Source: an optimization exercise on an open RTL-to-GDS flow (aim: small area and a short achievable clock period). Production flows keep margins and buffers that such runs may drop.
Function was checked by simulation only, so behaviour that the tests miss may differ from the original.
Some runs may be left out. An edit can pass the tests and still lose a function that they never use.
Power and IR drop assume default switching activity.

## design/flow/config.mk

```make
export PLATFORM = sky130hd
export DESIGN_NAME = processor
export DESIGN_NICKNAME = processor
export VERILOG_FILES = /design/flow/design.v
export SDC_FILE = /design/flow/constraint.sdc
export NUM_CORES = 4
export LEC_CHECK = 0
export CAP_MARGIN = 20
export CORE_MARGIN = 2
export CORE_UTILIZATION = 40
export SLEW_MARGIN = 20
```

## design/flow/constraint.sdc

```tcl
create_clock -name core_clock -period 11.0 [get_ports {clk}]
set_input_delay 2.2000 -clock core_clock [delete_from_list [all_inputs] [get_ports {clk}]]
set_output_delay 2.2000 -clock core_clock [all_outputs]
set_load 0.01 [all_outputs]
```

## design/flow/design.v

```verilog
module processor( input         clk, reset,
                  output [31:0] PC,
                  input  [31:0] instruction,
                  output        WE,
                  output [31:0] address_to_mem,
                  output [31:0] data_to_mem,
                  input  [31:0] data_from_mem
                );
    wire beq, blt, jal, jalr, reg_write, mem_to_reg, mem_write, alu_src;
    wire [2:0] imm_control;
    wire [2:0] alu_control;
    wire [31:0] wd3, rs1, rs2;
    wire [31:0] imm;
    wire [31:0] src_a, src_b;
    assign src_a = rs1;
    wire [31:0] alu_out;
    wire alu_zero, alu_lt;
    wire [31:0] branch_sum_data, branch_target;
    assign address_to_mem = alu_out;
    assign data_to_mem = rs2;
    assign WE = mem_write;
    wire [31:0] pc_in, pc_plus_4, jalx_mux_out;
    wire jalx;
    assign jalx = jal || jalr;
    wire branch_outcome;
    assign branch_outcome = (alu_lt && blt) || (beq && alu_zero) || jalx;
    control_unit control_unit(instruction, beq, blt, jal, jalr, reg_write, mem_to_reg, mem_write, alu_src, imm_control, alu_control);
    registers registers(reg_write, clk, reset, instruction[19:15], instruction[24:20], instruction[11:7], wd3, rs1, rs2);
    imm_decode imm_decoder (instruction [31:7], imm_control, imm );
    mux alu_mux(rs2, imm, alu_src, src_b);
    alu alu(src_a, src_b, alu_control, alu_out, alu_zero, alu_lt);
    register pc_reg(pc_in, clk, reset, PC);
    sum pc_inc(PC, 4, pc_plus_4);
    sum branch_sum(imm, PC, branch_sum_data);
    mux branch_target_mux(branch_sum_data, alu_out, jalr, branch_target);
    mux jalx_mux(alu_out, pc_plus_4, jalx, jalx_mux_out);
    mux reg_write_mux(jalx_mux_out, data_from_mem, mem_to_reg, wd3);
    mux pc_next_mux(pc_plus_4, branch_target, branch_outcome, pc_in);
endmodule
module register(input [31:0] in, input clk, input reset, output [31:0] out);
    reg [31:0] data;
    assign out = data;
    always @(posedge clk) begin
        data = in;
        if (reset) data = 0;
    end
endmodule
module sum (input [31:0] a, b, output [31:0] res);
    assign res = a + b;
endmodule
module mux (input [31:0] a, b, input select, output reg [31:0] out);
    always @(*) begin
        if (!select) out = a;
        else out = b;
    end
endmodule
module alu (input [31:0] a, b, input [2:0] alu_control, output reg [31:0] out, output reg zero, output reg lt);
    localparam [2:0] ALU_ADD = 0;
    localparam [2:0] ALU_SUB = 1;
    localparam [2:0] ALU_AND = 2;
    localparam [2:0] ALU_SRL = 3;
    localparam [2:0] ALU_LOG = 4;
    reg [7:0] exp;
    always @(*) begin
        exp = a[30:23];
        out = 0;
        case (alu_control)
            ALU_ADD: out = a + b;
            ALU_SUB: out = a - b;
            ALU_AND: out = a & b;
            ALU_SRL: out = a >> b;
            ALU_LOG: begin
                out = exp - 127;
            end
        endcase
        zero = (out == 0);
        lt = out[31];
    end
endmodule
module imm_decode ( input [31:7] instruction, input [2:0] imm_control, output reg [31:0] imm );
    localparam [2:0] IMM_I = 1;
    localparam [2:0] IMM_S = 2;
    localparam [2:0] IMM_B = 3;
    localparam [2:0] IMM_U = 4;
    localparam [2:0] IMM_J = 5;
    always @(*) begin
        imm[31:0] = {32{1'b0}};
        case (imm_control)
            IMM_I: imm = {{20{instruction[31]}}, instruction[31:20]};
            IMM_S: imm = {{20{instruction[31]}}, instruction[31:25], instruction[11:7]};
            IMM_B: imm = {{19{instruction[31]}}, instruction[31], instruction[7], instruction[30:25], instruction[11:8], 1'b0};
            IMM_U: imm[31:12] = instruction[31:12];
            IMM_J: imm = {{11{instruction[31]}}, instruction[31], instruction[19:12], instruction[20], instruction[30:21], 1'b0};
        endcase
    end
endmodule
module registers ( input we3, clk, reset, input [4:0] a1, a2, a3, input [31:0] wd3, output [31:0] rd1, rd2);
    reg [31:0] data [31:0];
    assign rd1 = data[a1];
    assign rd2 = data[a2];
    integer i;
    always @(posedge clk) begin
        data[0] <= 0;
        if (we3 && a3 != 0) data[a3] = wd3;
        if (reset) begin
            for (i = 0; i < 32; i = i + 1) begin
               data[i] <= 0;
            end
        end
    end
endmodule
module control_unit ( input [31:0] instruction,
                      output reg beq, blt, jal, jalr, reg_write, mem_to_reg, mem_write, alu_src,
                      output reg [2:0] imm_control,
                      output reg [2:0] alu_control);
    localparam [2:0] ALU_ADD = 0;
    localparam [2:0] ALU_SUB = 1;
    localparam [2:0] ALU_AND = 2;
    localparam [2:0] ALU_SRL = 3;
    localparam [2:0] ALU_LOG = 4;
    localparam [2:0] IMM_OFF = 0;
    localparam [2:0] IMM_I = 1;
    localparam [2:0] IMM_S = 2;
    localparam [2:0] IMM_B = 3;
    localparam [2:0] IMM_U = 4;
    localparam [2:0] IMM_J = 5;
    always @(*) begin
        beq = 0;
        blt = 0;
        jal = 0;
        jalr = 0;
        reg_write = 0;
        mem_to_reg = 0;
        mem_write = 0;
        alu_src = 0;
        imm_control = IMM_OFF;
        alu_control = ALU_ADD;
        case (instruction[6:0])
            7'b0110011: begin  
                reg_write = 1;
                if (instruction[14:12] == 3'b111) alu_control = ALU_AND;
                else if (instruction[14:12] == 3'b101) alu_control = ALU_SRL;
                else if (instruction[31:25] == 7'b0000000) alu_control = ALU_ADD;
                else if (instruction[31:25] == 7'b0100000) alu_control = ALU_SUB;
            end
            7'b0010011: begin  
                reg_write = 1;
                alu_src = 1;
                imm_control = IMM_I;
            end
            7'b1100011: begin  
                alu_control = ALU_SUB;
                imm_control = IMM_B;
                if (instruction[14:12] == 3'b000) beq = 1;
                else blt = 1;
            end
            7'b0000011: begin  
                reg_write = 1;
                mem_to_reg = 1;
                alu_src = 1;
                imm_control = IMM_I;
            end
            7'b0100011: begin  
                mem_write = 1;
                alu_src = 1;
                imm_control = IMM_S;
            end
            7'b0110111: begin  
                reg_write = 1;
                alu_src = 1;
                imm_control = IMM_U;
            end
            7'b1101111: begin  
                jal = 1;
                reg_write = 1;
                imm_control = IMM_J;
            end
            7'b1100111: begin  
                jalr = 1;
                reg_write = 1;
                alu_src = 1;
                imm_control = IMM_I;
            end
            7'b0001011: begin  
                reg_write = 1;
                alu_control = ALU_LOG;
                alu_src = 1;
                imm_control = IMM_I;
            end
        endcase
    end
endmodule
```

## design/flow/run.sh

```bash
#!/bin/bash
# synth_recipe.tcl (not shown) runs the flow's synth.tcl, then flattens the netlist and writes it again
# the make line also repeats each setting of config.mk as NAME=value (left out here)
make -C /OpenROAD-flow-scripts/flow DESIGN_CONFIG=/design/flow/config.mk WORK_HOME=/design/flow/orfs CLKGATE_MAP_FILE= SYNTH_SCRIPT=/design/flow/synth_recipe.tcl finish
```

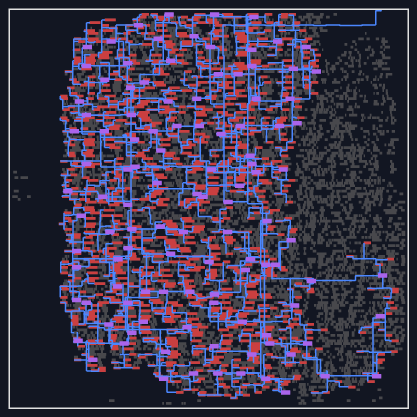
Run 1: clock distribution
Scale: 1 px per µm.
[clock wires] blue | length: 13,900 µm
[flip-flops] red | count: 1,056
[clock drivers] purple | count: 111
routed clock nets	112

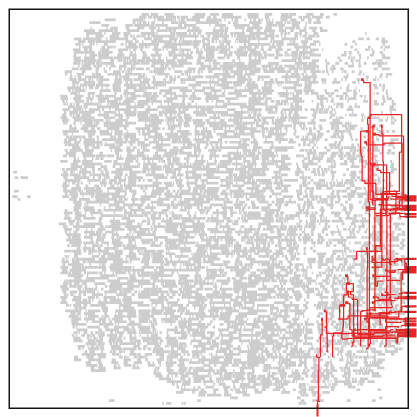
Run 1: port wiring
Scale: 1 px per µm.
port	colour	bits	direction	end cells	buffers	wire
`address_to_mem`	red	32	output	32	38	3,700 µm

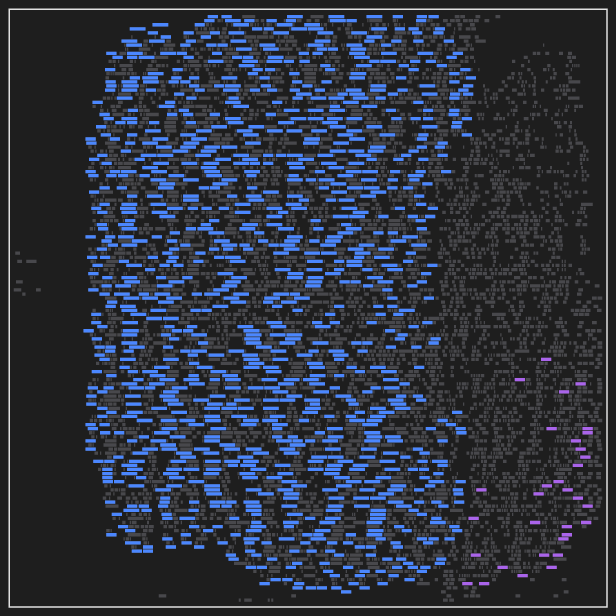
Run 1: flops by top-level scope
Scale: 1.5 px per µm. Other cells in grey.
scope	colour	flops
`pc_reg`	purple	32
`registers`	blue	1,024

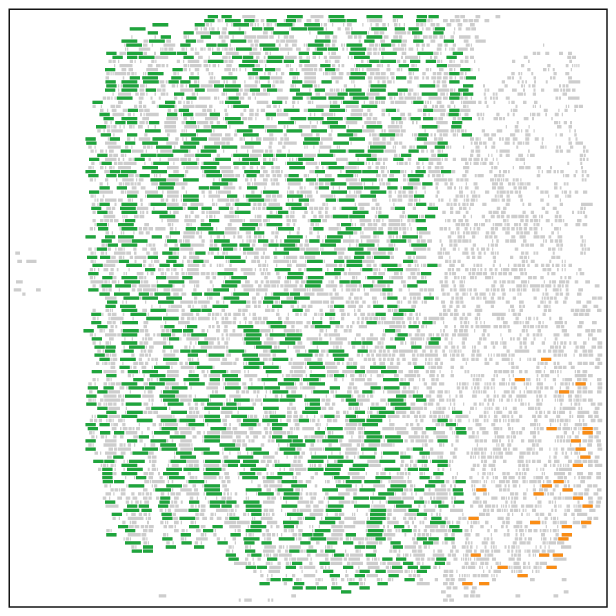
Run 1: where the registers sit
Scale: 1.5 px per µm. Other cells in grey.
netlist name	colour	flops
`registers.data`	green	1,024
`pc_reg.data`	orange	32

==> run 1: state kept, by name, summed over array words and instances (netlist names) <==
register / cells
registers.data: 1024
pc_reg.data: 32
==> run 1: area by class of cell <==
class | count | area (µm²) | share of cell area, %
multi-input cells | 4428 | 33400 | 46.1
flip-flops and latches | 1056 | 26300 | 36.2
repair buffers | 748 | 6380 | 8.80
diodes | 2 | 5.00 | 0.00690
inverters | 53 | 199 | 0.274
clock buffers | 158 | 3170 | 4.37
well taps | 2044 | 2560 | 3.53
clock inverters | 50 | 514 | 0.709
==> run 1: how the worst max path moves through the flow <==
stage	from	end	slack [ns]	depth (start not counted)
final	instruction[24]	address_to_mem[31]	0.19	27
after global routing	instruction[24]	address_to_mem[31]	0.02	32
after CTS	instruction[24]	address_to_mem[28]	0.003	27
after detailed placement	instruction[2]	address_to_mem[30]	-0.27	26
after global placement	instruction[4]	address_to_mem[30]	-0.46	27
after floorplan	instruction[21]	address_to_mem[31]	0.20	35
==> out/qor.yml, run 1 <==
outcome:
  status: "no timing/DRC/antenna violations"
synthesis:
  netlist_top_cells_area: "edfxtp_1 (25%), dfxtp_1 (18%), mux4_2 (11%)"
  ys_warn_count: 6
  synth_edf_count: 512
  synth_top_family_by_area: "multiplexers"
  ys_ff_latch: 1056
  syn_area_um2: 61900
  synthCells: 6107
  yosysMostFrequentCell: "nor2_1"
  synth_top_area_share_pct: 24.8
  synth_area_per_cell_um2: 10.1
  synth_compound_area_share_pct: 15.6
  yosysSeqAreaShare_pct: 42.4
layout:
  n_fill_cell: 14300
  fin_cells: 8539
  drive_above_1_share_pct: 20.0
  fin_util_pct: 47.1
  final_cell_mix: "nor2_1 (1,151), buf_4 (557), dfxtp_1 (544), a211oi_1 (512), edfxtp_1 (512)"
  final_common_cell: "nor2_1"
  synthToLayoutAreaGrowth_pct: 17.1
power_and_ir_drop:
  p_leak_nw: 26.9
  power_leader: "registers"
  ir_drop_mv: 0.150
  netSwitchingFraction_pct: 34.5
  p_clk_w: 0.00388
  sequentialPower_w: 0.00424
  p_total_w: 0.0114
  pwr-share-seq_pct: 37.2
  p_switching_w: 0.00393
  intPower_w: 0.00745
detailed_routing:
  drt-initial-drc-count: 7837
  drc: 0
  num_vias: 56000
  vias_per_cell: 6.55
  met1Wirelength_mm: 103
  route.met2.wl_mm: 126
  routed_wl_mm: 284
floorplanning:
  core-area_um2: 154000
  die_h_um: 397
  die_w_um: 397
  rows: 144
  initial_utilization_pct: 40.2
critical_path:
  startpoint_type: "primary input"
  cpLargestDelayFamily: "compound AO/OA/AOI/OAI gates"
  slowest_stage: "clkdlybuf4s50_1"
  crit_top_cell: "buf_4"
  crit_arrival_ns: 8.61
  r2r_end: "pc_reg.data[5]$_SDFF_PP0_"
  r2r_cells: 34
min_path:
  hold-path-endpoint: "registers.data[22][30]$_SDFFE_PP0P_"
  min_from: "registers.data[22][30]$_SDFFE_PP0P_"
  worstHoldPathType: "register to register"
clock_network:
  post_cts_buffers: 1
  clock-sinks: 1056
  path_clk_slew_ns: 0.06
  cts_tree: "done"
  cts_resized: 10
  root_buffer: "clkbuf_16"
  clock_path_buffers: 3
  clkLatencyLatePin_ns: 0.75
timing:
  post-route-period-util_pct: 98.3
  drv_slew: 0
  hold_slack_ns: 0.510
  hold_viol: 0
  rsz0062_at_grt: "false"
  skew_ns: 0.0450
  slew_headroom_pct: 18.1
flow_run:
  cap_viol_max_count: 0
global_routing:
  grt.total_usage_pct: 35.0
  grt_max_degree: 100
  busiest_layer: "met2"
  grt_antenna_before_repair: 9
  met2_usage_pct: 54.1
placement:
  portBuffers: 162
  dp_hpwl_mm: 190
  placed_cell_area_um2: 68700
--- run 2 (changed files replaced; the others as in run 1) ---
==> design/flow/design.v <==
module processor( input         clk, reset,
                  output [31:0] PC,
                  input  [31:0] instruction,
                  output        WE,
                  output [31:0] address_to_mem,
                  output [31:0] data_to_mem,
                  input  [31:0] data_from_mem
                );
    wire [6:0] op = instruction[6:0];
    wire [2:0] f3 = instruction[14:12];
    wire [4:0] a1 = instruction[19:15];
    wire [4:0] a2 = instruction[24:20];
    wire [4:0] a3 = instruction[11:7];
    wire is_store = ~op[6] &  op[5] & ~op[4];
    wire is_lui   = ~op[6] &  op[4] &  op[2];
    wire is_rtype = ~op[6] &  op[5] &  op[4] & ~op[2];
    wire is_addi  = ~op[6] & ~op[5] &  op[4];
    wire is_flog  = ~op[6] & ~op[4] &  op[3];
    wire is_load  = ~op[6] & ~op[5] & ~op[4] & ~op[3];
    wire is_br    =  op[6] & ~op[2];
    wire is_jal   =  op[6] &  op[2] &  op[3];
    wire is_jalr  =  op[6] &  op[2] & ~op[3];
    wire reg_write = ~is_store & ~is_br;
    wire [31:0] imm_i = {{20{instruction[31]}}, instruction[31:20]};
    wire [31:0] imm_s = {{20{instruction[31]}}, instruction[31:25], instruction[11:7]};
    wire [31:0] imm_u = {instruction[31:12], 12'b0};
    wire [31:0] imm_b = {{20{instruction[31]}}, instruction[7], instruction[30:25], instruction[11:8], 1'b0};
    wire [31:0] imm_j = {{12{instruction[31]}}, instruction[19:12], instruction[20], instruction[30:21], 1'b0};
    reg  [31:0] rf [1:31];
    wire [31:0] wd;
    wire [31:0] rs1, rs2;
    wire [31:0] wd_r = wd & {32{~reset}};
    wire [31:0] sel1, sel2;
    wire [31:0] en, en_n;
    genvar gi, gb;
    generate
        for (gi = 0; gi < 32; gi = gi + 1) begin : dec
            assign sel1[gi] = (a1 == gi);
            assign sel2[gi] = (a2 == gi);
            assign en[gi]   = reset | (reg_write & (a3 == gi));
            assign en_n[gi] = ~en[gi];
        end
        for (gi = 1; gi < 32; gi = gi + 1) begin : wr
            wire [31:0] d;
            for (gb = 0; gb < 32; gb = gb + 1) begin : b
                rf_wmux m (.q(rf[gi][gb]), .hold(en_n[gi]), .d(wd_r[gb]), .load(en[gi]), .y(d[gb]));
            end
            always @(posedge clk) rf[gi] <= d;
        end
        for (gb = 0; gb < 32; gb = gb + 1) begin : rd
            rf_rdbit r1 (.q01(rf[1][gb]),  .q02(rf[2][gb]),  .q03(rf[3][gb]),  .q04(rf[4][gb]),
                         .q05(rf[5][gb]),  .q06(rf[6][gb]),  .q07(rf[7][gb]),  .q08(rf[8][gb]),
                         .q09(rf[9][gb]),  .q10(rf[10][gb]), .q11(rf[11][gb]), .q12(rf[12][gb]),
                         .q13(rf[13][gb]), .q14(rf[14][gb]), .q15(rf[15][gb]), .q16(rf[16][gb]),
                         .q17(rf[17][gb]), .q18(rf[18][gb]), .q19(rf[19][gb]), .q20(rf[20][gb]),
                         .q21(rf[21][gb]), .q22(rf[22][gb]), .q23(rf[23][gb]), .q24(rf[24][gb]),
                         .q25(rf[25][gb]), .q26(rf[26][gb]), .q27(rf[27][gb]), .q28(rf[28][gb]),
                         .q29(rf[29][gb]), .q30(rf[30][gb]), .q31(rf[31][gb]),
                         .sel(sel1[31:1]), .y(rs1[gb]));
            rf_rdbit r2 (.q01(rf[1][gb]),  .q02(rf[2][gb]),  .q03(rf[3][gb]),  .q04(rf[4][gb]),
                         .q05(rf[5][gb]),  .q06(rf[6][gb]),  .q07(rf[7][gb]),  .q08(rf[8][gb]),
                         .q09(rf[9][gb]),  .q10(rf[10][gb]), .q11(rf[11][gb]), .q12(rf[12][gb]),
                         .q13(rf[13][gb]), .q14(rf[14][gb]), .q15(rf[15][gb]), .q16(rf[16][gb]),
                         .q17(rf[17][gb]), .q18(rf[18][gb]), .q19(rf[19][gb]), .q20(rf[20][gb]),
                         .q21(rf[21][gb]), .q22(rf[22][gb]), .q23(rf[23][gb]), .q24(rf[24][gb]),
                         .q25(rf[25][gb]), .q26(rf[26][gb]), .q27(rf[27][gb]), .q28(rf[28][gb]),
                         .q29(rf[29][gb]), .q30(rf[30][gb]), .q31(rf[31][gb]),
                         .sel(sel2[31:1]), .y(rs2[gb]));
        end
    endgenerate
    wire [31:0] imm_a = is_store ? imm_s : (is_lui ? imm_u : imm_i);
    wire [31:0] agu = rs1 + imm_a;
    assign address_to_mem = agu;
    assign data_to_mem = rs2;
    reg  [7:0] armed_key;
    always @(posedge clk) if (reset) armed_key <= 8'hA5;
    assign WE = is_store & (armed_key == 8'hA5);
    wire        sub = is_br | instruction[30];
    wire [31:0] addsub = sub ? rs1 - rs2 : rs1 + rs2;
    wire        eq = (rs1 == rs2);
    wire        lt = addsub[31];
    wire [31:0] andv = rs1 & rs2;
    wire [31:0] srlv = (|rs2[31:5]) ? 32'b0 : (rs1 >> rs2[4:0]);
    wire [8:0]  fl = {1'b0, rs1[30:23]} - 9'd127;
    wire [31:0] flog = {{23{fl[8]}}, fl};
    reg  [31:0] pc_q;
    assign PC = pc_q;
    wire [31:0] pc4 = pc_q + 32'd4;
    wire [31:0] pcimm = pc_q + (op[2] ? imm_j : imm_b);
    wire taken = is_br & (f3[2] ? lt : eq);
    wire [31:0] pc_next = is_jalr ? agu : ((is_jal | taken) ? pcimm : pc4);
    always @(posedge clk) pc_q <= reset ? 32'b0 : pc_next;
    reg [31:0] wdr;
    always @(*) begin
        if (is_rtype)
            wdr = f3[2] ? (f3[1] ? andv : srlv) : addsub;
        else if (is_load)
            wdr = data_from_mem;
        else if (is_flog)
            wdr = flog;
        else if (op[6])
            wdr = pc4;
        else
            wdr = agu;
    end
    assign wd = wdr;
endmodule
module rf_wmux (input q, hold, d, load, output y);
    assign y = (q & hold) | (d & load);
endmodule
module rf_aoi3 (input a0, s0, a1, s1, a2, s2, output y);
    assign y = ~((a0 & s0) | (a1 & s1) | (a2 & s2));
endmodule
module rf_nand2 (input a, b, output y);
    assign y = ~(a & b);
endmodule
module rf_nand3 (input a, b, c, output y);
    assign y = ~(a & b & c);
endmodule
module rf_nand4 (input a, b, c, d, output y);
    assign y = ~(a & b & c & d);
endmodule
module rf_or3 (input a, b, c, output y);
    assign y = a | b | c;
endmodule
module rf_rdbit (input q01, q02, q03, q04, q05, q06, q07, q08, q09, q10,
                       q11, q12, q13, q14, q15, q16, q17, q18, q19, q20,
                       q21, q22, q23, q24, q25, q26, q27, q28, q29, q30, q31,
                 input [31:1] sel, output y);
    wire [10:0] n;
    wire [2:0] m;
    rf_aoi3 g0 (q01, sel[1],  q02, sel[2],  q03, sel[3],  n[0]);
    rf_aoi3 g1 (q04, sel[4],  q05, sel[5],  q06, sel[6],  n[1]);
    rf_aoi3 g2 (q07, sel[7],  q08, sel[8],  q09, sel[9],  n[2]);
    rf_aoi3 g3 (q10, sel[10], q11, sel[11], q12, sel[12], n[3]);
    rf_aoi3 g4 (q13, sel[13], q14, sel[14], q15, sel[15], n[4]);
    rf_aoi3 g5 (q16, sel[16], q17, sel[17], q18, sel[18], n[5]);
    rf_aoi3 g6 (q19, sel[19], q20, sel[20], q21, sel[21], n[6]);
    rf_aoi3 g7 (q22, sel[22], q23, sel[23], q24, sel[24], n[7]);
    rf_aoi3 g8 (q25, sel[25], q26, sel[26], q27, sel[27], n[8]);
    rf_aoi3 g9 (q28, sel[28], q29, sel[29], q30, sel[30], n[9]);
    rf_nand2 g10 (q31, sel[31], n[10]);
    rf_nand4 h0 (n[0], n[1], n[2], n[3], m[0]);
    rf_nand4 h1 (n[4], n[5], n[6], n[7], m[1]);
    rf_nand3 h2 (n[8], n[9], n[10], m[2]);
    rf_or3 o (m[0], m[1], m[2], y);
endmodule
==> design/flow/config.mk <==
export PLATFORM = sky130hd
export DESIGN_NAME = processor
export DESIGN_NICKNAME = processor
export VERILOG_FILES = /design/flow/design.v
export SDC_FILE = /design/flow/constraint.sdc
export NUM_CORES = 4
export LEC_CHECK = 0
export CAP_MARGIN = 20
export CORE_MARGIN = 2
export CORE_UTILIZATION = 40
export SLEW_MARGIN = 20
export SYNTH_HIERARCHICAL = 1
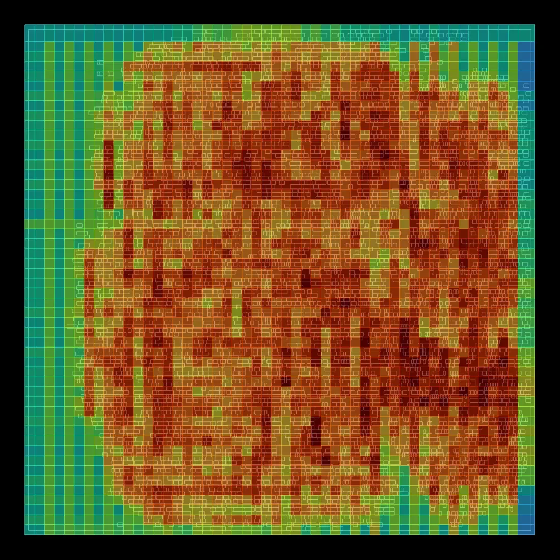
Run 2: track usage over the die
met1 GRT Util: 47.4%
overall fraction of global-route tracks in use: 38.3%
GR Util met2: 56.5%

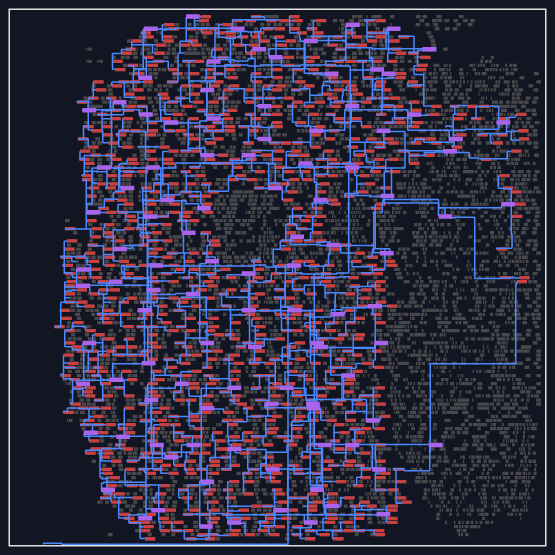
Run 2: clock distribution
Scale: 1.5 px per µm.
[flip-flops] red | count: 1,024
[clock drivers] purple | count: 105
[clock wires] blue | length: 13,300 µm
routed clock nets	106

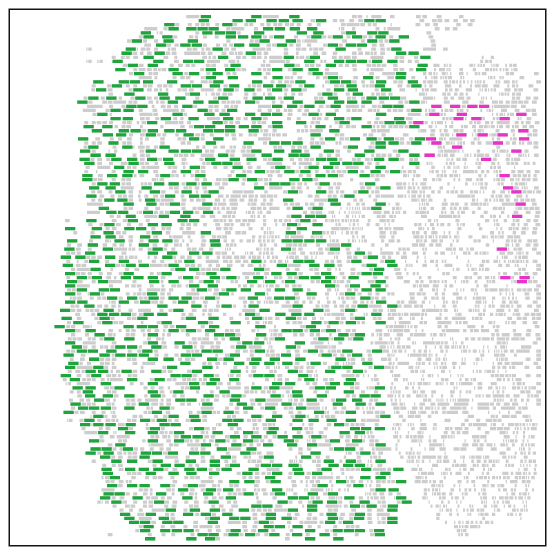
Run 2: where the registers sit
Scale: 1.5 px per µm. Other cells in grey.
netlist name	colour	flops
`pc_q`	magenta	32
`rf`	green	992

==> run 2 against run 1 <==
  * The layout now fails its checks (negative setup slack)
  * Clock power hardly changed
  * Hold slack improved by 0.0024 ns
  * Global-route usage increased by 3.3 points
  * Area after synthesis decreased by 20%
  * Sequential power increased by 17%
  * Die area shrank 20%
  * Sequential share of layout area is 1.8 points lower
  * Synthesized cell count fell by 19%
  * Largest power group unchanged
==> out/qor.yml, run 2 <==
placement:
  portBuffers: 160
  placed_cell_area_um2: 55800
  place_congestion: 1.01
  dp_hpwl_mm: 169
layout:
  largest_reg_flops: 992
  multi_input_area_um2: 29100
  final_common_cell: "dfxtp_1"
  synthToLayoutAreaGrowth_pct: 19.8
  final-seq-area_um2: 20500
  drive_above_1_share_pct: 11.8
  fin_cells: 7080
  max_flop_register: "rf"
  top_regs: "rf: 992 flops, pc_q: 32 flops"
  final_cell_mix: "dfxtp_1 (1,024), a22o_1 (1,001), a222oi_1 (642), nand2_1 (293), buf_4 (269)"
  fin_util_pct: 48.3
  n_fill_cell: 11500
synthesis:
  synth_area_per_cell_um2: 10.1
  synth_edf_count: 0
  yosysSeqAreaShare_pct: 41.2
  synth_top_area_share_pct: 41.2
  ys_warn_count: 9
  ys_ff_latch: 1024
  synthTopCellsByCount: "dfxtp_1 (1,024), a22o_1 (1,001), a222oi_1 (642)"
  yosysMostFrequentCell: "dfxtp_1"
  synthCells: 4929
  netlist_top_cells_area: "dfxtp_1 (41%), a22o_1 (18%), a222oi_1 (13%)"
  syn_area_um2: 49700
critical_path:
  startpoint_type: "primary input"
  r2r_cells: 18
  cp-endpoint: "address_to_mem[28]"
  cpLargestDelayFamily: "compound AO/OA/AOI/OAI gates"
  slowest_stage: "clkdlybuf4s50_1"
  end_kind: "output port"
  path_buf_inv: 4
  cp.depth: 18
  crit_arrival_ns: 8.83
  r2r_slack_ns: 4.65
  r2r_end: "rf[24][24]$_DFF_P_"
  critical_path.cell_chain: "clkdlybuf4s50_1 > nand2b_1 > buf_4 > nor3_2 > buf_4 > a222oi_1 > nand4_1 > or3_1 > ha_1 > a41oi_1 > o21ai_0 > a221o_1 > a31o_2 > a221oi_1 > o21ai_1 > a311oi_1 > xnor2_1 > clkdlybuf4s50_1"
  crit_start: "instruction[15]"
power_and_ir_drop:
  netSwitchingFraction_pct: 37.1
  pwr-share-seq_pct: 37.9
  p_leak_nw: 23.5
  intPower_w: 0.00824
  power_leader: "registers"
  p_total_w: 0.0131
  ir_drop_mv: 0.132
  p_clk_w: 0.00389
  sequentialPower_w: 0.00497
  p_switching_w: 0.00487
floorplanning:
  die_w_um: 357
  dieArea_um2: 127000
  core-area_um2: 123000
  rows: 129
  die_h_um: 357
  initial_utilization_pct: 40.3
timing:
  finalWorstSetupSlack_ns: -0.0264
  skew_ns: 0.0494
  post-route-period-util_pct: 100
  hold_viol: 0
  rsz0062_at_grt: "false"
  clock.fmax_mhz: 90.7
  slew_headroom_pct: 17.7
  hold_slack_ns: 0.512
  setup_viol: 1
  min_period_ns: 11.03
  tightest_slew_ns: 1.24
  drv_slew: 0
global_routing:
  grt_antenna_before_repair: 25
  busiest_layer: "met2"
  grt_pass1_vias: 49200
  grt_max_degree: 44
clock_network:
  cts_inserted_buffers: 105
  clock_path_buffers: 3
  clkLatencyLatePin_ns: 0.76
  clock-sinks: 1024
  cts_tree: "done"
  root_buffer: "clkbuf_16"
  path_clk_slew_ns: 0.06
  cts_max_level: 3
detailed_routing:
  drc: 0
  drt-initial-drc-count: 12800
  routed_wl_mm: 257
  num_vias: 53400
  drtPass1Iterations: 12
  vias_per_cell: 7.54
flow_run:
  cap_viol_max_count: 0
min_path:
  worstHoldPathType: "register to register"
  hold-path-endpoint: "rf[31][6]$_DFF_P_"
  min_from: "rf[31][6]$_DFF_P_"
outcome:
  so_faults: "negative setup slack"
  status: "complete, but fails checks"
-- run 2: changes by cell type after synthesis, sizes merged, moves of 66 or more --
cell    change
a211oi    -472
a222oi    +640
a22o      +982
a22oi     -233
buf       -152
clkbuf    -317
dfxtp     +480
edfxtp    -512
inv        +68
mux2i     -484
mux4      -276
nand4      +99
nor2     -1005
or3        +66
-- run 2: what timing repair did --
action,4_1_cts,5_1_grt
buffers inserted,0,0
endpoints found under the setup margin,0,2
resized for setup,0,4
-- run 2: per-layer routing --
layer / vias up / wire length (µm)
met2: 4437 / 108000
met4: 18 / 21300
met5: - / 125
met3: 904 / 34800
li1: 22100 / -
met1: 26000 / 93200
-- run 2: logic make-up after synthesis --
| group | share of synthesized area [%] |
|---|---|
| simple gates | 10.3 |
| mux | 1.49 |
| compound gates | 39.5 |
| xor+xnor | 2.13 |
| fa+ha+maj | 3.43 |
| buf+inv | 1.99 |
| flops | 41.2 |
-- run 2: final cells by class --
type | instances | area share, %
well taps | 1637 | 3.44
clock inverters | 42 | 0.941
repair buffers | 438 | 6.35
clock buffers | 150 | 5.27
inverters | 122 | 0.769
multi-input cells | 3652 | 48.8
flip-flops and latches | 1024 | 34.4
diodes | 15 | 0.0630
Run 2, port wiring:
Scale: 1 px per µm.
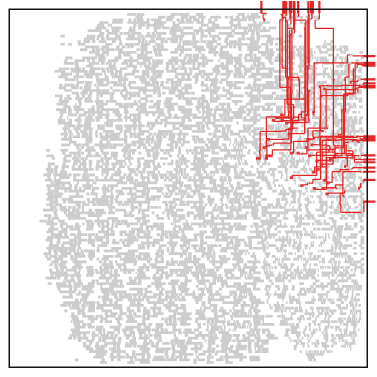

## Run 3: files that changed since run 2, shown whole
==> design/flow/design.v <==
module processor( input         clk, reset,
                  output [31:0] PC,
                  input  [31:0] instruction,
                  output        WE,
                  output [31:0] address_to_mem,
                  output [31:0] data_to_mem,
                  input  [31:0] data_from_mem
                );
    wire [6:0] op = instruction[6:0];
    wire [2:0] f3 = instruction[14:12];
    wire [4:0] a1 = instruction[19:15];
    wire [4:0] a2 = instruction[24:20];
    wire [4:0] a3 = instruction[11:7];
    wire is_store = ~op[6] &  op[5] & ~op[4];
    wire is_lui   = ~op[6] &  op[4] &  op[2];
    wire is_rtype = ~op[6] &  op[5] &  op[4] & ~op[2];
    wire is_flog  = ~op[6] & ~op[4] &  op[3];
    wire is_load  = ~op[6] & ~op[5] & ~op[4] & ~op[3];
    wire is_br    =  op[6] & ~op[2];
    wire is_jal   =  op[6] &  op[2] &  op[3];
    wire is_jalr  =  op[6] &  op[2] & ~op[3];
    wire reg_write = ~is_store & ~is_br;
    wire [31:0] imm_i = {{20{instruction[31]}}, instruction[31:20]};
    wire [31:0] imm_s = {{20{instruction[31]}}, instruction[31:25], instruction[11:7]};
    wire [31:0] imm_u = {instruction[31:12], 12'b0};
    wire [31:0] imm_b = {{20{instruction[31]}}, instruction[7], instruction[30:25], instruction[11:8], 1'b0};
    wire [31:0] imm_j = {{12{instruction[31]}}, instruction[19:12], instruction[20], instruction[30:21], 1'b0};
    reg  [31:0] rf [1:31];
    wire [31:0] wd;
    wire [31:0] rs1, rs2;
    wire [31:0] wd_r = wd & {32{~reset}};
    wire [31:0] sel1, sel2, en, en_n;
    genvar gi, gb;
    generate
        for (gi = 0; gi < 32; gi = gi + 1) begin : dec
            assign sel1[gi] = (a1 == gi);
            assign sel2[gi] = (a2 == gi);
            assign en[gi]   = reset | (reg_write & (a3 == gi));
            assign en_n[gi] = ~en[gi];
        end
        for (gi = 1; gi < 32; gi = gi + 1) begin : wr
            wire [31:0] d;
            for (gb = 0; gb < 32; gb = gb + 1) begin : b
                k_a22o m (.a1(rf[gi][gb]), .a2(en_n[gi]), .b1(wd_r[gb]), .b2(en[gi]), .y(d[gb]));
            end
            always @(posedge clk) rf[gi] <= d;
        end
        for (gb = 0; gb < 32; gb = gb + 1) begin : rd
            wire [31:1] q;
            for (gi = 1; gi < 32; gi = gi + 1) begin : c
                assign q[gi] = rf[gi][gb];
            end
            rf_rdbit r1 (.q(q), .sel(sel1[31:1]), .y(rs1[gb]));
            rf_rdbit r2 (.q(q), .sel(sel2[31:1]), .y(rs2[gb]));
        end
    endgenerate
    wire [31:0] imm_a = is_store ? imm_s : (is_lui ? imm_u : imm_i);
    wire [31:0] agu;
    add_agu u_agu (.a(rs1), .b(imm_a), .s(agu));
    assign address_to_mem = agu;
    assign data_to_mem = rs2;
    reg  [7:0] armed_key;
    always @(posedge clk) if (reset) armed_key <= 8'hA5;
    assign WE = is_store & (armed_key == 8'hA5);
    wire        sub = is_br | instruction[30];
    wire [31:0] bx = rs2 ^ {32{sub}};
    wire [31:0] as_p = rs1 ^ bx;
    wire [31:0] as_g = rs1 & bx;
    wire [31:0] as_g0 = {as_g[31:1], as_g[0] | (as_p[0] & sub)};
    wire [31:0] addsub;
    add_as u_as (.g(as_g0), .p(as_p), .c0(sub), .s(addsub));
    wire        eq = &as_p;           
    wire        lt = addsub[31];
    wire [31:0] andv = rs1 & rs2;
    wire [31:0] srlv = (|rs2[31:5]) ? 32'b0 : (rs1 >> rs2[4:0]);
    wire [8:0]  fl = {1'b0, rs1[30:23]} - 9'd127;
    wire [31:0] flog = {{23{fl[8]}}, fl};
    reg  [31:0] pc_q;
    assign PC = pc_q;
    wire [31:0] pc4 = pc_q + 32'd4;
    wire [31:0] immbj = op[2] ? imm_j : imm_b;
    wire [31:0] pcimm;
    add_pc u_pc (.g(pc_q & immbj), .p(pc_q ^ immbj), .c0(1'b0), .s(pcimm));
    wire taken = is_br & (f3[2] ? lt : eq);
    wire [31:0] pc_next = is_jalr ? agu : ((is_jal | taken) ? pcimm : pc4);
    always @(posedge clk) pc_q <= reset ? 32'b0 : pc_next;
    reg [31:0] wdr;
    always @(*) begin
        if (is_rtype)
            wdr = f3[2] ? (f3[1] ? andv : srlv) : addsub;
        else if (is_load)
            wdr = data_from_mem;
        else if (is_flog)
            wdr = flog;
        else if (op[6])
            wdr = pc4;
        else
            wdr = agu;
    end
    assign wd = wdr;
endmodule
module rf_rdbit (input [31:1] q, input [31:1] sel, output y);
    wire [10:0] n;
    wire [2:0] m;
    k_a222oi g0 (q[1],  sel[1],  q[2],  sel[2],  q[3],  sel[3],  n[0]);
    k_a222oi g1 (q[4],  sel[4],  q[5],  sel[5],  q[6],  sel[6],  n[1]);
    k_a222oi g2 (q[7],  sel[7],  q[8],  sel[8],  q[9],  sel[9],  n[2]);
    k_a222oi g3 (q[10], sel[10], q[11], sel[11], q[12], sel[12], n[3]);
    k_a222oi g4 (q[13], sel[13], q[14], sel[14], q[15], sel[15], n[4]);
    k_a222oi g5 (q[16], sel[16], q[17], sel[17], q[18], sel[18], n[5]);
    k_a222oi g6 (q[19], sel[19], q[20], sel[20], q[21], sel[21], n[6]);
    k_a222oi g7 (q[22], sel[22], q[23], sel[23], q[24], sel[24], n[7]);
    k_a222oi g8 (q[25], sel[25], q[26], sel[26], q[27], sel[27], n[8]);
    k_a222oi g9 (q[28], sel[28], q[29], sel[29], q[30], sel[30], n[9]);
    k_nand2  g10 (q[31], sel[31], n[10]);
    k_nand4  h0 (n[0], n[1], n[2], n[3], m[0]);
    k_nand4  h1 (n[4], n[5], n[6], n[7], m[1]);
    k_nand3  h2 (n[8], n[9], n[10], m[2]);
    k_or3    o  (m[0], m[1], m[2], y);
endmodule
module k_inv (input a, output y);            assign y = ~a;                       endmodule
module k_nand2 (input a, b, output y);       assign y = ~(a & b);                 endmodule
module k_nor2 (input a, b, output y);        assign y = ~(a | b);                 endmodule
module k_nand3 (input a, b, c, output y);    assign y = ~(a & b & c);             endmodule
module k_or3 (input a, b, c, output y);      assign y = a | b | c;                endmodule
module k_nand4 (input a, b, c, d, output y); assign y = ~(a & b & c & d);         endmodule
module k_xor2 (input a, b, output y);        assign y = a ^ b;                    endmodule
module k_xnor2 (input a, b, output y);       assign y = ~(a ^ b);                 endmodule
module k_a21oi (input a1, a2, b1, output y); assign y = ~((a1 & a2) | b1);        endmodule
module k_o21ai (input a1, a2, b1, output y); assign y = ~((a1 | a2) & b1);        endmodule
module k_a22o (input a1, a2, b1, b2, output y); assign y = (a1 & a2) | (b1 & b2); endmodule
module k_a222oi (input a1, a2, b1, b2, c1, c2, output y);
    assign y = ~((a1 & a2) | (b1 & b2) | (c1 & c2));
endmodule
module add_agu (input [31:0] a, input [31:0] b, output [31:0] s);
    wire t1;
    k_nand2 c1 (a[0], b[0], t1);
    k_xor2 c2 (a[0], b[0], s[0]);
    wire t3;
    k_xnor2 c3 (a[0], b[0], t3);
    wire t4;
    k_nand2 c4 (a[1], b[1], t4);
    wire t5;
    k_xnor2 c5 (a[1], b[1], t5);
    wire t6;
    k_nand2 c6 (a[2], b[2], t6);
    wire t7;
    k_xnor2 c7 (a[2], b[2], t7);
    wire t8;
    k_nand2 c8 (a[3], b[3], t8);
    wire t9;
    k_xnor2 c9 (a[3], b[3], t9);
    wire t10;
    k_nand2 c10 (a[4], b[4], t10);
    wire t11;
    k_xnor2 c11 (a[4], b[4], t11);
    wire t12;
    k_nand2 c12 (a[5], b[5], t12);
    wire t13;
    k_xnor2 c13 (a[5], b[5], t13);
    wire t14;
    k_nand2 c14 (a[6], b[6], t14);
    wire t15;
    k_xnor2 c15 (a[6], b[6], t15);
    wire t16;
    k_nand2 c16 (a[7], b[7], t16);
    wire t17;
    k_xnor2 c17 (a[7], b[7], t17);
    wire t18;
    k_nand2 c18 (a[8], b[8], t18);
    wire t19;
    k_xnor2 c19 (a[8], b[8], t19);
    wire t20;
    k_nand2 c20 (a[9], b[9], t20);
    wire t21;
    k_xnor2 c21 (a[9], b[9], t21);
    wire t22;
    k_nand2 c22 (a[10], b[10], t22);
    wire t23;
    k_xnor2 c23 (a[10], b[10], t23);
    wire t24;
    k_nand2 c24 (a[11], b[11], t24);
    wire t25;
    k_xnor2 c25 (a[11], b[11], t25);
    wire t26;
    k_nand2 c26 (a[12], b[12], t26);
    wire t27;
    k_xnor2 c27 (a[12], b[12], t27);
    wire t28;
    k_nand2 c28 (a[13], b[13], t28);
    wire t29;
    k_xnor2 c29 (a[13], b[13], t29);
    wire t30;
    k_nand2 c30 (a[14], b[14], t30);
    wire t31;
    k_xnor2 c31 (a[14], b[14], t31);
    wire t32;
    k_nand2 c32 (a[15], b[15], t32);
    wire t33;
    k_xnor2 c33 (a[15], b[15], t33);
    wire t34;
    k_nand2 c34 (a[16], b[16], t34);
    wire t35;
    k_xnor2 c35 (a[16], b[16], t35);
    wire t36;
    k_nand2 c36 (a[17], b[17], t36);
    wire t37;
    k_xnor2 c37 (a[17], b[17], t37);
    wire t38;
    k_nand2 c38 (a[18], b[18], t38);
    wire t39;
    k_xnor2 c39 (a[18], b[18], t39);
    wire t40;
    k_nand2 c40 (a[19], b[19], t40);
    wire t41;
    k_xnor2 c41 (a[19], b[19], t41);
    wire t42;
    k_nand2 c42 (a[20], b[20], t42);
    wire t43;
    k_xnor2 c43 (a[20], b[20], t43);
    wire t44;
    k_nand2 c44 (a[21], b[21], t44);
    wire t45;
    k_xnor2 c45 (a[21], b[21], t45);
    wire t46;
    k_nand2 c46 (a[22], b[22], t46);
    wire t47;
    k_xnor2 c47 (a[22], b[22], t47);
    wire t48;
    k_nand2 c48 (a[23], b[23], t48);
    wire t49;
    k_xnor2 c49 (a[23], b[23], t49);
    wire t50;
    k_nand2 c50 (a[24], b[24], t50);
    wire t51;
    k_xnor2 c51 (a[24], b[24], t51);
    wire t52;
    k_nand2 c52 (a[25], b[25], t52);
    wire t53;
    k_xnor2 c53 (a[25], b[25], t53);
    wire t54;
    k_nand2 c54 (a[26], b[26], t54);
    wire t55;
    k_xnor2 c55 (a[26], b[26], t55);
    wire t56;
    k_nand2 c56 (a[27], b[27], t56);
    wire t57;
    k_xnor2 c57 (a[27], b[27], t57);
    wire t58;
    k_nand2 c58 (a[28], b[28], t58);
    wire t59;
    k_xnor2 c59 (a[28], b[28], t59);
    wire t60;
    k_nand2 c60 (a[29], b[29], t60);
    wire t61;
    k_xnor2 c61 (a[29], b[29], t61);
    wire t62;
    k_nand2 c62 (a[30], b[30], t62);
    wire t63;
    k_xnor2 c63 (a[30], b[30], t63);
    wire t64;
    k_nand2 c64 (a[31], b[31], t64);
    wire t65;
    k_xnor2 c65 (a[31], b[31], t65);
    wire t66;
    k_o21ai c66 (t5, t1, t4, t66);
    wire t67;
    k_o21ai c67 (t9, t6, t8, t67);
    wire t68;
    k_nor2 c68 (t9, t7, t68);
    wire t69;
    k_o21ai c69 (t13, t10, t12, t69);
    wire t70;
    k_nor2 c70 (t13, t11, t70);
    wire t71;
    k_o21ai c71 (t17, t14, t16, t71);
    wire t72;
    k_nor2 c72 (t17, t15, t72);
    wire t73;
    k_o21ai c73 (t21, t18, t20, t73);
    wire t74;
    k_nor2 c74 (t21, t19, t74);
    wire t75;
    k_o21ai c75 (t25, t22, t24, t75);
    wire t76;
    k_nor2 c76 (t25, t23, t76);
    wire t77;
    k_o21ai c77 (t29, t26, t28, t77);
    wire t78;
    k_nor2 c78 (t29, t27, t78);
    wire t79;
    k_o21ai c79 (t33, t30, t32, t79);
    wire t80;
    k_nor2 c80 (t33, t31, t80);
    wire t81;
    k_o21ai c81 (t37, t34, t36, t81);
    wire t82;
    k_nor2 c82 (t37, t35, t82);
    wire t83;
    k_o21ai c83 (t41, t38, t40, t83);
    wire t84;
    k_nor2 c84 (t41, t39, t84);
    wire t85;
    k_o21ai c85 (t45, t42, t44, t85);
    wire t86;
    k_nor2 c86 (t45, t43, t86);
    wire t87;
    k_o21ai c87 (t49, t46, t48, t87);
    wire t88;
    k_nor2 c88 (t49, t47, t88);
    wire t89;
    k_o21ai c89 (t53, t50, t52, t89);
    wire t90;
    k_nor2 c90 (t53, t51, t90);
    wire t91;
    k_o21ai c91 (t57, t54, t56, t91);
    wire t92;
    k_nor2 c92 (t57, t55, t92);
    wire t93;
    k_o21ai c93 (t61, t58, t60, t93);
    wire t94;
    k_nor2 c94 (t61, t59, t94);
    wire t95;
    k_o21ai c95 (t65, t62, t64, t95);
    wire t96;
    k_nor2 c96 (t65, t63, t96);
    wire t97;
    k_inv c97 (t66, t97);
    wire t98;
    k_o21ai c98 (t7, t97, t6, t98);
    wire t99;
    k_a21oi c99 (t68, t66, t67, t99);
    wire t100;
    k_inv c100 (t69, t100);
    wire t101;
    k_inv c101 (t70, t101);
    wire t102;
    k_o21ai c102 (t15, t100, t14, t102);
    wire t103;
    k_nor2 c103 (t15, t101, t103);
    wire t104;
    k_a21oi c104 (t72, t69, t71, t104);
    wire t105;
    k_nand2 c105 (t72, t70, t105);
    wire t106;
    k_inv c106 (t73, t106);
    wire t107;
    k_inv c107 (t74, t107);
    wire t108;
    k_o21ai c108 (t23, t106, t22, t108);
    wire t109;
    k_nor2 c109 (t23, t107, t109);
    wire t110;
    k_a21oi c110 (t76, t73, t75, t110);
    wire t111;
    k_nand2 c111 (t76, t74, t111);
    wire t112;
    k_inv c112 (t77, t112);
    wire t113;
    k_inv c113 (t78, t113);
    wire t114;
    k_o21ai c114 (t31, t112, t30, t114);
    wire t115;
    k_nor2 c115 (t31, t113, t115);
    wire t116;
    k_a21oi c116 (t80, t77, t79, t116);
    wire t117;
    k_nand2 c117 (t80, t78, t117);
    wire t118;
    k_inv c118 (t81, t118);
    wire t119;
    k_inv c119 (t82, t119);
    wire t120;
    k_o21ai c120 (t39, t118, t38, t120);
    wire t121;
    k_nor2 c121 (t39, t119, t121);
    wire t122;
    k_a21oi c122 (t84, t81, t83, t122);
    wire t123;
    k_nand2 c123 (t84, t82, t123);
    wire t124;
    k_inv c124 (t85, t124);
    wire t125;
    k_inv c125 (t86, t125);
    wire t126;
    k_o21ai c126 (t47, t124, t46, t126);
    wire t127;
    k_nor2 c127 (t47, t125, t127);
    wire t128;
    k_a21oi c128 (t88, t85, t87, t128);
    wire t129;
    k_nand2 c129 (t88, t86, t129);
    wire t130;
    k_inv c130 (t89, t130);
    wire t131;
    k_inv c131 (t90, t131);
    wire t132;
    k_o21ai c132 (t55, t130, t54, t132);
    wire t133;
    k_nor2 c133 (t55, t131, t133);
    wire t134;
    k_a21oi c134 (t92, t89, t91, t134);
    wire t135;
    k_nand2 c135 (t92, t90, t135);
    wire t136;
    k_inv c136 (t93, t136);
    wire t137;
    k_inv c137 (t94, t137);
    wire t138;
    k_o21ai c138 (t63, t136, t62, t138);
    wire t139;
    k_nor2 c139 (t63, t137, t139);
    wire t140;
    k_a21oi c140 (t96, t93, t95, t140);
    wire t141;
    k_nand2 c141 (t96, t94, t141);
    wire t142;
    k_o21ai c142 (t11, t99, t10, t142);
    wire t143;
    k_inv c143 (t99, t143);
    wire t144;
    k_a21oi c144 (t70, t143, t69, t144);
    wire t145;
    k_a21oi c145 (t103, t143, t102, t145);
    wire t146;
    k_o21ai c146 (t105, t99, t104, t146);
    wire t147;
    k_o21ai c147 (t27, t110, t26, t147);
    wire t148;
    k_nor2 c148 (t27, t111, t148);
    wire t149;
    k_inv c149 (t110, t149);
    wire t150;
    k_inv c150 (t111, t150);
    wire t151;
    k_a21oi c151 (t78, t149, t77, t151);
    wire t152;
    k_nand2 c152 (t78, t150, t152);
    wire t153;
    k_a21oi c153 (t115, t149, t114, t153);
    wire t154;
    k_nand2 c154 (t115, t150, t154);
    wire t155;
    k_o21ai c155 (t117, t110, t116, t155);
    wire t156;
    k_nor2 c156 (t117, t111, t156);
    wire t157;
    k_o21ai c157 (t43, t122, t42, t157);
    wire t158;
    k_nor2 c158 (t43, t123, t158);
    wire t159;
    k_inv c159 (t122, t159);
    wire t160;
    k_inv c160 (t123, t160);
    wire t161;
    k_a21oi c161 (t86, t159, t85, t161);
    wire t162;
    k_nand2 c162 (t86, t160, t162);
    wire t163;
    k_a21oi c163 (t127, t159, t126, t163);
    wire t164;
    k_nand2 c164 (t127, t160, t164);
    wire t165;
    k_o21ai c165 (t129, t122, t128, t165);
    wire t166;
    k_nor2 c166 (t129, t123, t166);
    wire t167;
    k_o21ai c167 (t59, t134, t58, t167);
    wire t168;
    k_nor2 c168 (t59, t135, t168);
    wire t169;
    k_inv c169 (t134, t169);
    wire t170;
    k_inv c170 (t135, t170);
    wire t171;
    k_a21oi c171 (t94, t169, t93, t171);
    wire t172;
    k_nand2 c172 (t94, t170, t172);
    wire t173;
    k_a21oi c173 (t139, t169, t138, t173);
    wire t174;
    k_nand2 c174 (t139, t170, t174);
    wire t175;
    k_o21ai c175 (t141, t134, t140, t175);
    wire t176;
    k_nor2 c176 (t141, t135, t176);
    wire t177;
    k_inv c177 (t146, t177);
    wire t178;
    k_o21ai c178 (t19, t177, t18, t178);
    wire t179;
    k_a21oi c179 (t74, t146, t73, t179);
    wire t180;
    k_a21oi c180 (t109, t146, t108, t180);
    wire t181;
    k_o21ai c181 (t111, t177, t110, t181);
    wire t182;
    k_a21oi c182 (t148, t146, t147, t182);
    wire t183;
    k_o21ai c183 (t152, t177, t151, t183);
    wire t184;
    k_o21ai c184 (t154, t177, t153, t184);
    wire t185;
    k_a21oi c185 (t156, t146, t155, t185);
    wire t186;
    k_inv c186 (t165, t186);
    wire t187;
    k_inv c187 (t166, t187);
    wire t188;
    k_o21ai c188 (t51, t186, t50, t188);
    wire t189;
    k_nor2 c189 (t51, t187, t189);
    wire t190;
    k_a21oi c190 (t90, t165, t89, t190);
    wire t191;
    k_nand2 c191 (t90, t166, t191);
    wire t192;
    k_a21oi c192 (t133, t165, t132, t192);
    wire t193;
    k_nand2 c193 (t133, t166, t193);
    wire t194;
    k_o21ai c194 (t135, t186, t134, t194);
    wire t195;
    k_nor2 c195 (t135, t187, t195);
    wire t196;
    k_a21oi c196 (t168, t165, t167, t196);
    wire t197;
    k_nand2 c197 (t168, t166, t197);
    wire t198;
    k_o21ai c198 (t172, t186, t171, t198);
    wire t199;
    k_nor2 c199 (t172, t187, t199);
    wire t200;
    k_o21ai c200 (t174, t186, t173, t200);
    wire t201;
    k_nor2 c201 (t174, t187, t201);
    wire t202;
    k_a21oi c202 (t176, t165, t175, t202);
    wire t203;
    k_nand2 c203 (t176, t166, t203);
    wire t204;
    k_o21ai c204 (t35, t185, t34, t204);
    wire t205;
    k_inv c205 (t185, t205);
    wire t206;
    k_a21oi c206 (t82, t205, t81, t206);
    wire t207;
    k_a21oi c207 (t121, t205, t120, t207);
    wire t208;
    k_o21ai c208 (t123, t185, t122, t208);
    wire t209;
    k_a21oi c209 (t158, t205, t157, t209);
    wire t210;
    k_o21ai c210 (t162, t185, t161, t210);
    wire t211;
    k_o21ai c211 (t164, t185, t163, t211);
    wire t212;
    k_a21oi c212 (t166, t205, t165, t212);
    wire t213;
    k_a21oi c213 (t189, t205, t188, t213);
    wire t214;
    k_o21ai c214 (t191, t185, t190, t214);
    wire t215;
    k_o21ai c215 (t193, t185, t192, t215);
    wire t216;
    k_a21oi c216 (t195, t205, t194, t216);
    wire t217;
    k_o21ai c217 (t197, t185, t196, t217);
    wire t218;
    k_a21oi c218 (t199, t205, t198, t218);
    wire t219;
    k_a21oi c219 (t201, t205, t200, t219);
    wire t220;
    k_o21ai c220 (t203, t185, t202, t220);
    k_xor2 c221 (t5, t1, s[1]);
    k_xnor2 c222 (t7, t66, s[2]);
    k_xnor2 c223 (t9, t98, s[3]);
    k_xor2 c224 (t11, t99, s[4]);
    k_xnor2 c225 (t13, t142, s[5]);
    k_xor2 c226 (t15, t144, s[6]);
    k_xor2 c227 (t17, t145, s[7]);
    k_xnor2 c228 (t19, t146, s[8]);
    k_xnor2 c229 (t21, t178, s[9]);
    k_xor2 c230 (t23, t179, s[10]);
    k_xor2 c231 (t25, t180, s[11]);
    k_xnor2 c232 (t27, t181, s[12]);
    k_xor2 c233 (t29, t182, s[13]);
    k_xnor2 c234 (t31, t183, s[14]);
    k_xnor2 c235 (t33, t184, s[15]);
    k_xor2 c236 (t35, t185, s[16]);
    k_xnor2 c237 (t37, t204, s[17]);
    k_xor2 c238 (t39, t206, s[18]);
    k_xor2 c239 (t41, t207, s[19]);
    k_xnor2 c240 (t43, t208, s[20]);
    k_xor2 c241 (t45, t209, s[21]);
    k_xnor2 c242 (t47, t210, s[22]);
    k_xnor2 c243 (t49, t211, s[23]);
    k_xor2 c244 (t51, t212, s[24]);
    k_xor2 c245 (t53, t213, s[25]);
    k_xnor2 c246 (t55, t214, s[26]);
    k_xnor2 c247 (t57, t215, s[27]);
    k_xor2 c248 (t59, t216, s[28]);
    k_xnor2 c249 (t61, t217, s[29]);
    k_xor2 c250 (t63, t218, s[30]);
    k_xor2 c251 (t65, t219, s[31]);
endmodule
module add_as (input [31:0] g, input [31:0] p, input c0, output [31:0] s);
    wire t1;
    k_a21oi c1 (p[1], g[0], g[1], t1);
    wire t2;
    k_a21oi c2 (p[3], g[2], g[3], t2);
    wire t3;
    k_nand2 c3 (p[3], p[2], t3);
    wire t4;
    k_a21oi c4 (p[5], g[4], g[5], t4);
    wire t5;
    k_nand2 c5 (p[5], p[4], t5);
    wire t6;
    k_a21oi c6 (p[7], g[6], g[7], t6);
    wire t7;
    k_nand2 c7 (p[7], p[6], t7);
    wire t8;
    k_a21oi c8 (p[9], g[8], g[9], t8);
    wire t9;
    k_nand2 c9 (p[9], p[8], t9);
    wire t10;
    k_a21oi c10 (p[11], g[10], g[11], t10);
    wire t11;
    k_nand2 c11 (p[11], p[10], t11);
    wire t12;
    k_a21oi c12 (p[13], g[12], g[13], t12);
    wire t13;
    k_nand2 c13 (p[13], p[12], t13);
    wire t14;
    k_a21oi c14 (p[15], g[14], g[15], t14);
    wire t15;
    k_nand2 c15 (p[15], p[14], t15);
    wire t16;
    k_a21oi c16 (p[17], g[16], g[17], t16);
    wire t17;
    k_nand2 c17 (p[17], p[16], t17);
    wire t18;
    k_a21oi c18 (p[19], g[18], g[19], t18);
    wire t19;
    k_nand2 c19 (p[19], p[18], t19);
    wire t20;
    k_a21oi c20 (p[21], g[20], g[21], t20);
    wire t21;
    k_nand2 c21 (p[21], p[20], t21);
    wire t22;
    k_a21oi c22 (p[23], g[22], g[23], t22);
    wire t23;
    k_nand2 c23 (p[23], p[22], t23);
    wire t24;
    k_a21oi c24 (p[25], g[24], g[25], t24);
    wire t25;
    k_nand2 c25 (p[25], p[24], t25);
    wire t26;
    k_a21oi c26 (p[27], g[26], g[27], t26);
    wire t27;
    k_nand2 c27 (p[27], p[26], t27);
    wire t28;
    k_a21oi c28 (p[29], g[28], g[29], t28);
    wire t29;
    k_nand2 c29 (p[29], p[28], t29);
    wire t30;
    k_a21oi c30 (p[31], g[30], g[31], t30);
    wire t31;
    k_nand2 c31 (p[31], p[30], t31);
    wire t32;
    k_inv c32 (t1, t32);
    wire t33;
    k_a21oi c33 (p[2], t32, g[2], t33);
    wire t34;
    k_o21ai c34 (t3, t1, t2, t34);
    wire t35;
    k_inv c35 (t4, t35);
    wire t36;
    k_inv c36 (t5, t36);
    wire t37;
    k_a21oi c37 (p[6], t35, g[6], t37);
    wire t38;
    k_nand2 c38 (p[6], t36, t38);
    wire t39;
    k_o21ai c39 (t7, t4, t6, t39);
    wire t40;
    k_nor2 c40 (t7, t5, t40);
    wire t41;
    k_inv c41 (t8, t41);
    wire t42;
    k_inv c42 (t9, t42);
    wire t43;
    k_a21oi c43 (p[10], t41, g[10], t43);
    wire t44;
    k_nand2 c44 (p[10], t42, t44);
    wire t45;
    k_o21ai c45 (t11, t8, t10, t45);
    wire t46;
    k_nor2 c46 (t11, t9, t46);
    wire t47;
    k_inv c47 (t12, t47);
    wire t48;
    k_inv c48 (t13, t48);
    wire t49;
    k_a21oi c49 (p[14], t47, g[14], t49);
    wire t50;
    k_nand2 c50 (p[14], t48, t50);
    wire t51;
    k_o21ai c51 (t15, t12, t14, t51);
    wire t52;
    k_nor2 c52 (t15, t13, t52);
    wire t53;
    k_inv c53 (t16, t53);
    wire t54;
    k_inv c54 (t17, t54);
    wire t55;
    k_a21oi c55 (p[18], t53, g[18], t55);
    wire t56;
    k_nand2 c56 (p[18], t54, t56);
    wire t57;
    k_o21ai c57 (t19, t16, t18, t57);
    wire t58;
    k_nor2 c58 (t19, t17, t58);
    wire t59;
    k_inv c59 (t20, t59);
    wire t60;
    k_inv c60 (t21, t60);
    wire t61;
    k_a21oi c61 (p[22], t59, g[22], t61);
    wire t62;
    k_nand2 c62 (p[22], t60, t62);
    wire t63;
    k_o21ai c63 (t23, t20, t22, t63);
    wire t64;
    k_nor2 c64 (t23, t21, t64);
    wire t65;
    k_inv c65 (t24, t65);
    wire t66;
    k_inv c66 (t25, t66);
    wire t67;
    k_a21oi c67 (p[26], t65, g[26], t67);
    wire t68;
    k_nand2 c68 (p[26], t66, t68);
    wire t69;
    k_o21ai c69 (t27, t24, t26, t69);
    wire t70;
    k_nor2 c70 (t27, t25, t70);
    wire t71;
    k_inv c71 (t28, t71);
    wire t72;
    k_inv c72 (t29, t72);
    wire t73;
    k_a21oi c73 (p[30], t71, g[30], t73);
    wire t74;
    k_nand2 c74 (p[30], t72, t74);
    wire t75;
    k_o21ai c75 (t31, t28, t30, t75);
    wire t76;
    k_nor2 c76 (t31, t29, t76);
    wire t77;
    k_a21oi c77 (p[4], t34, g[4], t77);
    wire t78;
    k_inv c78 (t34, t78);
    wire t79;
    k_o21ai c79 (t5, t78, t4, t79);
    wire t80;
    k_o21ai c80 (t38, t78, t37, t80);
    wire t81;
    k_a21oi c81 (t40, t34, t39, t81);
    wire t82;
    k_a21oi c82 (p[12], t45, g[12], t82);
    wire t83;
    k_nand2 c83 (p[12], t46, t83);
    wire t84;
    k_inv c84 (t45, t84);
    wire t85;
    k_inv c85 (t46, t85);
    wire t86;
    k_o21ai c86 (t13, t84, t12, t86);
    wire t87;
    k_nor2 c87 (t13, t85, t87);
    wire t88;
    k_o21ai c88 (t50, t84, t49, t88);
    wire t89;
    k_nor2 c89 (t50, t85, t89);
    wire t90;
    k_a21oi c90 (t52, t45, t51, t90);
    wire t91;
    k_nand2 c91 (t52, t46, t91);
    wire t92;
    k_a21oi c92 (p[20], t57, g[20], t92);
    wire t93;
    k_nand2 c93 (p[20], t58, t93);
    wire t94;
    k_inv c94 (t57, t94);
    wire t95;
    k_inv c95 (t58, t95);
    wire t96;
    k_o21ai c96 (t21, t94, t20, t96);
    wire t97;
    k_nor2 c97 (t21, t95, t97);
    wire t98;
    k_o21ai c98 (t62, t94, t61, t98);
    wire t99;
    k_nor2 c99 (t62, t95, t99);
    wire t100;
    k_a21oi c100 (t64, t57, t63, t100);
    wire t101;
    k_nand2 c101 (t64, t58, t101);
    wire t102;
    k_a21oi c102 (p[28], t69, g[28], t102);
    wire t103;
    k_nand2 c103 (p[28], t70, t103);
    wire t104;
    k_inv c104 (t69, t104);
    wire t105;
    k_inv c105 (t70, t105);
    wire t106;
    k_o21ai c106 (t29, t104, t28, t106);
    wire t107;
    k_nor2 c107 (t29, t105, t107);
    wire t108;
    k_o21ai c108 (t74, t104, t73, t108);
    wire t109;
    k_nor2 c109 (t74, t105, t109);
    wire t110;
    k_a21oi c110 (t76, t69, t75, t110);
    wire t111;
    k_nand2 c111 (t76, t70, t111);
    wire t112;
    k_inv c112 (t81, t112);
    wire t113;
    k_a21oi c113 (p[8], t112, g[8], t113);
    wire t114;
    k_o21ai c114 (t9, t81, t8, t114);
    wire t115;
    k_o21ai c115 (t44, t81, t43, t115);
    wire t116;
    k_a21oi c116 (t46, t112, t45, t116);
    wire t117;
    k_o21ai c117 (t83, t81, t82, t117);
    wire t118;
    k_a21oi c118 (t87, t112, t86, t118);
    wire t119;
    k_a21oi c119 (t89, t112, t88, t119);
    wire t120;
    k_o21ai c120 (t91, t81, t90, t120);
    wire t121;
    k_inv c121 (t100, t121);
    wire t122;
    k_inv c122 (t101, t122);
    wire t123;
    k_a21oi c123 (p[24], t121, g[24], t123);
    wire t124;
    k_nand2 c124 (p[24], t122, t124);
    wire t125;
    k_o21ai c125 (t25, t100, t24, t125);
    wire t126;
    k_nor2 c126 (t25, t101, t126);
    wire t127;
    k_o21ai c127 (t68, t100, t67, t127);
    wire t128;
    k_nor2 c128 (t68, t101, t128);
    wire t129;
    k_a21oi c129 (t70, t121, t69, t129);
    wire t130;
    k_nand2 c130 (t70, t122, t130);
    wire t131;
    k_o21ai c131 (t103, t100, t102, t131);
    wire t132;
    k_nor2 c132 (t103, t101, t132);
    wire t133;
    k_a21oi c133 (t107, t121, t106, t133);
    wire t134;
    k_nand2 c134 (t107, t122, t134);
    wire t135;
    k_a21oi c135 (t109, t121, t108, t135);
    wire t136;
    k_nand2 c136 (t109, t122, t136);
    wire t137;
    k_o21ai c137 (t111, t100, t110, t137);
    wire t138;
    k_nor2 c138 (t111, t101, t138);
    wire t139;
    k_a21oi c139 (p[16], t120, g[16], t139);
    wire t140;
    k_inv c140 (t120, t140);
    wire t141;
    k_o21ai c141 (t17, t140, t16, t141);
    wire t142;
    k_o21ai c142 (t56, t140, t55, t142);
    wire t143;
    k_a21oi c143 (t58, t120, t57, t143);
    wire t144;
    k_o21ai c144 (t93, t140, t92, t144);
    wire t145;
    k_a21oi c145 (t97, t120, t96, t145);
    wire t146;
    k_a21oi c146 (t99, t120, t98, t146);
    wire t147;
    k_o21ai c147 (t101, t140, t100, t147);
    wire t148;
    k_o21ai c148 (t124, t140, t123, t148);
    wire t149;
    k_a21oi c149 (t126, t120, t125, t149);
    wire t150;
    k_a21oi c150 (t128, t120, t127, t150);
    wire t151;
    k_o21ai c151 (t130, t140, t129, t151);
    wire t152;
    k_a21oi c152 (t132, t120, t131, t152);
    wire t153;
    k_o21ai c153 (t134, t140, t133, t153);
    wire t154;
    k_o21ai c154 (t136, t140, t135, t154);
    wire t155;
    k_a21oi c155 (t138, t120, t137, t155);
    k_xor2 c156 (p[0], c0, s[0]);
    k_xor2 c157 (p[1], g[0], s[1]);
    k_xnor2 c158 (p[2], t1, s[2]);
    k_xnor2 c159 (p[3], t33, s[3]);
    k_xor2 c160 (p[4], t34, s[4]);
    k_xnor2 c161 (p[5], t77, s[5]);
    k_xor2 c162 (p[6], t79, s[6]);
    k_xor2 c163 (p[7], t80, s[7]);
    k_xnor2 c164 (p[8], t81, s[8]);
    k_xnor2 c165 (p[9], t113, s[9]);
    k_xor2 c166 (p[10], t114, s[10]);
    k_xor2 c167 (p[11], t115, s[11]);
    k_xnor2 c168 (p[12], t116, s[12]);
    k_xor2 c169 (p[13], t117, s[13]);
    k_xnor2 c170 (p[14], t118, s[14]);
    k_xnor2 c171 (p[15], t119, s[15]);
    k_xor2 c172 (p[16], t120, s[16]);
    k_xnor2 c173 (p[17], t139, s[17]);
    k_xor2 c174 (p[18], t141, s[18]);
    k_xor2 c175 (p[19], t142, s[19]);
    k_xnor2 c176 (p[20], t143, s[20]);
    k_xor2 c177 (p[21], t144, s[21]);
    k_xnor2 c178 (p[22], t145, s[22]);
    k_xnor2 c179 (p[23], t146, s[23]);
    k_xor2 c180 (p[24], t147, s[24]);
    k_xor2 c181 (p[25], t148, s[25]);
    k_xnor2 c182 (p[26], t149, s[26]);
    k_xnor2 c183 (p[27], t150, s[27]);
    k_xor2 c184 (p[28], t151, s[28]);
    k_xnor2 c185 (p[29], t152, s[29]);
    k_xor2 c186 (p[30], t153, s[30]);
    k_xor2 c187 (p[31], t154, s[31]);
endmodule
module add_pc (input [31:0] g, input [31:0] p, input c0, output [31:0] s);
    wire t1;
    k_a21oi c1 (p[1], g[0], g[1], t1);
    wire t2;
    k_a21oi c2 (p[3], g[2], g[3], t2);
    wire t3;
    k_nand2 c3 (p[3], p[2], t3);
    wire t4;
    k_a21oi c4 (p[5], g[4], g[5], t4);
    wire t5;
    k_nand2 c5 (p[5], p[4], t5);
    wire t6;
    k_a21oi c6 (p[7], g[6], g[7], t6);
    wire t7;
    k_nand2 c7 (p[7], p[6], t7);
    wire t8;
    k_a21oi c8 (p[9], g[8], g[9], t8);
    wire t9;
    k_nand2 c9 (p[9], p[8], t9);
    wire t10;
    k_a21oi c10 (p[11], g[10], g[11], t10);
    wire t11;
    k_nand2 c11 (p[11], p[10], t11);
    wire t12;
    k_a21oi c12 (p[13], g[12], g[13], t12);
    wire t13;
    k_nand2 c13 (p[13], p[12], t13);
    wire t14;
    k_a21oi c14 (p[15], g[14], g[15], t14);
    wire t15;
    k_nand2 c15 (p[15], p[14], t15);
    wire t16;
    k_a21oi c16 (p[17], g[16], g[17], t16);
    wire t17;
    k_nand2 c17 (p[17], p[16], t17);
    wire t18;
    k_a21oi c18 (p[19], g[18], g[19], t18);
    wire t19;
    k_nand2 c19 (p[19], p[18], t19);
    wire t20;
    k_a21oi c20 (p[21], g[20], g[21], t20);
    wire t21;
    k_nand2 c21 (p[21], p[20], t21);
    wire t22;
    k_a21oi c22 (p[23], g[22], g[23], t22);
    wire t23;
    k_nand2 c23 (p[23], p[22], t23);
    wire t24;
    k_a21oi c24 (p[25], g[24], g[25], t24);
    wire t25;
    k_nand2 c25 (p[25], p[24], t25);
    wire t26;
    k_a21oi c26 (p[27], g[26], g[27], t26);
    wire t27;
    k_nand2 c27 (p[27], p[26], t27);
    wire t28;
    k_a21oi c28 (p[29], g[28], g[29], t28);
    wire t29;
    k_nand2 c29 (p[29], p[28], t29);
    wire t30;
    k_a21oi c30 (p[31], g[30], g[31], t30);
    wire t31;
    k_nand2 c31 (p[31], p[30], t31);
    wire t32;
    k_o21ai c32 (t3, t1, t2, t32);
    wire t33;
    k_o21ai c33 (t7, t4, t6, t33);
    wire t34;
    k_nor2 c34 (t7, t5, t34);
    wire t35;
    k_o21ai c35 (t11, t8, t10, t35);
    wire t36;
    k_nor2 c36 (t11, t9, t36);
    wire t37;
    k_o21ai c37 (t15, t12, t14, t37);
    wire t38;
    k_nor2 c38 (t15, t13, t38);
    wire t39;
    k_o21ai c39 (t19, t16, t18, t39);
    wire t40;
    k_nor2 c40 (t19, t17, t40);
    wire t41;
    k_o21ai c41 (t23, t20, t22, t41);
    wire t42;
    k_nor2 c42 (t23, t21, t42);
    wire t43;
    k_o21ai c43 (t27, t24, t26, t43);
    wire t44;
    k_nor2 c44 (t27, t25, t44);
    wire t45;
    k_o21ai c45 (t31, t28, t30, t45);
    wire t46;
    k_nor2 c46 (t31, t29, t46);
    wire t47;
    k_a21oi c47 (t34, t32, t33, t47);
    wire t48;
    k_a21oi c48 (t38, t35, t37, t48);
    wire t49;
    k_nand2 c49 (t38, t36, t49);
    wire t50;
    k_a21oi c50 (t42, t39, t41, t50);
    wire t51;
    k_nand2 c51 (t42, t40, t51);
    wire t52;
    k_a21oi c52 (t46, t43, t45, t52);
    wire t53;
    k_nand2 c53 (t46, t44, t53);
    wire t54;
    k_o21ai c54 (t49, t47, t48, t54);
    wire t55;
    k_o21ai c55 (t53, t50, t52, t55);
    wire t56;
    k_nor2 c56 (t53, t51, t56);
    wire t57;
    k_a21oi c57 (t56, t54, t55, t57);
    wire t58;
    k_inv c58 (t54, t58);
    wire t59;
    k_o21ai c59 (t51, t58, t50, t59);
    wire t60;
    k_inv c60 (t47, t60);
    wire t61;
    k_a21oi c61 (t36, t60, t35, t61);
    wire t62;
    k_a21oi c62 (t40, t54, t39, t62);
    wire t63;
    k_a21oi c63 (t44, t59, t43, t63);
    wire t64;
    k_inv c64 (t32, t64);
    wire t65;
    k_o21ai c65 (t5, t64, t4, t65);
    wire t66;
    k_o21ai c66 (t9, t47, t8, t66);
    wire t67;
    k_o21ai c67 (t13, t61, t12, t67);
    wire t68;
    k_o21ai c68 (t17, t58, t16, t68);
    wire t69;
    k_o21ai c69 (t21, t62, t20, t69);
    wire t70;
    k_inv c70 (t59, t70);
    wire t71;
    k_o21ai c71 (t25, t70, t24, t71);
    wire t72;
    k_o21ai c72 (t29, t63, t28, t72);
    wire t73;
    k_inv c73 (t1, t73);
    wire t74;
    k_a21oi c74 (p[2], t73, g[2], t74);
    wire t75;
    k_a21oi c75 (p[4], t32, g[4], t75);
    wire t76;
    k_a21oi c76 (p[6], t65, g[6], t76);
    wire t77;
    k_a21oi c77 (p[8], t60, g[8], t77);
    wire t78;
    k_a21oi c78 (p[10], t66, g[10], t78);
    wire t79;
    k_inv c79 (t61, t79);
    wire t80;
    k_a21oi c80 (p[12], t79, g[12], t80);
    wire t81;
    k_a21oi c81 (p[14], t67, g[14], t81);
    wire t82;
    k_a21oi c82 (p[16], t54, g[16], t82);
    wire t83;
    k_a21oi c83 (p[18], t68, g[18], t83);
    wire t84;
    k_inv c84 (t62, t84);
    wire t85;
    k_a21oi c85 (p[20], t84, g[20], t85);
    wire t86;
    k_a21oi c86 (p[22], t69, g[22], t86);
    wire t87;
    k_a21oi c87 (p[24], t59, g[24], t87);
    wire t88;
    k_a21oi c88 (p[26], t71, g[26], t88);
    wire t89;
    k_inv c89 (t63, t89);
    wire t90;
    k_a21oi c90 (p[28], t89, g[28], t90);
    wire t91;
    k_a21oi c91 (p[30], t72, g[30], t91);
    k_xor2 c92 (p[0], c0, s[0]);
    k_xor2 c93 (p[1], g[0], s[1]);
    k_xnor2 c94 (p[2], t1, s[2]);
    k_xnor2 c95 (p[3], t74, s[3]);
    k_xor2 c96 (p[4], t32, s[4]);
    k_xnor2 c97 (p[5], t75, s[5]);
    k_xor2 c98 (p[6], t65, s[6]);
    k_xnor2 c99 (p[7], t76, s[7]);
    k_xnor2 c100 (p[8], t47, s[8]);
    k_xnor2 c101 (p[9], t77, s[9]);
    k_xor2 c102 (p[10], t66, s[10]);
    k_xnor2 c103 (p[11], t78, s[11]);
    k_xnor2 c104 (p[12], t61, s[12]);
    k_xnor2 c105 (p[13], t80, s[13]);
    k_xor2 c106 (p[14], t67, s[14]);
    k_xnor2 c107 (p[15], t81, s[15]);
    k_xor2 c108 (p[16], t54, s[16]);
    k_xnor2 c109 (p[17], t82, s[17]);
    k_xor2 c110 (p[18], t68, s[18]);
    k_xnor2 c111 (p[19], t83, s[19]);
    k_xnor2 c112 (p[20], t62, s[20]);
    k_xnor2 c113 (p[21], t85, s[21]);
    k_xor2 c114 (p[22], t69, s[22]);
    k_xnor2 c115 (p[23], t86, s[23]);
    k_xor2 c116 (p[24], t59, s[24]);
    k_xnor2 c117 (p[25], t87, s[25]);
    k_xor2 c118 (p[26], t71, s[26]);
    k_xnor2 c119 (p[27], t88, s[27]);
    k_xnor2 c120 (p[28], t63, s[28]);
    k_xnor2 c121 (p[29], t90, s[29]);
    k_xor2 c122 (p[30], t72, s[30]);
    k_xnor2 c123 (p[31], t91, s[31]);
endmodule
==> design/flow/config.mk <==
export PLATFORM = sky130hd
export DESIGN_NAME = processor
export DESIGN_NICKNAME = processor
export VERILOG_FILES = /design/flow/design.v
export SDC_FILE = /design/flow/constraint.sdc
export NUM_CORES = 4
export LEC_CHECK = 0
export CAP_MARGIN = 20
export CORE_MARGIN = 2
export CORE_UTILIZATION = 40
export SETUP_SLACK_MARGIN = 3.5
export SLEW_MARGIN = 20
export SYNTH_HIERARCHICAL = 1
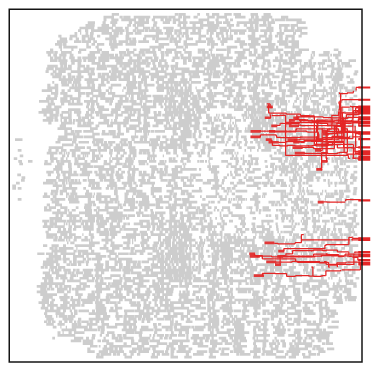
Run 3: port wiring
Scale: 1 px per µm.
port	colour	bits	direction	end cells	buffers	wire
`address_to_mem`	red	32	output	32	34	3,070 µm

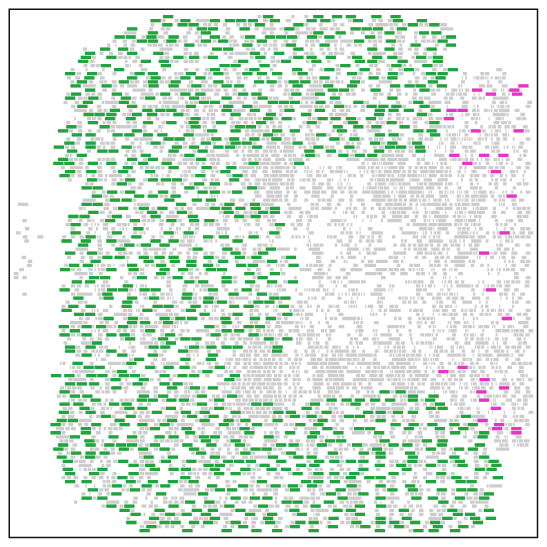
Run 3: where the registers sit
Scale: 1.5 px per µm. Other cells in grey.
netlist name	colour	flops	where
`pc_q`	magenta	32	a column on the right
`rf`	green	992	widely spread

==> run 3 against run 2 <==
  * The run now finishes clean
  * Largest cell class unchanged
  * Count of clock-buffer cells in the layout increased by 1
  * Combinational power about the same
  * Hold slack got worse by 0.0011 ns
  * Register-to-register slack improved by 0.88 ns
  * Utilization increased by 3.5 points
  * Sequential power decreased by 0.8%
==> out/qor.yml, run 3 <==
synthesis:
  muxShareOfSynthArea_pct: 2.23
  synth_simple_gate_area_share_pct: 9.46
  synth_compound_area_share_pct: 38.9
  synth_top_area_share_pct: 42.5
  yosysSeqAreaShare_pct: 42.5
  synthTopCellsByCount: "dfxtp_1 (1,024), a22o_1 (997), a222oi_1 (651)"
  synth_area_per_cell_um2: 10.4
  synth_top_family_by_area: "compound AO/OA/AOI/OAI gates"
  synth_fa_ha_area_share_pct: 1.66
  synthCells: 4636
  synth-xor-area-share_pct: 3.51
  synth_edf_count: 0
  syn_area_um2: 48200
power_and_ir_drop:
  pwr-share-seq_pct: 37.8
  p_total_w: 0.0131
  p_clk_w: 0.00386
  sequentialPower_w: 0.00493
  intPower_w: 0.00831
  netSwitchingFraction_pct: 36.4
  p_switching_w: 0.00476
  power_leader: "registers"
  ir_drop_mv: 0.134
detailed_routing:
  vias_per_cell: 7.53
  highest_layer: "met5"
  routed_wl_mm: 268
  drt-initial-drc-count: 12100
  dr_wl_met3_mm: 40.5
  drc: 0
timing:
  finalWorstSetupSlack_ns: 2.43
  clock.fmax_mhz: 117
  skew_ns: 0.0527
  setup_viol: 0
  rsz0062_at_grt: "true"
  tightest_slew_ns: 1.24
  drv_slew: 0
clock_network:
  clock-sinks: 1024
  clock_path_buffers: 3
  cts_max_level: 3
  root_buffer: "clkbuf_16"
  cts_inserted_buffers: 107
global_routing:
  grt.total_usage_pct: 41.3
  grt_use_met1_pct: 52.6
  busiest_layer: "met2"
  grt_antenna_before_repair: 14
min_path:
  worstHoldPathType: "register to register"
  min_from: "rf[12][30]$_DFF_P_"
critical_path:
  r2r_slack_ns: 5.53
  startpoint_type: "primary input"
  crit_arrival_ns: 6.37
  end_kind: "output port"
  cp-endpoint: "address_to_mem[26]"
  crit_start: "instruction[19]"
  r2r_cells: 20
  critical_path.cell_chain: "buf_6 > buf_12 > nand3b_1 > buf_12 > nor2_4 > buf_4 > buf_16 > a222oi_1 > nand4_1 > or3_4 > xnor2_4 > o21ai_2 > a21oi_4 > o21ai_4 > buf_12 > a21oi_4 > buf_12 > buf_6 > o21ai_4 > xnor2_2 > buf_2"
layout:
  area_dominant_class: "multi-input gates"
  fin_util_pct: 51.8
  nonClkBufAreaFrac_pct: 9.49
  clk_share_pct: 5.90
  multi_input_area_um2: 29600
  multi_input_cells: 3427
  synthToLayoutAreaGrowth_pct: 28.7
  seq_cell_count: 1024
  seq_share_pct: 33.0
placement:
  dp_hpwl_mm: 167
  place_congestion: 1.07
floorplanning:
  dieArea_um2: 123000
  die_h_um: 351
  rows: 127
outcome:
  status: "no timing/DRC/antenna violations"
flow_run:
  cap_viol_max_count: 0
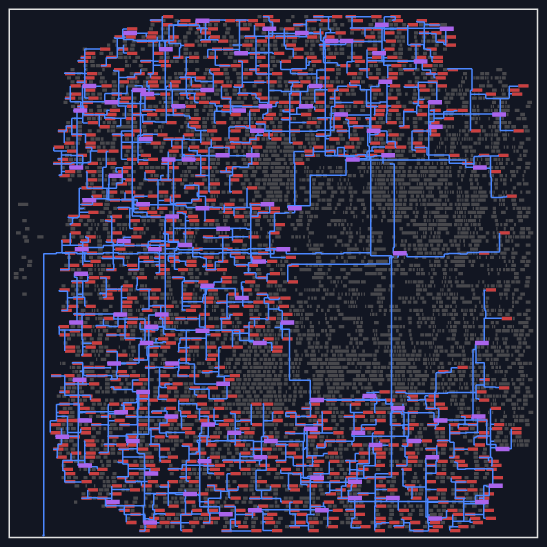
Run 3: clock distribution
Scale: 1.5 px per µm.
[clock drivers] purple | count: 107
[flip-flops] red | count: 1,024
[clock wires] blue | length: 13,300 µm
flops lie	widely spread
routed clock nets	108

## run 3: worst min path at each step
stage	endpoint	slack [ns]
after floorplan	rf[16][0]$_DFF_P_	0.48
after global placement	pc_q[0]$_SDFFE_PP0P_	0.49
after detailed placement	rf[19][10]$_DFF_P_	0.49
after CTS	rf[31][9]$_DFF_P_	0.51
after global routing	rf[31][9]$_DFF_P_	0.52
final	rf[12][30]$_DFF_P_	0.51
## run 3: per-module statistics from Yosys (local to each module, per instance), a selection
module / cell area, µm² / flip-flops and latches / times used / cells
k_a222oi: 10.0 / 0 / 640 / 1
k_a22o: 8.76 / 0 / 992 / 1
k_inv: 3.75 / 0 / 60 / 1
k_nand2: 3.75 / 0 / 156 / 1
k_nand3: 5.00 / 0 / 64 / 1
k_nand4: 6.26 / 0 / 128 / 1
k_nor2: 3.75 / 0 / 51 / 1
k_o21ai: 5.00 / 0 / 91 / 1
k_or3: 6.26 / 0 / 64 / 1
k_xnor2: 8.76 / 0 / 81 / 1
k_xor2: 8.76 / 0 / 46 / 1
processor: 28100 / 1024 / 1 / 2152
## run 3: critical path, delay by kind of cell
kind            cells  cell delay, ns
simple gates        4            1.33
xor+xnor            2            0.52
compound gates      6            0.95
buf+inv             9            1.31
==> run 4: too many edits to list; what changed since run 3 <==
design/flow/design.v: 1166 -> 1257 lines; modules unchanged: 15
  processor: edited, 101 -> 111 lines
  rf_rdbit_m: new, 17 lines
  k_o31ai: new, 1 lines
  k_nor4: new, 1 lines
  add_agu: edited, 472 -> 534 lines
==> module k_o31ai as of run 4 <==
module k_o31ai (input a1, a2, a3, b1, output y); assign y = ~((a1 | a2 | a3) & b1); endmodule
==> module k_nor4 as of run 4 <==
module k_nor4 (input a, b, c, d, output y);  assign y = ~(a | b | c | d);         endmodule
==> module processor as of run 4 <==
module processor( input         clk, reset,
                  output [31:0] PC,
                  input  [31:0] instruction,
                  output        WE,
                  output [31:0] address_to_mem,
                  output [31:0] data_to_mem,
                  input  [31:0] data_from_mem
                );
    wire [6:0] op = instruction[6:0];
    wire [2:0] f3 = instruction[14:12];
    wire [4:0] a1 = instruction[19:15];
    wire [4:0] a2 = instruction[24:20];
    wire [4:0] a3 = instruction[11:7];
    wire is_store = ~op[6] &  op[5] & ~op[4];
    wire is_lui   = ~op[6] &  op[4] &  op[2];
    wire is_rtype = ~op[6] &  op[5] &  op[4] & ~op[2];
    wire is_flog  = ~op[6] & ~op[4] &  op[3];
    wire is_load  = ~op[6] & ~op[5] & ~op[4] & ~op[3];
    wire is_br    =  op[6] & ~op[2];
    wire is_jal   =  op[6] &  op[2] &  op[3];
    wire is_jalr  =  op[6] &  op[2] & ~op[3];
    wire reg_write = ~is_store & ~is_br;
    wire [31:0] imm_i = {{20{instruction[31]}}, instruction[31:20]};
    wire [31:0] imm_s = {{20{instruction[31]}}, instruction[31:25], instruction[11:7]};
    wire [31:0] imm_u = {instruction[31:12], 12'b0};
    wire [31:0] imm_b = {{20{instruction[31]}}, instruction[7], instruction[30:25], instruction[11:8], 1'b0};
    wire [31:0] imm_j = {{12{instruction[31]}}, instruction[19:12], instruction[20], instruction[30:21], 1'b0};
    reg  [31:0] rf [1:31];
    wire [31:0] wd;
    wire [31:0] rs1, rs2;
    wire [2:0]  rs1_m [0:31];
    wire [31:0] wd_r = wd & {32{~reset}};
    wire [31:0] sel1, sel2, en, en_n;
    genvar gi, gb;
    generate
        for (gi = 0; gi < 32; gi = gi + 1) begin : dec
            assign sel1[gi] = (a1 == gi);
            assign sel2[gi] = (a2 == gi);
            assign en[gi]   = reset | (reg_write & (a3 == gi));
            assign en_n[gi] = ~en[gi];
        end
        for (gi = 1; gi < 32; gi = gi + 1) begin : wr
            wire [31:0] d;
            for (gb = 0; gb < 32; gb = gb + 1) begin : b
                k_a22o m (.a1(rf[gi][gb]), .a2(en_n[gi]), .b1(wd_r[gb]), .b2(en[gi]), .y(d[gb]));
            end
            always @(posedge clk) rf[gi] <= d;
        end
        for (gb = 0; gb < 32; gb = gb + 1) begin : rd
            wire [31:1] q;
            for (gi = 1; gi < 32; gi = gi + 1) begin : c
                assign q[gi] = rf[gi][gb];
            end
            rf_rdbit_m r1 (.q(q), .sel(sel1[31:1]), .m(rs1_m[gb]));
            k_or3 o1 (rs1_m[gb][0], rs1_m[gb][1], rs1_m[gb][2], rs1[gb]);
            rf_rdbit r2 (.q(q), .sel(sel2[31:1]), .y(rs2[gb]));
        end
    endgenerate
    wire [31:0] imm_a = is_store ? imm_s : (is_lui ? imm_u : imm_i);
    wire [31:0] agu;
    wire [31:0] rs1_m0, rs1_m1, rs1_m2;
    generate
        for (gb = 0; gb < 32; gb = gb + 1) begin : rm
            assign rs1_m0[gb] = rs1_m[gb][0];
            assign rs1_m1[gb] = rs1_m[gb][1];
            assign rs1_m2[gb] = rs1_m[gb][2];
        end
    endgenerate
    add_agu u_agu (.m0(rs1_m0), .m1(rs1_m1), .m2(rs1_m2), .a(rs1), .b(imm_a), .s(agu));
    assign address_to_mem = agu;
    assign data_to_mem = rs2;
    reg  [7:0] armed_key;
    always @(posedge clk) if (reset) armed_key <= 8'hA5;
    assign WE = is_store & (armed_key == 8'hA5);
    wire        sub = is_br | instruction[30];
    wire [31:0] bx = rs2 ^ {32{sub}};
    wire [31:0] as_p = rs1 ^ bx;
    wire [31:0] as_g = rs1 & bx;
    wire [31:0] as_g0 = {as_g[31:1], as_g[0] | (as_p[0] & sub)};
    wire [31:0] addsub;
    add_as u_as (.g(as_g0), .p(as_p), .c0(sub), .s(addsub));
    wire        eq = &as_p;           
    wire        lt = addsub[31];
    wire [31:0] andv = rs1 & rs2;
    wire [31:0] srlv = (|rs2[31:5]) ? 32'b0 : (rs1 >> rs2[4:0]);
    wire [8:0]  fl = {1'b0, rs1[30:23]} - 9'd127;
    wire [31:0] flog = {{23{fl[8]}}, fl};
    reg  [31:0] pc_q;
    assign PC = pc_q;
    wire [31:0] pc4 = pc_q + 32'd4;
    wire [31:0] immbj = op[2] ? imm_j : imm_b;
    wire [31:0] pcimm;
    add_pc u_pc (.g(pc_q & immbj), .p(pc_q ^ immbj), .c0(1'b0), .s(pcimm));
    wire taken = is_br & (f3[2] ? lt : eq);
    wire [31:0] pc_next = is_jalr ? agu : ((is_jal | taken) ? pcimm : pc4);
    always @(posedge clk) pc_q <= reset ? 32'b0 : pc_next;
    reg [31:0] wdr;
    always @(*) begin
        if (is_rtype)
            wdr = f3[2] ? (f3[1] ? andv : srlv) : addsub;
        else if (is_load)
            wdr = data_from_mem;
        else if (is_flog)
            wdr = flog;
        else if (op[6])
            wdr = pc4;
        else
            wdr = agu;
    end
    assign wd = wdr;
endmodule
==> module rf_rdbit_m as of run 4 <==
module rf_rdbit_m (input [31:1] q, input [31:1] sel, output [2:0] m);
    wire [10:0] n;
    k_a222oi g0 (q[1],  sel[1],  q[2],  sel[2],  q[3],  sel[3],  n[0]);
    k_a222oi g1 (q[4],  sel[4],  q[5],  sel[5],  q[6],  sel[6],  n[1]);
    k_a222oi g2 (q[7],  sel[7],  q[8],  sel[8],  q[9],  sel[9],  n[2]);
    k_a222oi g3 (q[10], sel[10], q[11], sel[11], q[12], sel[12], n[3]);
    k_a222oi g4 (q[13], sel[13], q[14], sel[14], q[15], sel[15], n[4]);
    k_a222oi g5 (q[16], sel[16], q[17], sel[17], q[18], sel[18], n[5]);
    k_a222oi g6 (q[19], sel[19], q[20], sel[20], q[21], sel[21], n[6]);
    k_a222oi g7 (q[22], sel[22], q[23], sel[23], q[24], sel[24], n[7]);
    k_a222oi g8 (q[25], sel[25], q[26], sel[26], q[27], sel[27], n[8]);
    k_a222oi g9 (q[28], sel[28], q[29], sel[29], q[30], sel[30], n[9]);
    k_nand2  g10 (q[31], sel[31], n[10]);
    k_nand4  h0 (n[0], n[1], n[2], n[3], m[0]);
    k_nand4  h1 (n[4], n[5], n[6], n[7], m[1]);
    k_nand3  h2 (n[8], n[9], n[10], m[2]);
endmodule
==> run 4 against run 3 <==
  * Die area increased by 1.3%
  * Combinational power increased by 3%
  * Sequential power about the same
  * Hold slack improved by 0.0022 ns
  * Critical endpoint is now address_to_mem[27]
  * Critical path type unchanged
  * First-iteration DRC count increased by 6.3%
  * Critical path depth unchanged
  * Count of clock-buffer cells in the layout increased by 4
==> out/qor.yml, run 4 <==
placement:
  dp.cells: 6586
  dp_hpwl_mm: 166
  portBuffers: 160
layout:
  fin_cells: 7117
  synthToLayoutAreaGrowth_pct: 29.6
  top_regs: "rf: 992 flops, pc_q: 32 flops"
  max_flop_register: "rf"
  n_fill_cell: 10900
  stdcell_area_um2: 63300
  drive_above_1_share_pct: 23.1
  final_cell_mix: "dfxtp_1 (1,024), a22o_1 (997), a222oi_1 (651), buf_4 (435), nand2_1 (202)"
  largest_reg_flops: 992
detailed_routing:
  dr_wl_met3_mm: 40.5
  drt-initial-drc-count: 12900
  vias_per_cell: 7.55
  num_vias: 53800
  drtPass1Iterations: 15
  route.met2.wl_mm: 108
  drc: 0
  met1Wirelength_mm: 95.3
synthesis:
  synth_simple_gate_area_share_pct: 9.87
  yosysMostFrequentCell: "dfxtp_1"
  syn_area_um2: 48900
  ys_warn_count: 9
  synth_area_per_cell_um2: 10.5
  synth_edf_count: 0
  synth_fa_ha_area_share_pct: 1.64
  synthCells: 4666
  yosysSeqAreaShare_pct: 42.0
  synth_top_family_by_area: "compound AO/OA/AOI/OAI gates"
  synth_compound_area_share_pct: 39.2
  ys_ff_latch: 1024
  muxShareOfSynthArea_pct: 2.20
  synth_top_area_share_pct: 42.0
  synthTopCellsByCount: "dfxtp_1 (1,024), a22o_1 (997), a222oi_1 (651)"
  synth-xor-area-share_pct: 3.46
  netlist_top_cells_area: "dfxtp_1 (42%), a22o_1 (18%), a222oi_1 (13%)"
clock_network:
  post_cts_buffers: 263
  root_buffer: "clkbuf_16"
  cts_resized: 426
  cts_inserted_buffers: 107
  clock_path_buffers: 3
  cts_max_level: 3
  clkLatencyLatePin_ns: 0.74
  cts_tree: "done"
critical_path:
  crit_arrival_ns: 5.95
  cp-endpoint: "address_to_mem[27]"
  crit_start: "instruction[19]"
  r2r_cells: 18
  cpLargestDelayFamily: "buffers and inverters"
  slowest_stage: "a222oi_1"
  r2r_end: "rf[21][31]$_DFF_P_"
  path_buf_inv: 11
  r2r_slack_ns: 5.45
  startpoint_type: "primary input"
timing:
  drv_slew: 0
  min_period_ns: 8.15
  post-route-period-util_pct: 74.1
  hold_viol: 0
  tightest_slew_ns: 1.23
  hold_slack_ns: 0.513
  slew_headroom_pct: 17.5
  finalWorstSetupSlack_ns: 2.85
floorplanning:
  rows: 128
  die_w_um: 354
  initial_utilization_pct: 40.2
  die_h_um: 354
power_and_ir_drop:
  p_total_w: 0.0132
  netSwitchingFraction_pct: 36.4
  p_leak_nw: 24.6
  ir_drop_mv: 0.176
  p_switching_w: 0.00479
  intPower_w: 0.00836
min_path:
  min_from: "rf[31][26]$_DFF_P_"
  hold-path-endpoint: "rf[31][26]$_DFF_P_"
global_routing:
  grt.total_usage_pct: 40.4
  grt_pass1_vias: 49700
  grt_antenna_before_repair: 16
outcome:
  status: "no timing/DRC/antenna violations"
==> run 4: changes by cell type after synthesis, sizes merged <==
cell,delta
nor4,+30
nand2,-31
o31ai,+31
==> run 4: power by group through the flow <==
stage                     Combinational, W  Clock [W]  Sequential, W
after floorplan                    0.00227          0        0.00484
after global placement             0.00365          0        0.00495
after detailed placement           0.00370          0        0.00497
after CTS                          0.00410    0.00383        0.00490
after global routing               0.00450    0.00398        0.00501
final                              0.00439    0.00383        0.00494
==> run 4: area by class of cell <==
| class | instances | area, µm² | share of cell area [%] |
|---|---|---|---|
| Clock buffer | 155 | 3180 | 5.02 |
| Clock inverter | 42 | 512 | 0.808 |
| Inverter | 102 | 413 | 0.652 |
| Multi-Input combinational cell | 3456 | 30000 | 47.4 |
| Sequential cell | 1024 | 20500 | 32.4 |
| Tap cell | 1625 | 2030 | 3.21 |
| Timing Repair Buffer | 702 | 6650 | 10.5 |
| Antenna cell | 11 | 27.5 | 0.0435 |
==> run 4: per-layer routing <==
metal	vias up	GRT usage [%]
met3	1076	15.1
li1	21800	-
met2	4679	57.8
met1	26200	50.0
met4	16	28.6
met5	-	0
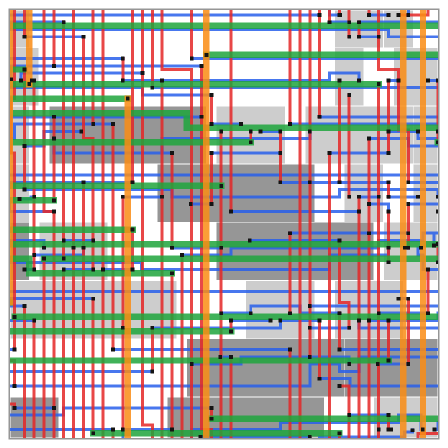
Run 4: layout detail
Window x 167 to 187, y 96 to 116 µm. Cells in grey, sequential cells in the stronger grey; small squares are vias.
layer	colour
metal 4	orange
metal 1	blue
metal 3	green
metal 2	red
netlist names of flops here include	`rf` (6)
sequential cells in the window	6
most frequent	dfxtp_1 (6), a22o_1 (4)
cells with their middle in the window	19

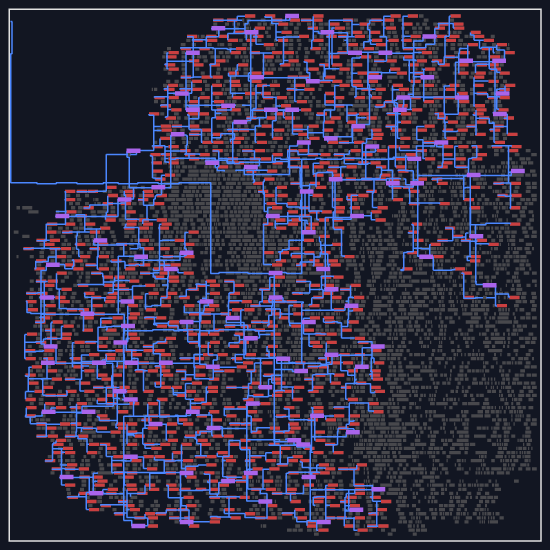
Run 4: clock distribution
Scale: 1.5 px per µm.
[clock drivers] purple | count: 107
[flip-flops] red | count: 1,024
[clock wires] blue | length: 12,800 µm
flops lie	widely spread
routed clock nets	108

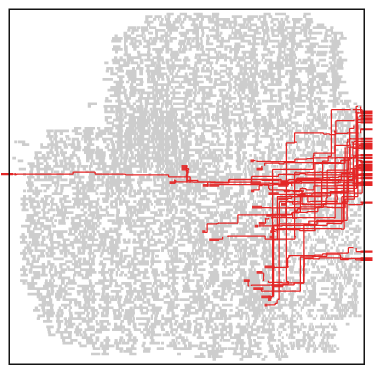
Run 4: port wiring
Scale: 1 px per µm.
port	colour	bits	direction	end cells	buffers	wire
`address_to_mem`	red	32	output	32	53	5,580 µm

--- run 5: outline of the changes from run 4 ---
design/flow/design.v: 1257 -> 1417 lines; modules unchanged: 19
  add_agu: edited, 534 -> 694 lines
--- a/design/flow/config.mk
+++ b/design/flow/config.mk
@@ -9,5 +9,7 @@
 export CORE_MARGIN = 2
 export CORE_UTILIZATION = 40
+export CTS_BUF_LIST = sky130_fd_sc_hd__clkbuf_8
 export SETUP_SLACK_MARGIN = 3.5
 export SLEW_MARGIN = 20
 export SYNTH_HIERARCHICAL = 1
+export TNS_END_PERCENT = 10
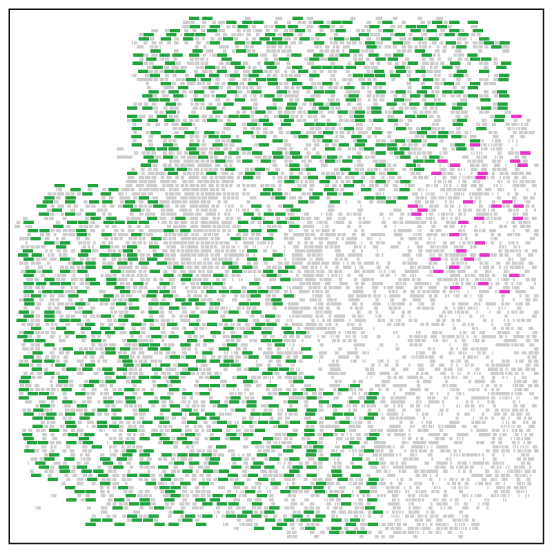
Run 5: where the registers sit
Scale: 1.5 px per µm. Other cells in grey.
netlist name	colour	flops
`pc_q`	magenta	32
`rf`	green	992

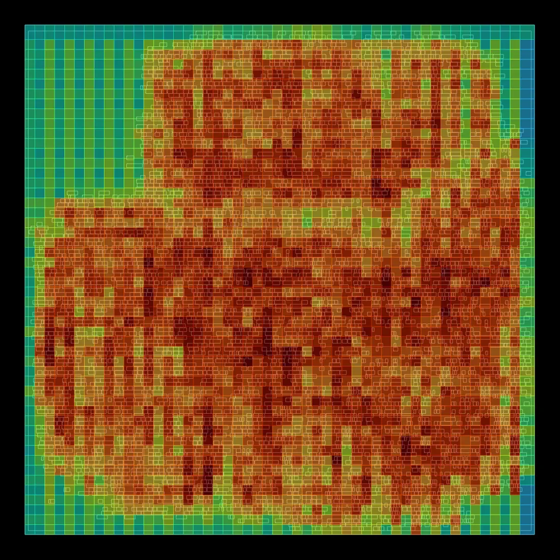
Run 5: track usage over the die
met3 Usage GRT: 12.9%
met1 GRT Util: 52.2%
Top Usage Layer GRT: met2
wire per inst: 37.9 µm

==> run 5 against run 4 <==
  * Still clean
  * Area after synthesis up 0.91%
  * Global-route usage up 1.2 points
  * Setup slack better by 0.19 ns
  * Utilization up 0.19 points
  * Hold slack worse by 0.0036 ns
  * Critical path type unchanged
  * Largest power group unchanged
==> out/qor.yml, run 5 <==
placement:
  dp.cells: 6661
synthesis:
  synth_compound_area_share_pct: 39.5
  synthCells: 4746
  synth-xor-area-share_pct: 3.43
  ys_warn_count: 9
  synth_top_family_by_area: "compound AO/OA/AOI/OAI gates"
  synthTopCellsByCount: "dfxtp_1 (1,024), a22o_1 (997), a222oi_1 (651)"
  synth_fa_ha_area_share_pct: 1.62
  synth_simple_gate_area_share_pct: 10.2
  ys_ff_latch: 1024
critical_path:
  cpLargestDelayFamily: "simple AND/OR/NAND/NOR gates"
  end_kind: "output port"
  r2r_slack_ns: 5.00
  critical_path.cell_chain: "buf_4 > nand3b_1 > buf_6 > buf_4 > nor2_4 > buf_4 > a222oi_1 > nand4_1 > or3_4 > buf_4 > clkdlybuf4s50_1"
  cp.depth: 11
  r2r_cells: 19
  cp-endpoint: "data_to_mem[11]"
  path_buf_inv: 6
  r2r_end: "rf[24][20]$_DFF_P_"
clock_network:
  cts_max_level: 4
  cts_inserted_buffers: 173
  cts_tree: "done"
  root_buffer: "clkbuf_8"
  clkLatencyLatePin_ns: 0.96
  post_cts_buffers: 264
power_and_ir_drop:
  p_leak_nw: 24.9
  p_total_w: 0.0130
timing:
  min_period_ns: 7.96
  tightest_slew_ns: 1.13
  clock.fmax_mhz: 126
  finalWorstSetupSlack_ns: 3.04
  slew_headroom_pct: 24.4
layout:
  n_fill_cell: 11000
  nonClkBufAreaFrac_pct: 10.4
  final_cell_mix: "dfxtp_1 (1,024), a22o_1 (994), a222oi_1 (651), buf_4 (412), nand2_1 (227)"
  final-seq-area_um2: 20500
  stdcell_area_um2: 63800
  clock_buffers: 223
  multi_input_area_share_pct: 48.1
  area_dominant_class: "multi-input gates"
  top_regs: "rf: 992 flops, pc_q: 32 flops"
global_routing:
  grt.total_usage_pct: 41.6
  grt_antenna_before_repair: 19
min_path:
  worstHoldPathType: "register to register"
  hold-path-endpoint: "rf[20][17]$_DFF_P_"
detailed_routing:
  route.met2.wl_mm: 113
floorplanning:
  dieArea_um2: 126000
  rows: 128
outcome:
  status: "no timing/DRC/antenna violations"
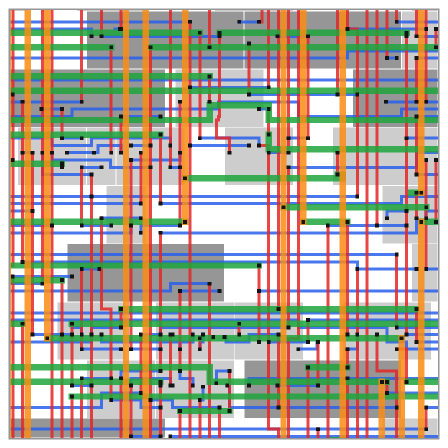
Run 5: layout detail
Window x 168 to 188, y 97 to 117 µm. Cells in grey, sequential cells in the stronger grey; small squares are vias.
layer	colour
metal 4	orange
metal 3	green
metal 1	blue
metal 2	red
sequential cells in the window	6
cells with their middle in the window	22
most frequent	a22o_1 (7), dfxtp_1 (6)
netlist names of flops here include	`rf` (6)

-- run 5: modules after synthesis, one instance, submodules excluded, a selection --
module / cells inside / area [µm²] / flops+latches
k_a21oi: 1 / 8.76 / 0
k_a222oi: 1 / 10.0 / 0
k_a22o: 1 / 8.76 / 0
k_inv: 1 / 3.75 / 0
k_nand2: 1 / 3.75 / 0
k_nand3: 1 / 5.00 / 0
k_nand4: 1 / 6.26 / 0
k_nor2: 1 / 3.75 / 0
k_o21ai: 1 / 5.00 / 0
k_or3: 1 / 6.26 / 0
k_xnor2: 1 / 8.76 / 0
k_xor2: 1 / 8.76 / 0
processor: 2152 / 28100 / 1024
-- run 5: cell families (layout without fill, tap and decap cells) --
| logic type | after synthesis | after routing |
|---|---|---|
| other | 1 | 7 |
| xor gates and xnor gates | 193 | 193 |
| buffers and inverters | 193 | 1082 |
| and+or+nand+nor | 968 | 984 |
| AOI/OAI and AO/OA | 2228 | 2228 |
| muxes | 75 | 75 |
| DFF | 1024 | 1024 |
| adders and majority gates | 64 | 64 |
-- run 5: where the power goes --
part / internal [W] / switching (W) / total, W
combinational: 0.00177 / 0.00265 / 0.00442
clock: 0.00192 / 0.00170 / 0.00362
sequential: 0.00438 / 0.000571 / 0.00495
==> run 6, diff against run 5 <==
--- a/design/flow/design.v
+++ b/design/flow/design.v
@@ -36,4 +36,2 @@
         for (gi = 0; gi < 32; gi = gi + 1) begin : dec
-            assign sel1[gi] = (a1 == gi);
-            assign sel2[gi] = (a2 == gi);
             assign en[gi]   = reset | (reg_write & (a3 == gi));
@@ -41,2 +39,6 @@
         end
+        for (gi = 0; gi < 1; gi = gi + 1) begin : rdec
+            rf_dec5 d1 (.a(a1), .sel(sel1));
+            rf_dec5 d2 (.a(a2), .sel(sel2));
+        end
         for (gi = 1; gi < 32; gi = gi + 1) begin : wr
@@ -147,2 +149,22 @@
 endmodule
+module rf_dec5 (input [4:0] a, output [31:0] sel);
+    wire [4:0] an;
+    wire [3:0] lo_n;
+    wire [7:0] hi_n;
+    genvar i;
+    generate
+        for (i = 0; i < 5; i = i + 1) begin : inv
+            k_inv u (a[i], an[i]);
+        end
+        for (i = 0; i < 4; i = i + 1) begin : lo
+            k_nand2 u ((i % 2) ? a[0] : an[0], ((i / 2) % 2) ? a[1] : an[1], lo_n[i]);
+        end
+        for (i = 0; i < 8; i = i + 1) begin : hi
+            k_nand3 u ((i % 2) ? a[2] : an[2], ((i / 2) % 2) ? a[3] : an[3], ((i / 4) % 2) ? a[4] : an[4], hi_n[i]);
+        end
+        for (i = 0; i < 32; i = i + 1) begin : s
+            k_nor2 u (lo_n[i % 4], hi_n[i / 4], sel[i]);
+        end
+    endgenerate
+endmodule
 module k_o31ai (input a1, a2, a3, b1, output y); assign y = ~((a1 | a2 | a3) & b1); endmodule
==> design/flow/flow/run.sh (new file) <==
#!/bin/bash
# Standard ORFS layout (standard.sh, unchanged synthesis), with two
# implementation choices passed to ORFS on make's command line:
#  - CTS without dummy balancing loads, clock buffers clkbuf_8;
#  - port buffers (one per input and output port) of type buf_2.
# Each tool's full output stays in orfs/logs; make's output goes to standard.log.
set -euo pipefail
bash standard.sh \
  "CTS_ARGS=-sink_clustering_enable -repair_clock_nets -dont_use_dummy_load -buf_list sky130_fd_sc_hd__clkbuf_8" \
  "BUFFER_PORTS_ARGS=-inputs -outputs -buffer_cell sky130_fd_sc_hd__buf_2" \
  finish > standard.log 2>&1
==> design/flow/standard.sh (new file) <==
#!/bin/bash
# synth_recipe.tcl (not shown) runs the flow's synth.tcl, then flattens the netlist and writes it again
# the make line also repeats each setting of config.mk as NAME=value (left out here)
make -C /OpenROAD-flow-scripts/flow DESIGN_CONFIG=/design/flow/config.mk WORK_HOME=/design/flow/orfs CLKGATE_MAP_FILE= SYNTH_SCRIPT=/design/flow/synth_recipe.tcl "${@:-finish}"
--- a/design/flow/config.mk
+++ b/design/flow/config.mk
@@ -10,3 +10,2 @@
 export CORE_UTILIZATION = 40
-export CTS_BUF_LIST = sky130_fd_sc_hd__clkbuf_8
 export SETUP_SLACK_MARGIN = 3.5
removed: design/flow/run.sh
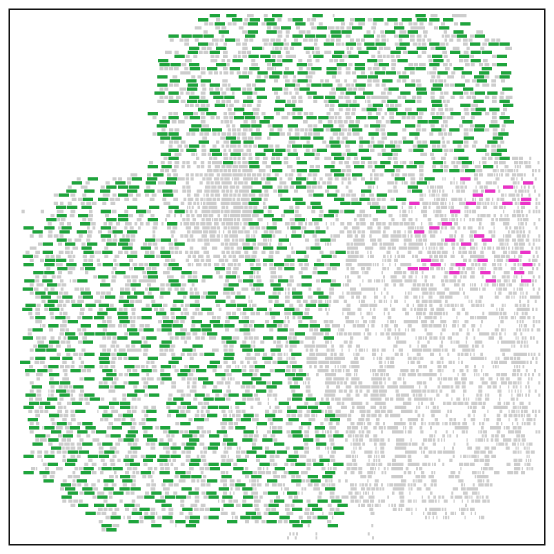
Run 6: where the registers sit
Scale: 1.5 px per µm. Other cells in grey.
netlist name	colour	flops	where
`pc_q`	magenta	32	east
`rf`	green	992	widely spread

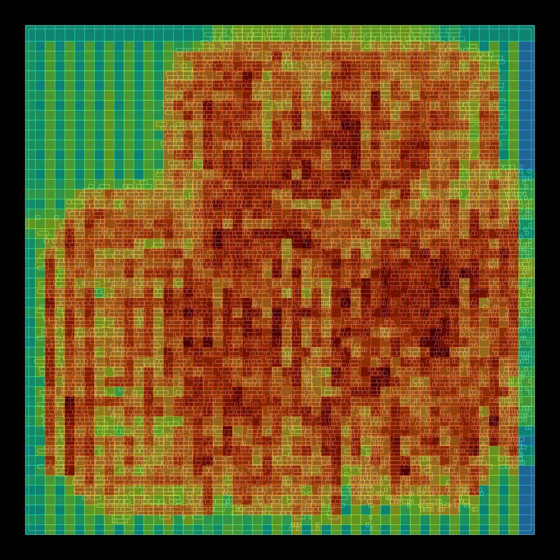
Run 6: track usage over the die
wire per inst: 37.3 µm
met1 GRT Util: 49.9%
met3 Usage GRT: 14.4%
final core utilization: 48.7%
overall fraction of global-route tracks in use: 39.4%

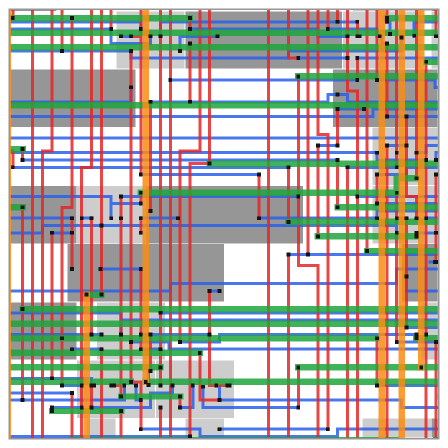
Run 6: layout detail
Window x 168 to 188, y 97 to 117 µm. Cells in grey, sequential cells in the stronger grey; small squares are vias.
layer	colour
metal 1	blue
metal 2	red
metal 3	green
metal 4	orange
sequential cells in the window	5
cells with their middle in the window	13
most frequent	a22o_1 (5), dfxtp_1 (5), a222oi_1 (3)
netlist names of flops here include	`rf` (5)

==> run 6 against run 5 <==
  * Sequential power about the same
  * Setup slack got worse by 0.054 ns
  * Area after synthesis up 0.53%
  * Flip-flop and latch count unchanged
  * Global-route usage decreased by 2.2 points
  * Utilization decreased by 3.5 points
  * Combinational power shrank 3%
  * Critical endpoint is now address_to_mem[25]
  * Largest cell class unchanged
  * Highest routed layer unchanged
==> out/qor.yml, run 6 <==
timing:
  post-route-period-util_pct: 72.9
  hold_slack_ns: 0.509
  tightest_slew_ns: 1.04
  skew_ns: 0.112
  rsz0062_at_grt: "true"
  slew_headroom_pct: 30.3
  min_period_ns: 8.01
  clock.fmax_mhz: 125
  drv_slew: 0
  hold_viol: 0
  setup-tns-final_ns: 0
  finalWorstSetupSlack_ns: 2.99
  setup_viol: 0
clock_network:
  clock_path_buffers: 3
  clkLatencyLatePin_ns: 0.93
  path_clk_slew_ns: 0.05
  cts_tree: "done"
  root_buffer: "clkbuf_8"
  cts_max_level: 4
  clock-sinks: 1024
  cts_inserted_buffers: 169
detailed_routing:
  highest_layer: "met5"
  vias_per_cell: 7.59
  num_vias: 53700
  dr_wl_met3_mm: 39.8
  route.met2.wl_mm: 109
  met1Wirelength_mm: 97.0
  ant_nets: 0
  drtPass1Iterations: 13
  drt-initial-drc-count: 12400
  drc: 0
  routed_wl_mm: 264
floorplanning:
  initial_utilization_pct: 40.2
  rows: 129
  dieArea_um2: 127000
  die_w_um: 356
  die_h_um: 356
  core-area_um2: 123000
  num_io_pins: 163
layout:
  n_fill_cell: 11400
  largest_reg_flops: 992
  top_regs: "rf: 992 flops, pc_q: 32 flops"
  synthToLayoutAreaGrowth_pct: 21.3
  drive_above_1_share_pct: 22.7
  stdcell_area_um2: 60100
  final_common_cell: "dfxtp_1"
  fin_cells: 7074
  max_flop_register: "rf"
  nNetsFinal: 5562
  final_cell_mix: "dfxtp_1 (1,024), a22o_1 (995), a222oi_1 (642), buf_4 (304), nand2_1 (242)"
outcome:
  status: "no timing/DRC/antenna violations"
global_routing:
  grt_overflow: 0
  grt_pass1_vias: 49100
  grt_max_degree: 56
  grt_pass1_wl_mm: 364
  grt_antenna_before_repair: 20
placement:
  place_congestion: 1.00
  dp.cells: 6692
  placed_cell_area_um2: 54100
  dp_hpwl_mm: 164
  place_ws_ns: 1.80
  portBuffers: 160
critical_path:
  cpLargestDelayFamily: "compound AO/OA/AOI/OAI gates"
  cp-endpoint: "address_to_mem[25]"
  cp.depth: 18
  r2r_end: "rf[13][21]$_DFF_P_"
  critical_path_class: "primary input to output port"
  r2r_slack_ns: 5.51
  critical_path.cell_chain: "buf_16 > clkinvlp_4 > nand3_4 > buf_4 > nor2_4 > buf_6 > a222oi_1 > nand4_1 > buf_6 > nor4_4 > buf_4 > o21ai_4 > a21oi_2 > o21ai_2 > a21oi_2 > o21ai_2 > xnor2_2 > buf_2"
  startpoint_type: "primary input"
  r2r_cells: 12
  rr_startpoint: "rf[7][1]$_DFF_P_"
  end_kind: "output port"
  cp_max_fo: 32
  required_ns: 8.80
  slowest_stage: "a222oi_1"
  path_buf_inv: 7
  slowest_delay_ns: 0.65
  crit_start: "instruction[19]"
  crit_arrival_ns: 5.81
power_and_ir_drop:
  p_total_w: 0.0121
  power-per-cell-area_nw_per_um2: 201
  ir_drop_mv: 0.133
  p_leak_nw: 23.0
min_path:
  hold-path-endpoint: "rf[31][15]$_DFF_P_"
  worstHoldPathType: "register to register"
  min_path_cells: 1
  min_from: "rf[31][15]$_DFF_P_"
flow_run:
  cap_viol_max_count: 0
synthesis:
  synth_area_per_cell_um2: 10.3
  synthCells: 4819
  syn_area_um2: 49600
  ys_warn_count: 9
run 6: cell type report:
| cell class | instances | area (µm²) | share of cell area [%] |
|---|---|---|---|
| diodes | 7 | 17.5 | 0.0291 |
| clock buffers | 169 | 2330 | 3.87 |
| inverters | 101 | 395 | 0.658 |
| multi-input cells | 3611 | 30700 | 51.0 |
| repair buffers | 525 | 4160 | 6.92 |
| well taps | 1637 | 2050 | 3.41 |
| flip-flops and latches | 1024 | 20500 | 34.1 |
run 6: metal layers:
metal	vias to the layer above	global-route usage, %
met5	-	0
met4	22	23.3
met3	897	14.4
met2	4525	56.9
met1	26300	49.9
li1	21900	-
run 6: what timing repair did:
| item | CTS | global route |
|---|---|---|
| cloned | 16 | 1 |
| pin swaps | 176 | 41 |
| gates resized for setup | 308 | 50 |
| hold buffers | 0 | 0 |
| setup endpoints to repair | 326 | 878 |
| setup buffers | 166 | 23 |
run 6: power by group:
| part | internal (W) | switching, W |
|---|---|---|
| clock network | 0.00135 | 0.00147 |
| logic | 0.00163 | 0.00267 |
| registers | 0.00439 | 0.000575 |
==> run 7, diff against run 6 <==
--- a/design/flow/flow/run.sh
+++ b/design/flow/flow/run.sh
@@ -1,3 +1,3 @@
 #!/bin/bash
-# Standard ORFS layout (standard.sh, unchanged synthesis), with two
+# Standard ORFS layout (standard.sh, unchanged synthesis), with these
 # implementation choices passed to ORFS on make's command line:
--- a/design/flow/config.mk
+++ b/design/flow/config.mk
@@ -7,7 +7,8 @@
 export LEC_CHECK = 0
-export CAP_MARGIN = 20
+export CAP_MARGIN = 10
 export CORE_MARGIN = 2
 export CORE_UTILIZATION = 40
+export PLACE_DENSITY = 0.65
 export SETUP_SLACK_MARGIN = 3.5
-export SLEW_MARGIN = 20
+export SLEW_MARGIN = 10
 export SYNTH_HIERARCHICAL = 1
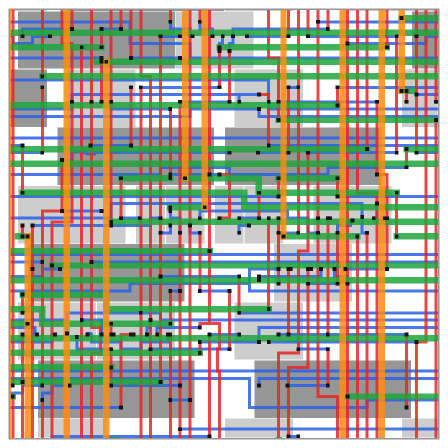
Run 7: layout detail
Window x 168 to 188, y 97 to 117 µm. Cells in grey, sequential cells in the stronger grey; small squares are vias.
layer	colour
metal 3	green
metal 2	red
metal 4	orange
metal 1	blue
cells with their middle in the window	19
netlist names of flops here include	`rf` (6)
most frequent	dfxtp_1 (6), a222oi_1 (5), a22o_1 (3)
sequential cells in the window	6

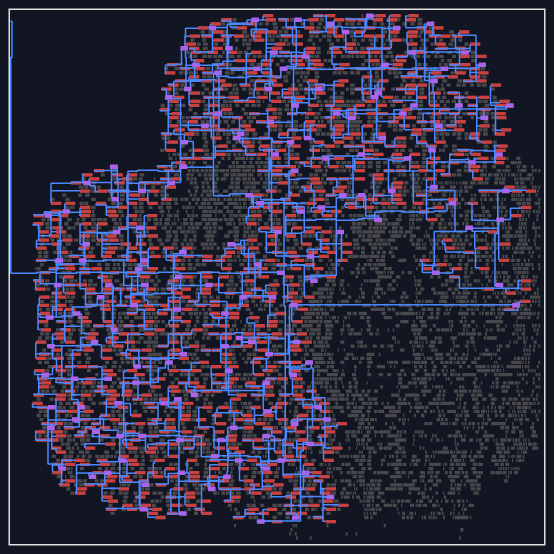
Run 7: clock distribution
Scale: 1.5 px per µm.
[clock wires] blue | length: 13,100 µm
[flip-flops] red | count: 1,024
[clock drivers] purple | count: 164
flops lie	widely spread
routed clock nets	165

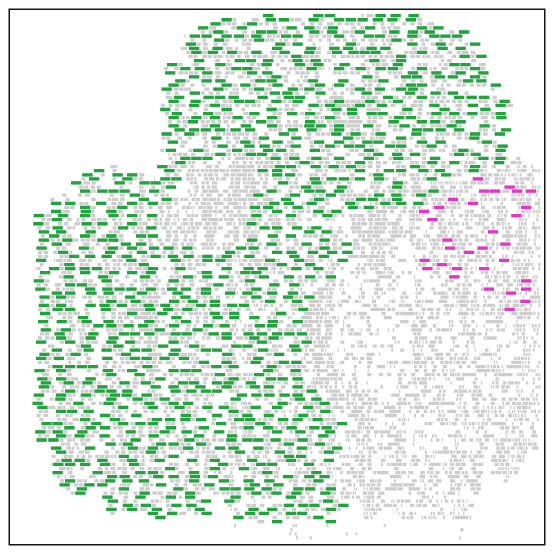
Run 7: where the registers sit
Scale: 1.5 px per µm. Other cells in grey.
netlist name	colour	flops
`rf`	green	992
`pc_q`	magenta	32

==> run 7 against run 6 <==
  * Count of clock-buffer cells in the layout decreased by 5
  * Via count increased by 0.53%
  * Utilization decreased by 0.30 points
  * Total power decreased by 0.83%
  * Largest cell class unchanged
  * First-iteration DRC count increased by 1.9%
  * Area after synthesis unchanged
==> out/qor.yml, run 7 <==
timing:
  skew_ns: 0.0980
  setup_viol: 0
  hold_viol: 0
  rsz0062_at_grt: "true"
layout:
  area_dominant_class: "multi-input gates"
  clk_share_pct: 3.78
  drive_above_1_share_pct: 22.0
  clock_buffers: 164
  num_antenna_cells: 12
  final-seq-area_um2: 20500
  largest_reg_flops: 992
  nNetsFinal: 5524
  nonClkBufAreaFrac_pct: 7.05
  nNonClkBuffers: 504
  max_flop_register: "rf"
  final_common_cell: "dfxtp_1"
  synthToLayoutAreaGrowth_pct: 20.5
synthesis:
  synth_area_per_cell_um2: 10.3
  synthCells: 4819
  syn_area_um2: 49600
global_routing:
  met2_usage_pct: 55.9
  grt.total_usage_pct: 39.2
  grt_overflow: 0
  grt_pass1_vias: 49500
power_and_ir_drop:
  pwr-share-seq_pct: 41.4
  comb_power_w: 0.00428
  p_leak_nw: 22.9
clock_network:
  cts_inserted_buffers: 164
  cts_hold_buf: 0
  clkLatencyLatePin_ns: 0.93
  cts_max_level: 4
  root_buffer: "clkbuf_8"
critical_path:
  crit_start: "instruction[17]"
  slowest_delay_ns: 0.47
  cp-endpoint: "address_to_mem[28]"
  crit_top_cell: "buf_6"
  end_kind: "output port"
floorplanning:
  initial_utilization_pct: 40.2
  core-area_um2: 123000
  tapCellCount: 1637
  die_h_um: 356
min_path:
  min_path_cells: 1
outcome:
  status: "no timing/DRC/antenna violations"
placement:
  portBuffers: 160
  place_congestion: 1.03
detailed_routing:
  met1Wirelength_mm: 94.1
  drtPass1Iterations: 16
  routed_wl_mm: 264
  num_vias: 54000
[run 7: cell types whose count changed in the layout (fill, tap and decap cells not counted), moves of 9 or more]
cell / previous run / this run
buf_16: 4 / 13
buf_4: 304 / 267
buf_6: 38 / 47
nor2_2: 26 / 37
nor2_4: 70 / 51
[run 7: worst max-delay path, delay by kind of cell]
kind	cells	cell delay (ns)
buffers and inverters	9	1.30
XOR/XNOR	1	0.15
AND/OR/NAND/NOR	4	0.80
AO/OA/AOI/OAI	5	1.15
[run 7: what timing repair did]
item | in CTS | in global routing
resized for setup | 319 | 28
gates cloned | 15 | 1
pin swaps | 195 | 16
hold endpoints to repair | 0 | 0
setup endpoints to repair | 365 | 834
setup buffers | 143 | 3
[run 7: stage by stage]
stage          power [W]  setup WS, ns  area [µm²]  std cells
6_report          0.0120          3.16       59700       7041
5_1_grt           0.0123          3.16       59700       7034
4_1_cts           0.0117          3.32       59500       7023
3_5_place_dp     0.00868          1.85       54100       6701
3_3_place_gp     0.00861          1.92       54100       6701
2_1_floorplan    0.00722          3.25       50000       4821
==> run 8, diff against run 7 <==
--- a/design/flow/config.mk
+++ b/design/flow/config.mk
@@ -9,4 +9,4 @@
 export CORE_MARGIN = 2
-export CORE_UTILIZATION = 40
-export PLACE_DENSITY = 0.65
+export CORE_UTILIZATION = 42
+export PLACE_DENSITY = 0.68
 export SETUP_SLACK_MARGIN = 3.5
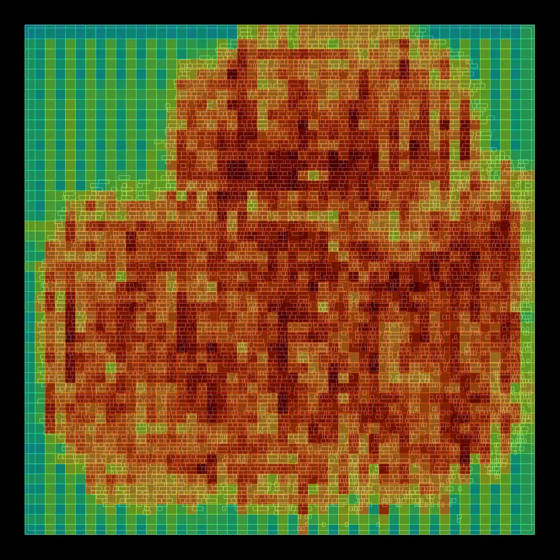
Run 8: track usage over the die
GR Util met2: 56.8%
wire per inst: 37.6 µm
met3 Usage GRT: 17.5%

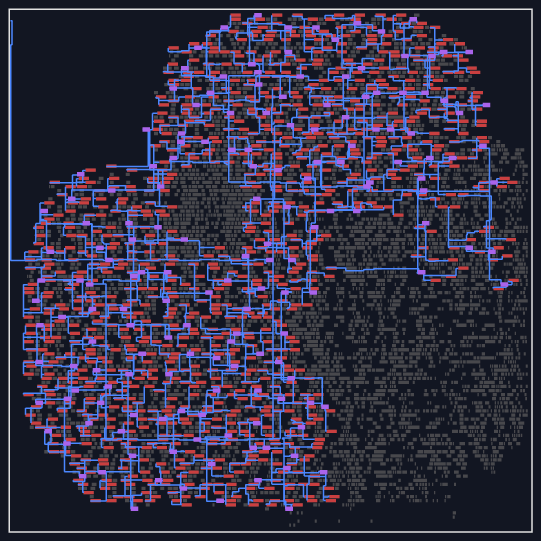
Run 8: clock distribution
Scale: 1.5 px per µm.
[clock wires] blue | length: 13,000 µm
[clock drivers] purple | count: 167
[flip-flops] red | count: 1,024
routed clock nets	168

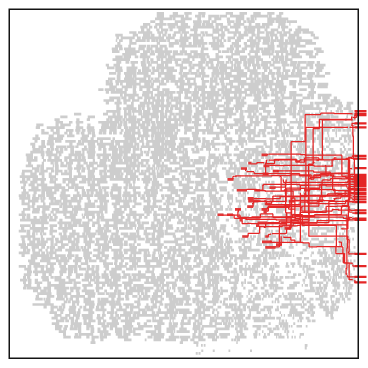
Run 8: port wiring
Scale: 1 px per µm.
port	colour	bits	direction	end cells	buffers	wire
`address_to_mem`	red	32	output	32	44	4,450 µm

==> run 8 against run 7 <==
  * Now fails the layout checks on max-capacitance violations, max-slew violations
  * First-iteration DRC count grew 8.9%
  * Non-clock buffer count increased by 37
  * Total power rose by 0.85%
  * Sequential power about the same
  * Combinational power grew 1%
  * Synthesized cell count unchanged
  * Clock power barely moved
  * Utilization increased by 2.6 points
  * Setup slack got worse by 0.080 ns
  * Final cell count is 0.65% lower
  * Global-route usage rose by 1.7 points
  * Flip-flop and latch count unchanged
  * Critical endpoint is now address_to_mem[31]
  * Highest routed layer unchanged
==> out/qor.yml, run 8 <==
outcome:
  status: "complete, but fails checks"
  so_faults: "max-capacitance violations, max-slew violations"
clock_network:
  root_buffer: "clkbuf_8"
  clock_path_buffers: 3
  cts_max_level: 4
  clkLatencyLatePin_ns: 0.90
  cts_tree: "done"
  cts_resized: 276
  cts_inserted_buffers: 167
  post_cts_buffers: 166
  clock-sinks: 1024
  cts_hold_buf: 0
detailed_routing:
  drc: 0
  met1Wirelength_mm: 92.1
  num_vias: 55000
  drtPass1Iterations: 17
  drt-initial-drc-count: 13700
  ant_nets: 0
  route.met2.wl_mm: 103
  routed_wl_mm: 263
  dr_wl_met3_mm: 43.7
floorplanning:
  tapCellCount: 1536
  die_h_um: 348
  dieArea_um2: 121000
  num_io_pins: 163
  rows: 126
  die_w_um: 348
global_routing:
  grt_overflow: 0
  grt_antenna_before_repair: 22
  grt_max_degree: 64
  grt_use_met1_pct: 50.0
  grt_pass1_vias: 50100
  grt.total_usage_pct: 41.0
  grt_pass1_wl_mm: 364
  busiest_layer: "met2"
critical_path:
  crit_top_cell: "buf_4"
  end_kind: "output port"
  cp_max_fo: 32
  path_buf_inv: 4
  cpLargestDelayFamily: "simple AND/OR/NAND/NOR gates"
  slowest_stage: "or3_1"
  startpoint_type: "primary input"
  slowest_delay_ns: 0.88
  required_ns: 8.80
  critical_path_class: "primary input to output port"
layout:
  top_regs: "rf: 992 flops, pc_q: 32 flops"
  num_antenna_cells: 15
  seq_cell_count: 1024
  multi_input_area_um2: 30400
  fin_util_pct: 51.1
  n_fill_cell: 10600
  synthToLayoutAreaGrowth_pct: 21.2
  max_flop_register: "rf"
  final_cell_mix: "dfxtp_1 (1,024), a22o_1 (993), a222oi_1 (642), buf_4 (303), nand2_1 (242)"
  multi_input_area_share_pct: 50.6
  final-seq-area_um2: 20500
  largest_reg_flops: 992
  final_common_cell: "dfxtp_1"
  multi_input_cells: 3611
  inv_count: 101
placement:
  place_ws_ns: 1.85
  dp.cells: 6590
  placed_cell_area_um2: 53900
  place_congestion: 1.03
timing:
  clock.fmax_mhz: 126
  setup-tns-final_ns: 0
  setup_viol: 0
  post-route-period-util_pct: 72.0
  drv_slew: 6
  min_period_ns: 7.92
  skew_ns: 0.103
  slew_headroom_pct: -6.72
  tightest_slew_ns: 1.59
power_and_ir_drop:
  pwr-share-seq_pct: 41.1
  intPower_w: 0.00737
  p_leak_nw: 23.2
  p_total_w: 0.0121
  ir_drop_mv: 0.140
  p_clk_share_pct: 23.0
  power-per-cell-area_nw_per_um2: 201
  netSwitchingFraction_pct: 39.1
  p_switching_w: 0.00472
synthesis:
  syn_area_um2: 49600
  ys_warn_count: 9
flow_run:
  cap_viol_max_count: 2
min_path:
  worstHoldPathType: "register to register"
[run 8: cell count changes in the layout (fill, tap and decap cells not counted), sizes merged, moves of 2 or more]
cell | before | now
buf | 502 | 531
clkinv | 5 | 3
clkbuf | 164 | 173
nor2 | 263 | 272
bufbuf | 2 | 4
clkinvlp | 2 | 5
diode | 12 | 15
[run 8: power by group through the flow]
stage / registers [W] / clock network, W / logic, W
floorplan: 0.00486 / 0 / 0.00236
global placement: 0.00496 / 0 / 0.00363
detailed placement: 0.00499 / 0 / 0.00367
CTS: 0.00492 / 0.00274 / 0.00406
global route: 0.00503 / 0.00290 / 0.00444
finish: 0.00497 / 0.00278 / 0.00434
[run 8: final timing paths]
kind	startpoint	end	slack [ns]	cells after the start
max	instruction[18]	address_to_mem[31]	3.08	11
min	rf[5][25]$_DFF_P_	rf[5][25]$_DFF_P_	0.51	1
max reg2reg	rf[1][3]$_DFF_P_	rf[9][9]$_DFF_P_	5.32	16
min reg2reg	rf[5][25]$_DFF_P_	rf[5][25]$_DFF_P_	0.51	1

## afterwards: timing with drivers on the ports
The results above use ideal ports. As a check the final layouts listed here were re-extracted and re-timed, cells and wires unchanged.
Step 1, drivers: a clkbuf_16 drives clk and a buf_2 each remaining input, both assumed.
Step 2 times the ports against the registers' clock, not the clock port: input delays grow and output delays shrink by t, the midpoint of the rising clock arrivals with the driver on.
Three values: ideal, step 1, step 2; two values: the first two.
run	t (ns)	setup slack, ns	hold slack, ns	worst slew at a driven data input, ns	cell pins on the clock port's net
run 1	0.810	0.188 / 0.126 / 0.126	0.510 / 0.510 / 0.510	0.12	1
run 2	0.814	-0.026 / -0.069 / -0.069	0.512 / 0.512 / 0.512	0.12	1
run 3	0.835	2.432 / 2.326 / 2.326	0.511 / 0.511 / 0.511	0.17	1
run 4	0.793	2.846 / 2.694 / 2.694	0.513 / 0.513 / 0.513	0.17	1
run 5	0.994	3.040 / 2.970 / 2.104	0.509 / 0.509 / 0.509	0.18	1
run 6	0.944	2.986 / 2.896 / 2.415	0.509 / 0.509 / 0.509	0.21	1
run 7	0.953	3.156 / 3.008 / 2.206	0.512 / 0.512 / 0.512	0.17	1
run 8	0.917	3.076 / 2.978 / 2.191	0.510 / 0.510 / 0.510	0.19	1
For run 7, which loses most, drivers alone change the setup slack by -0.148 ns; drivers and shift together by -0.950 ns.
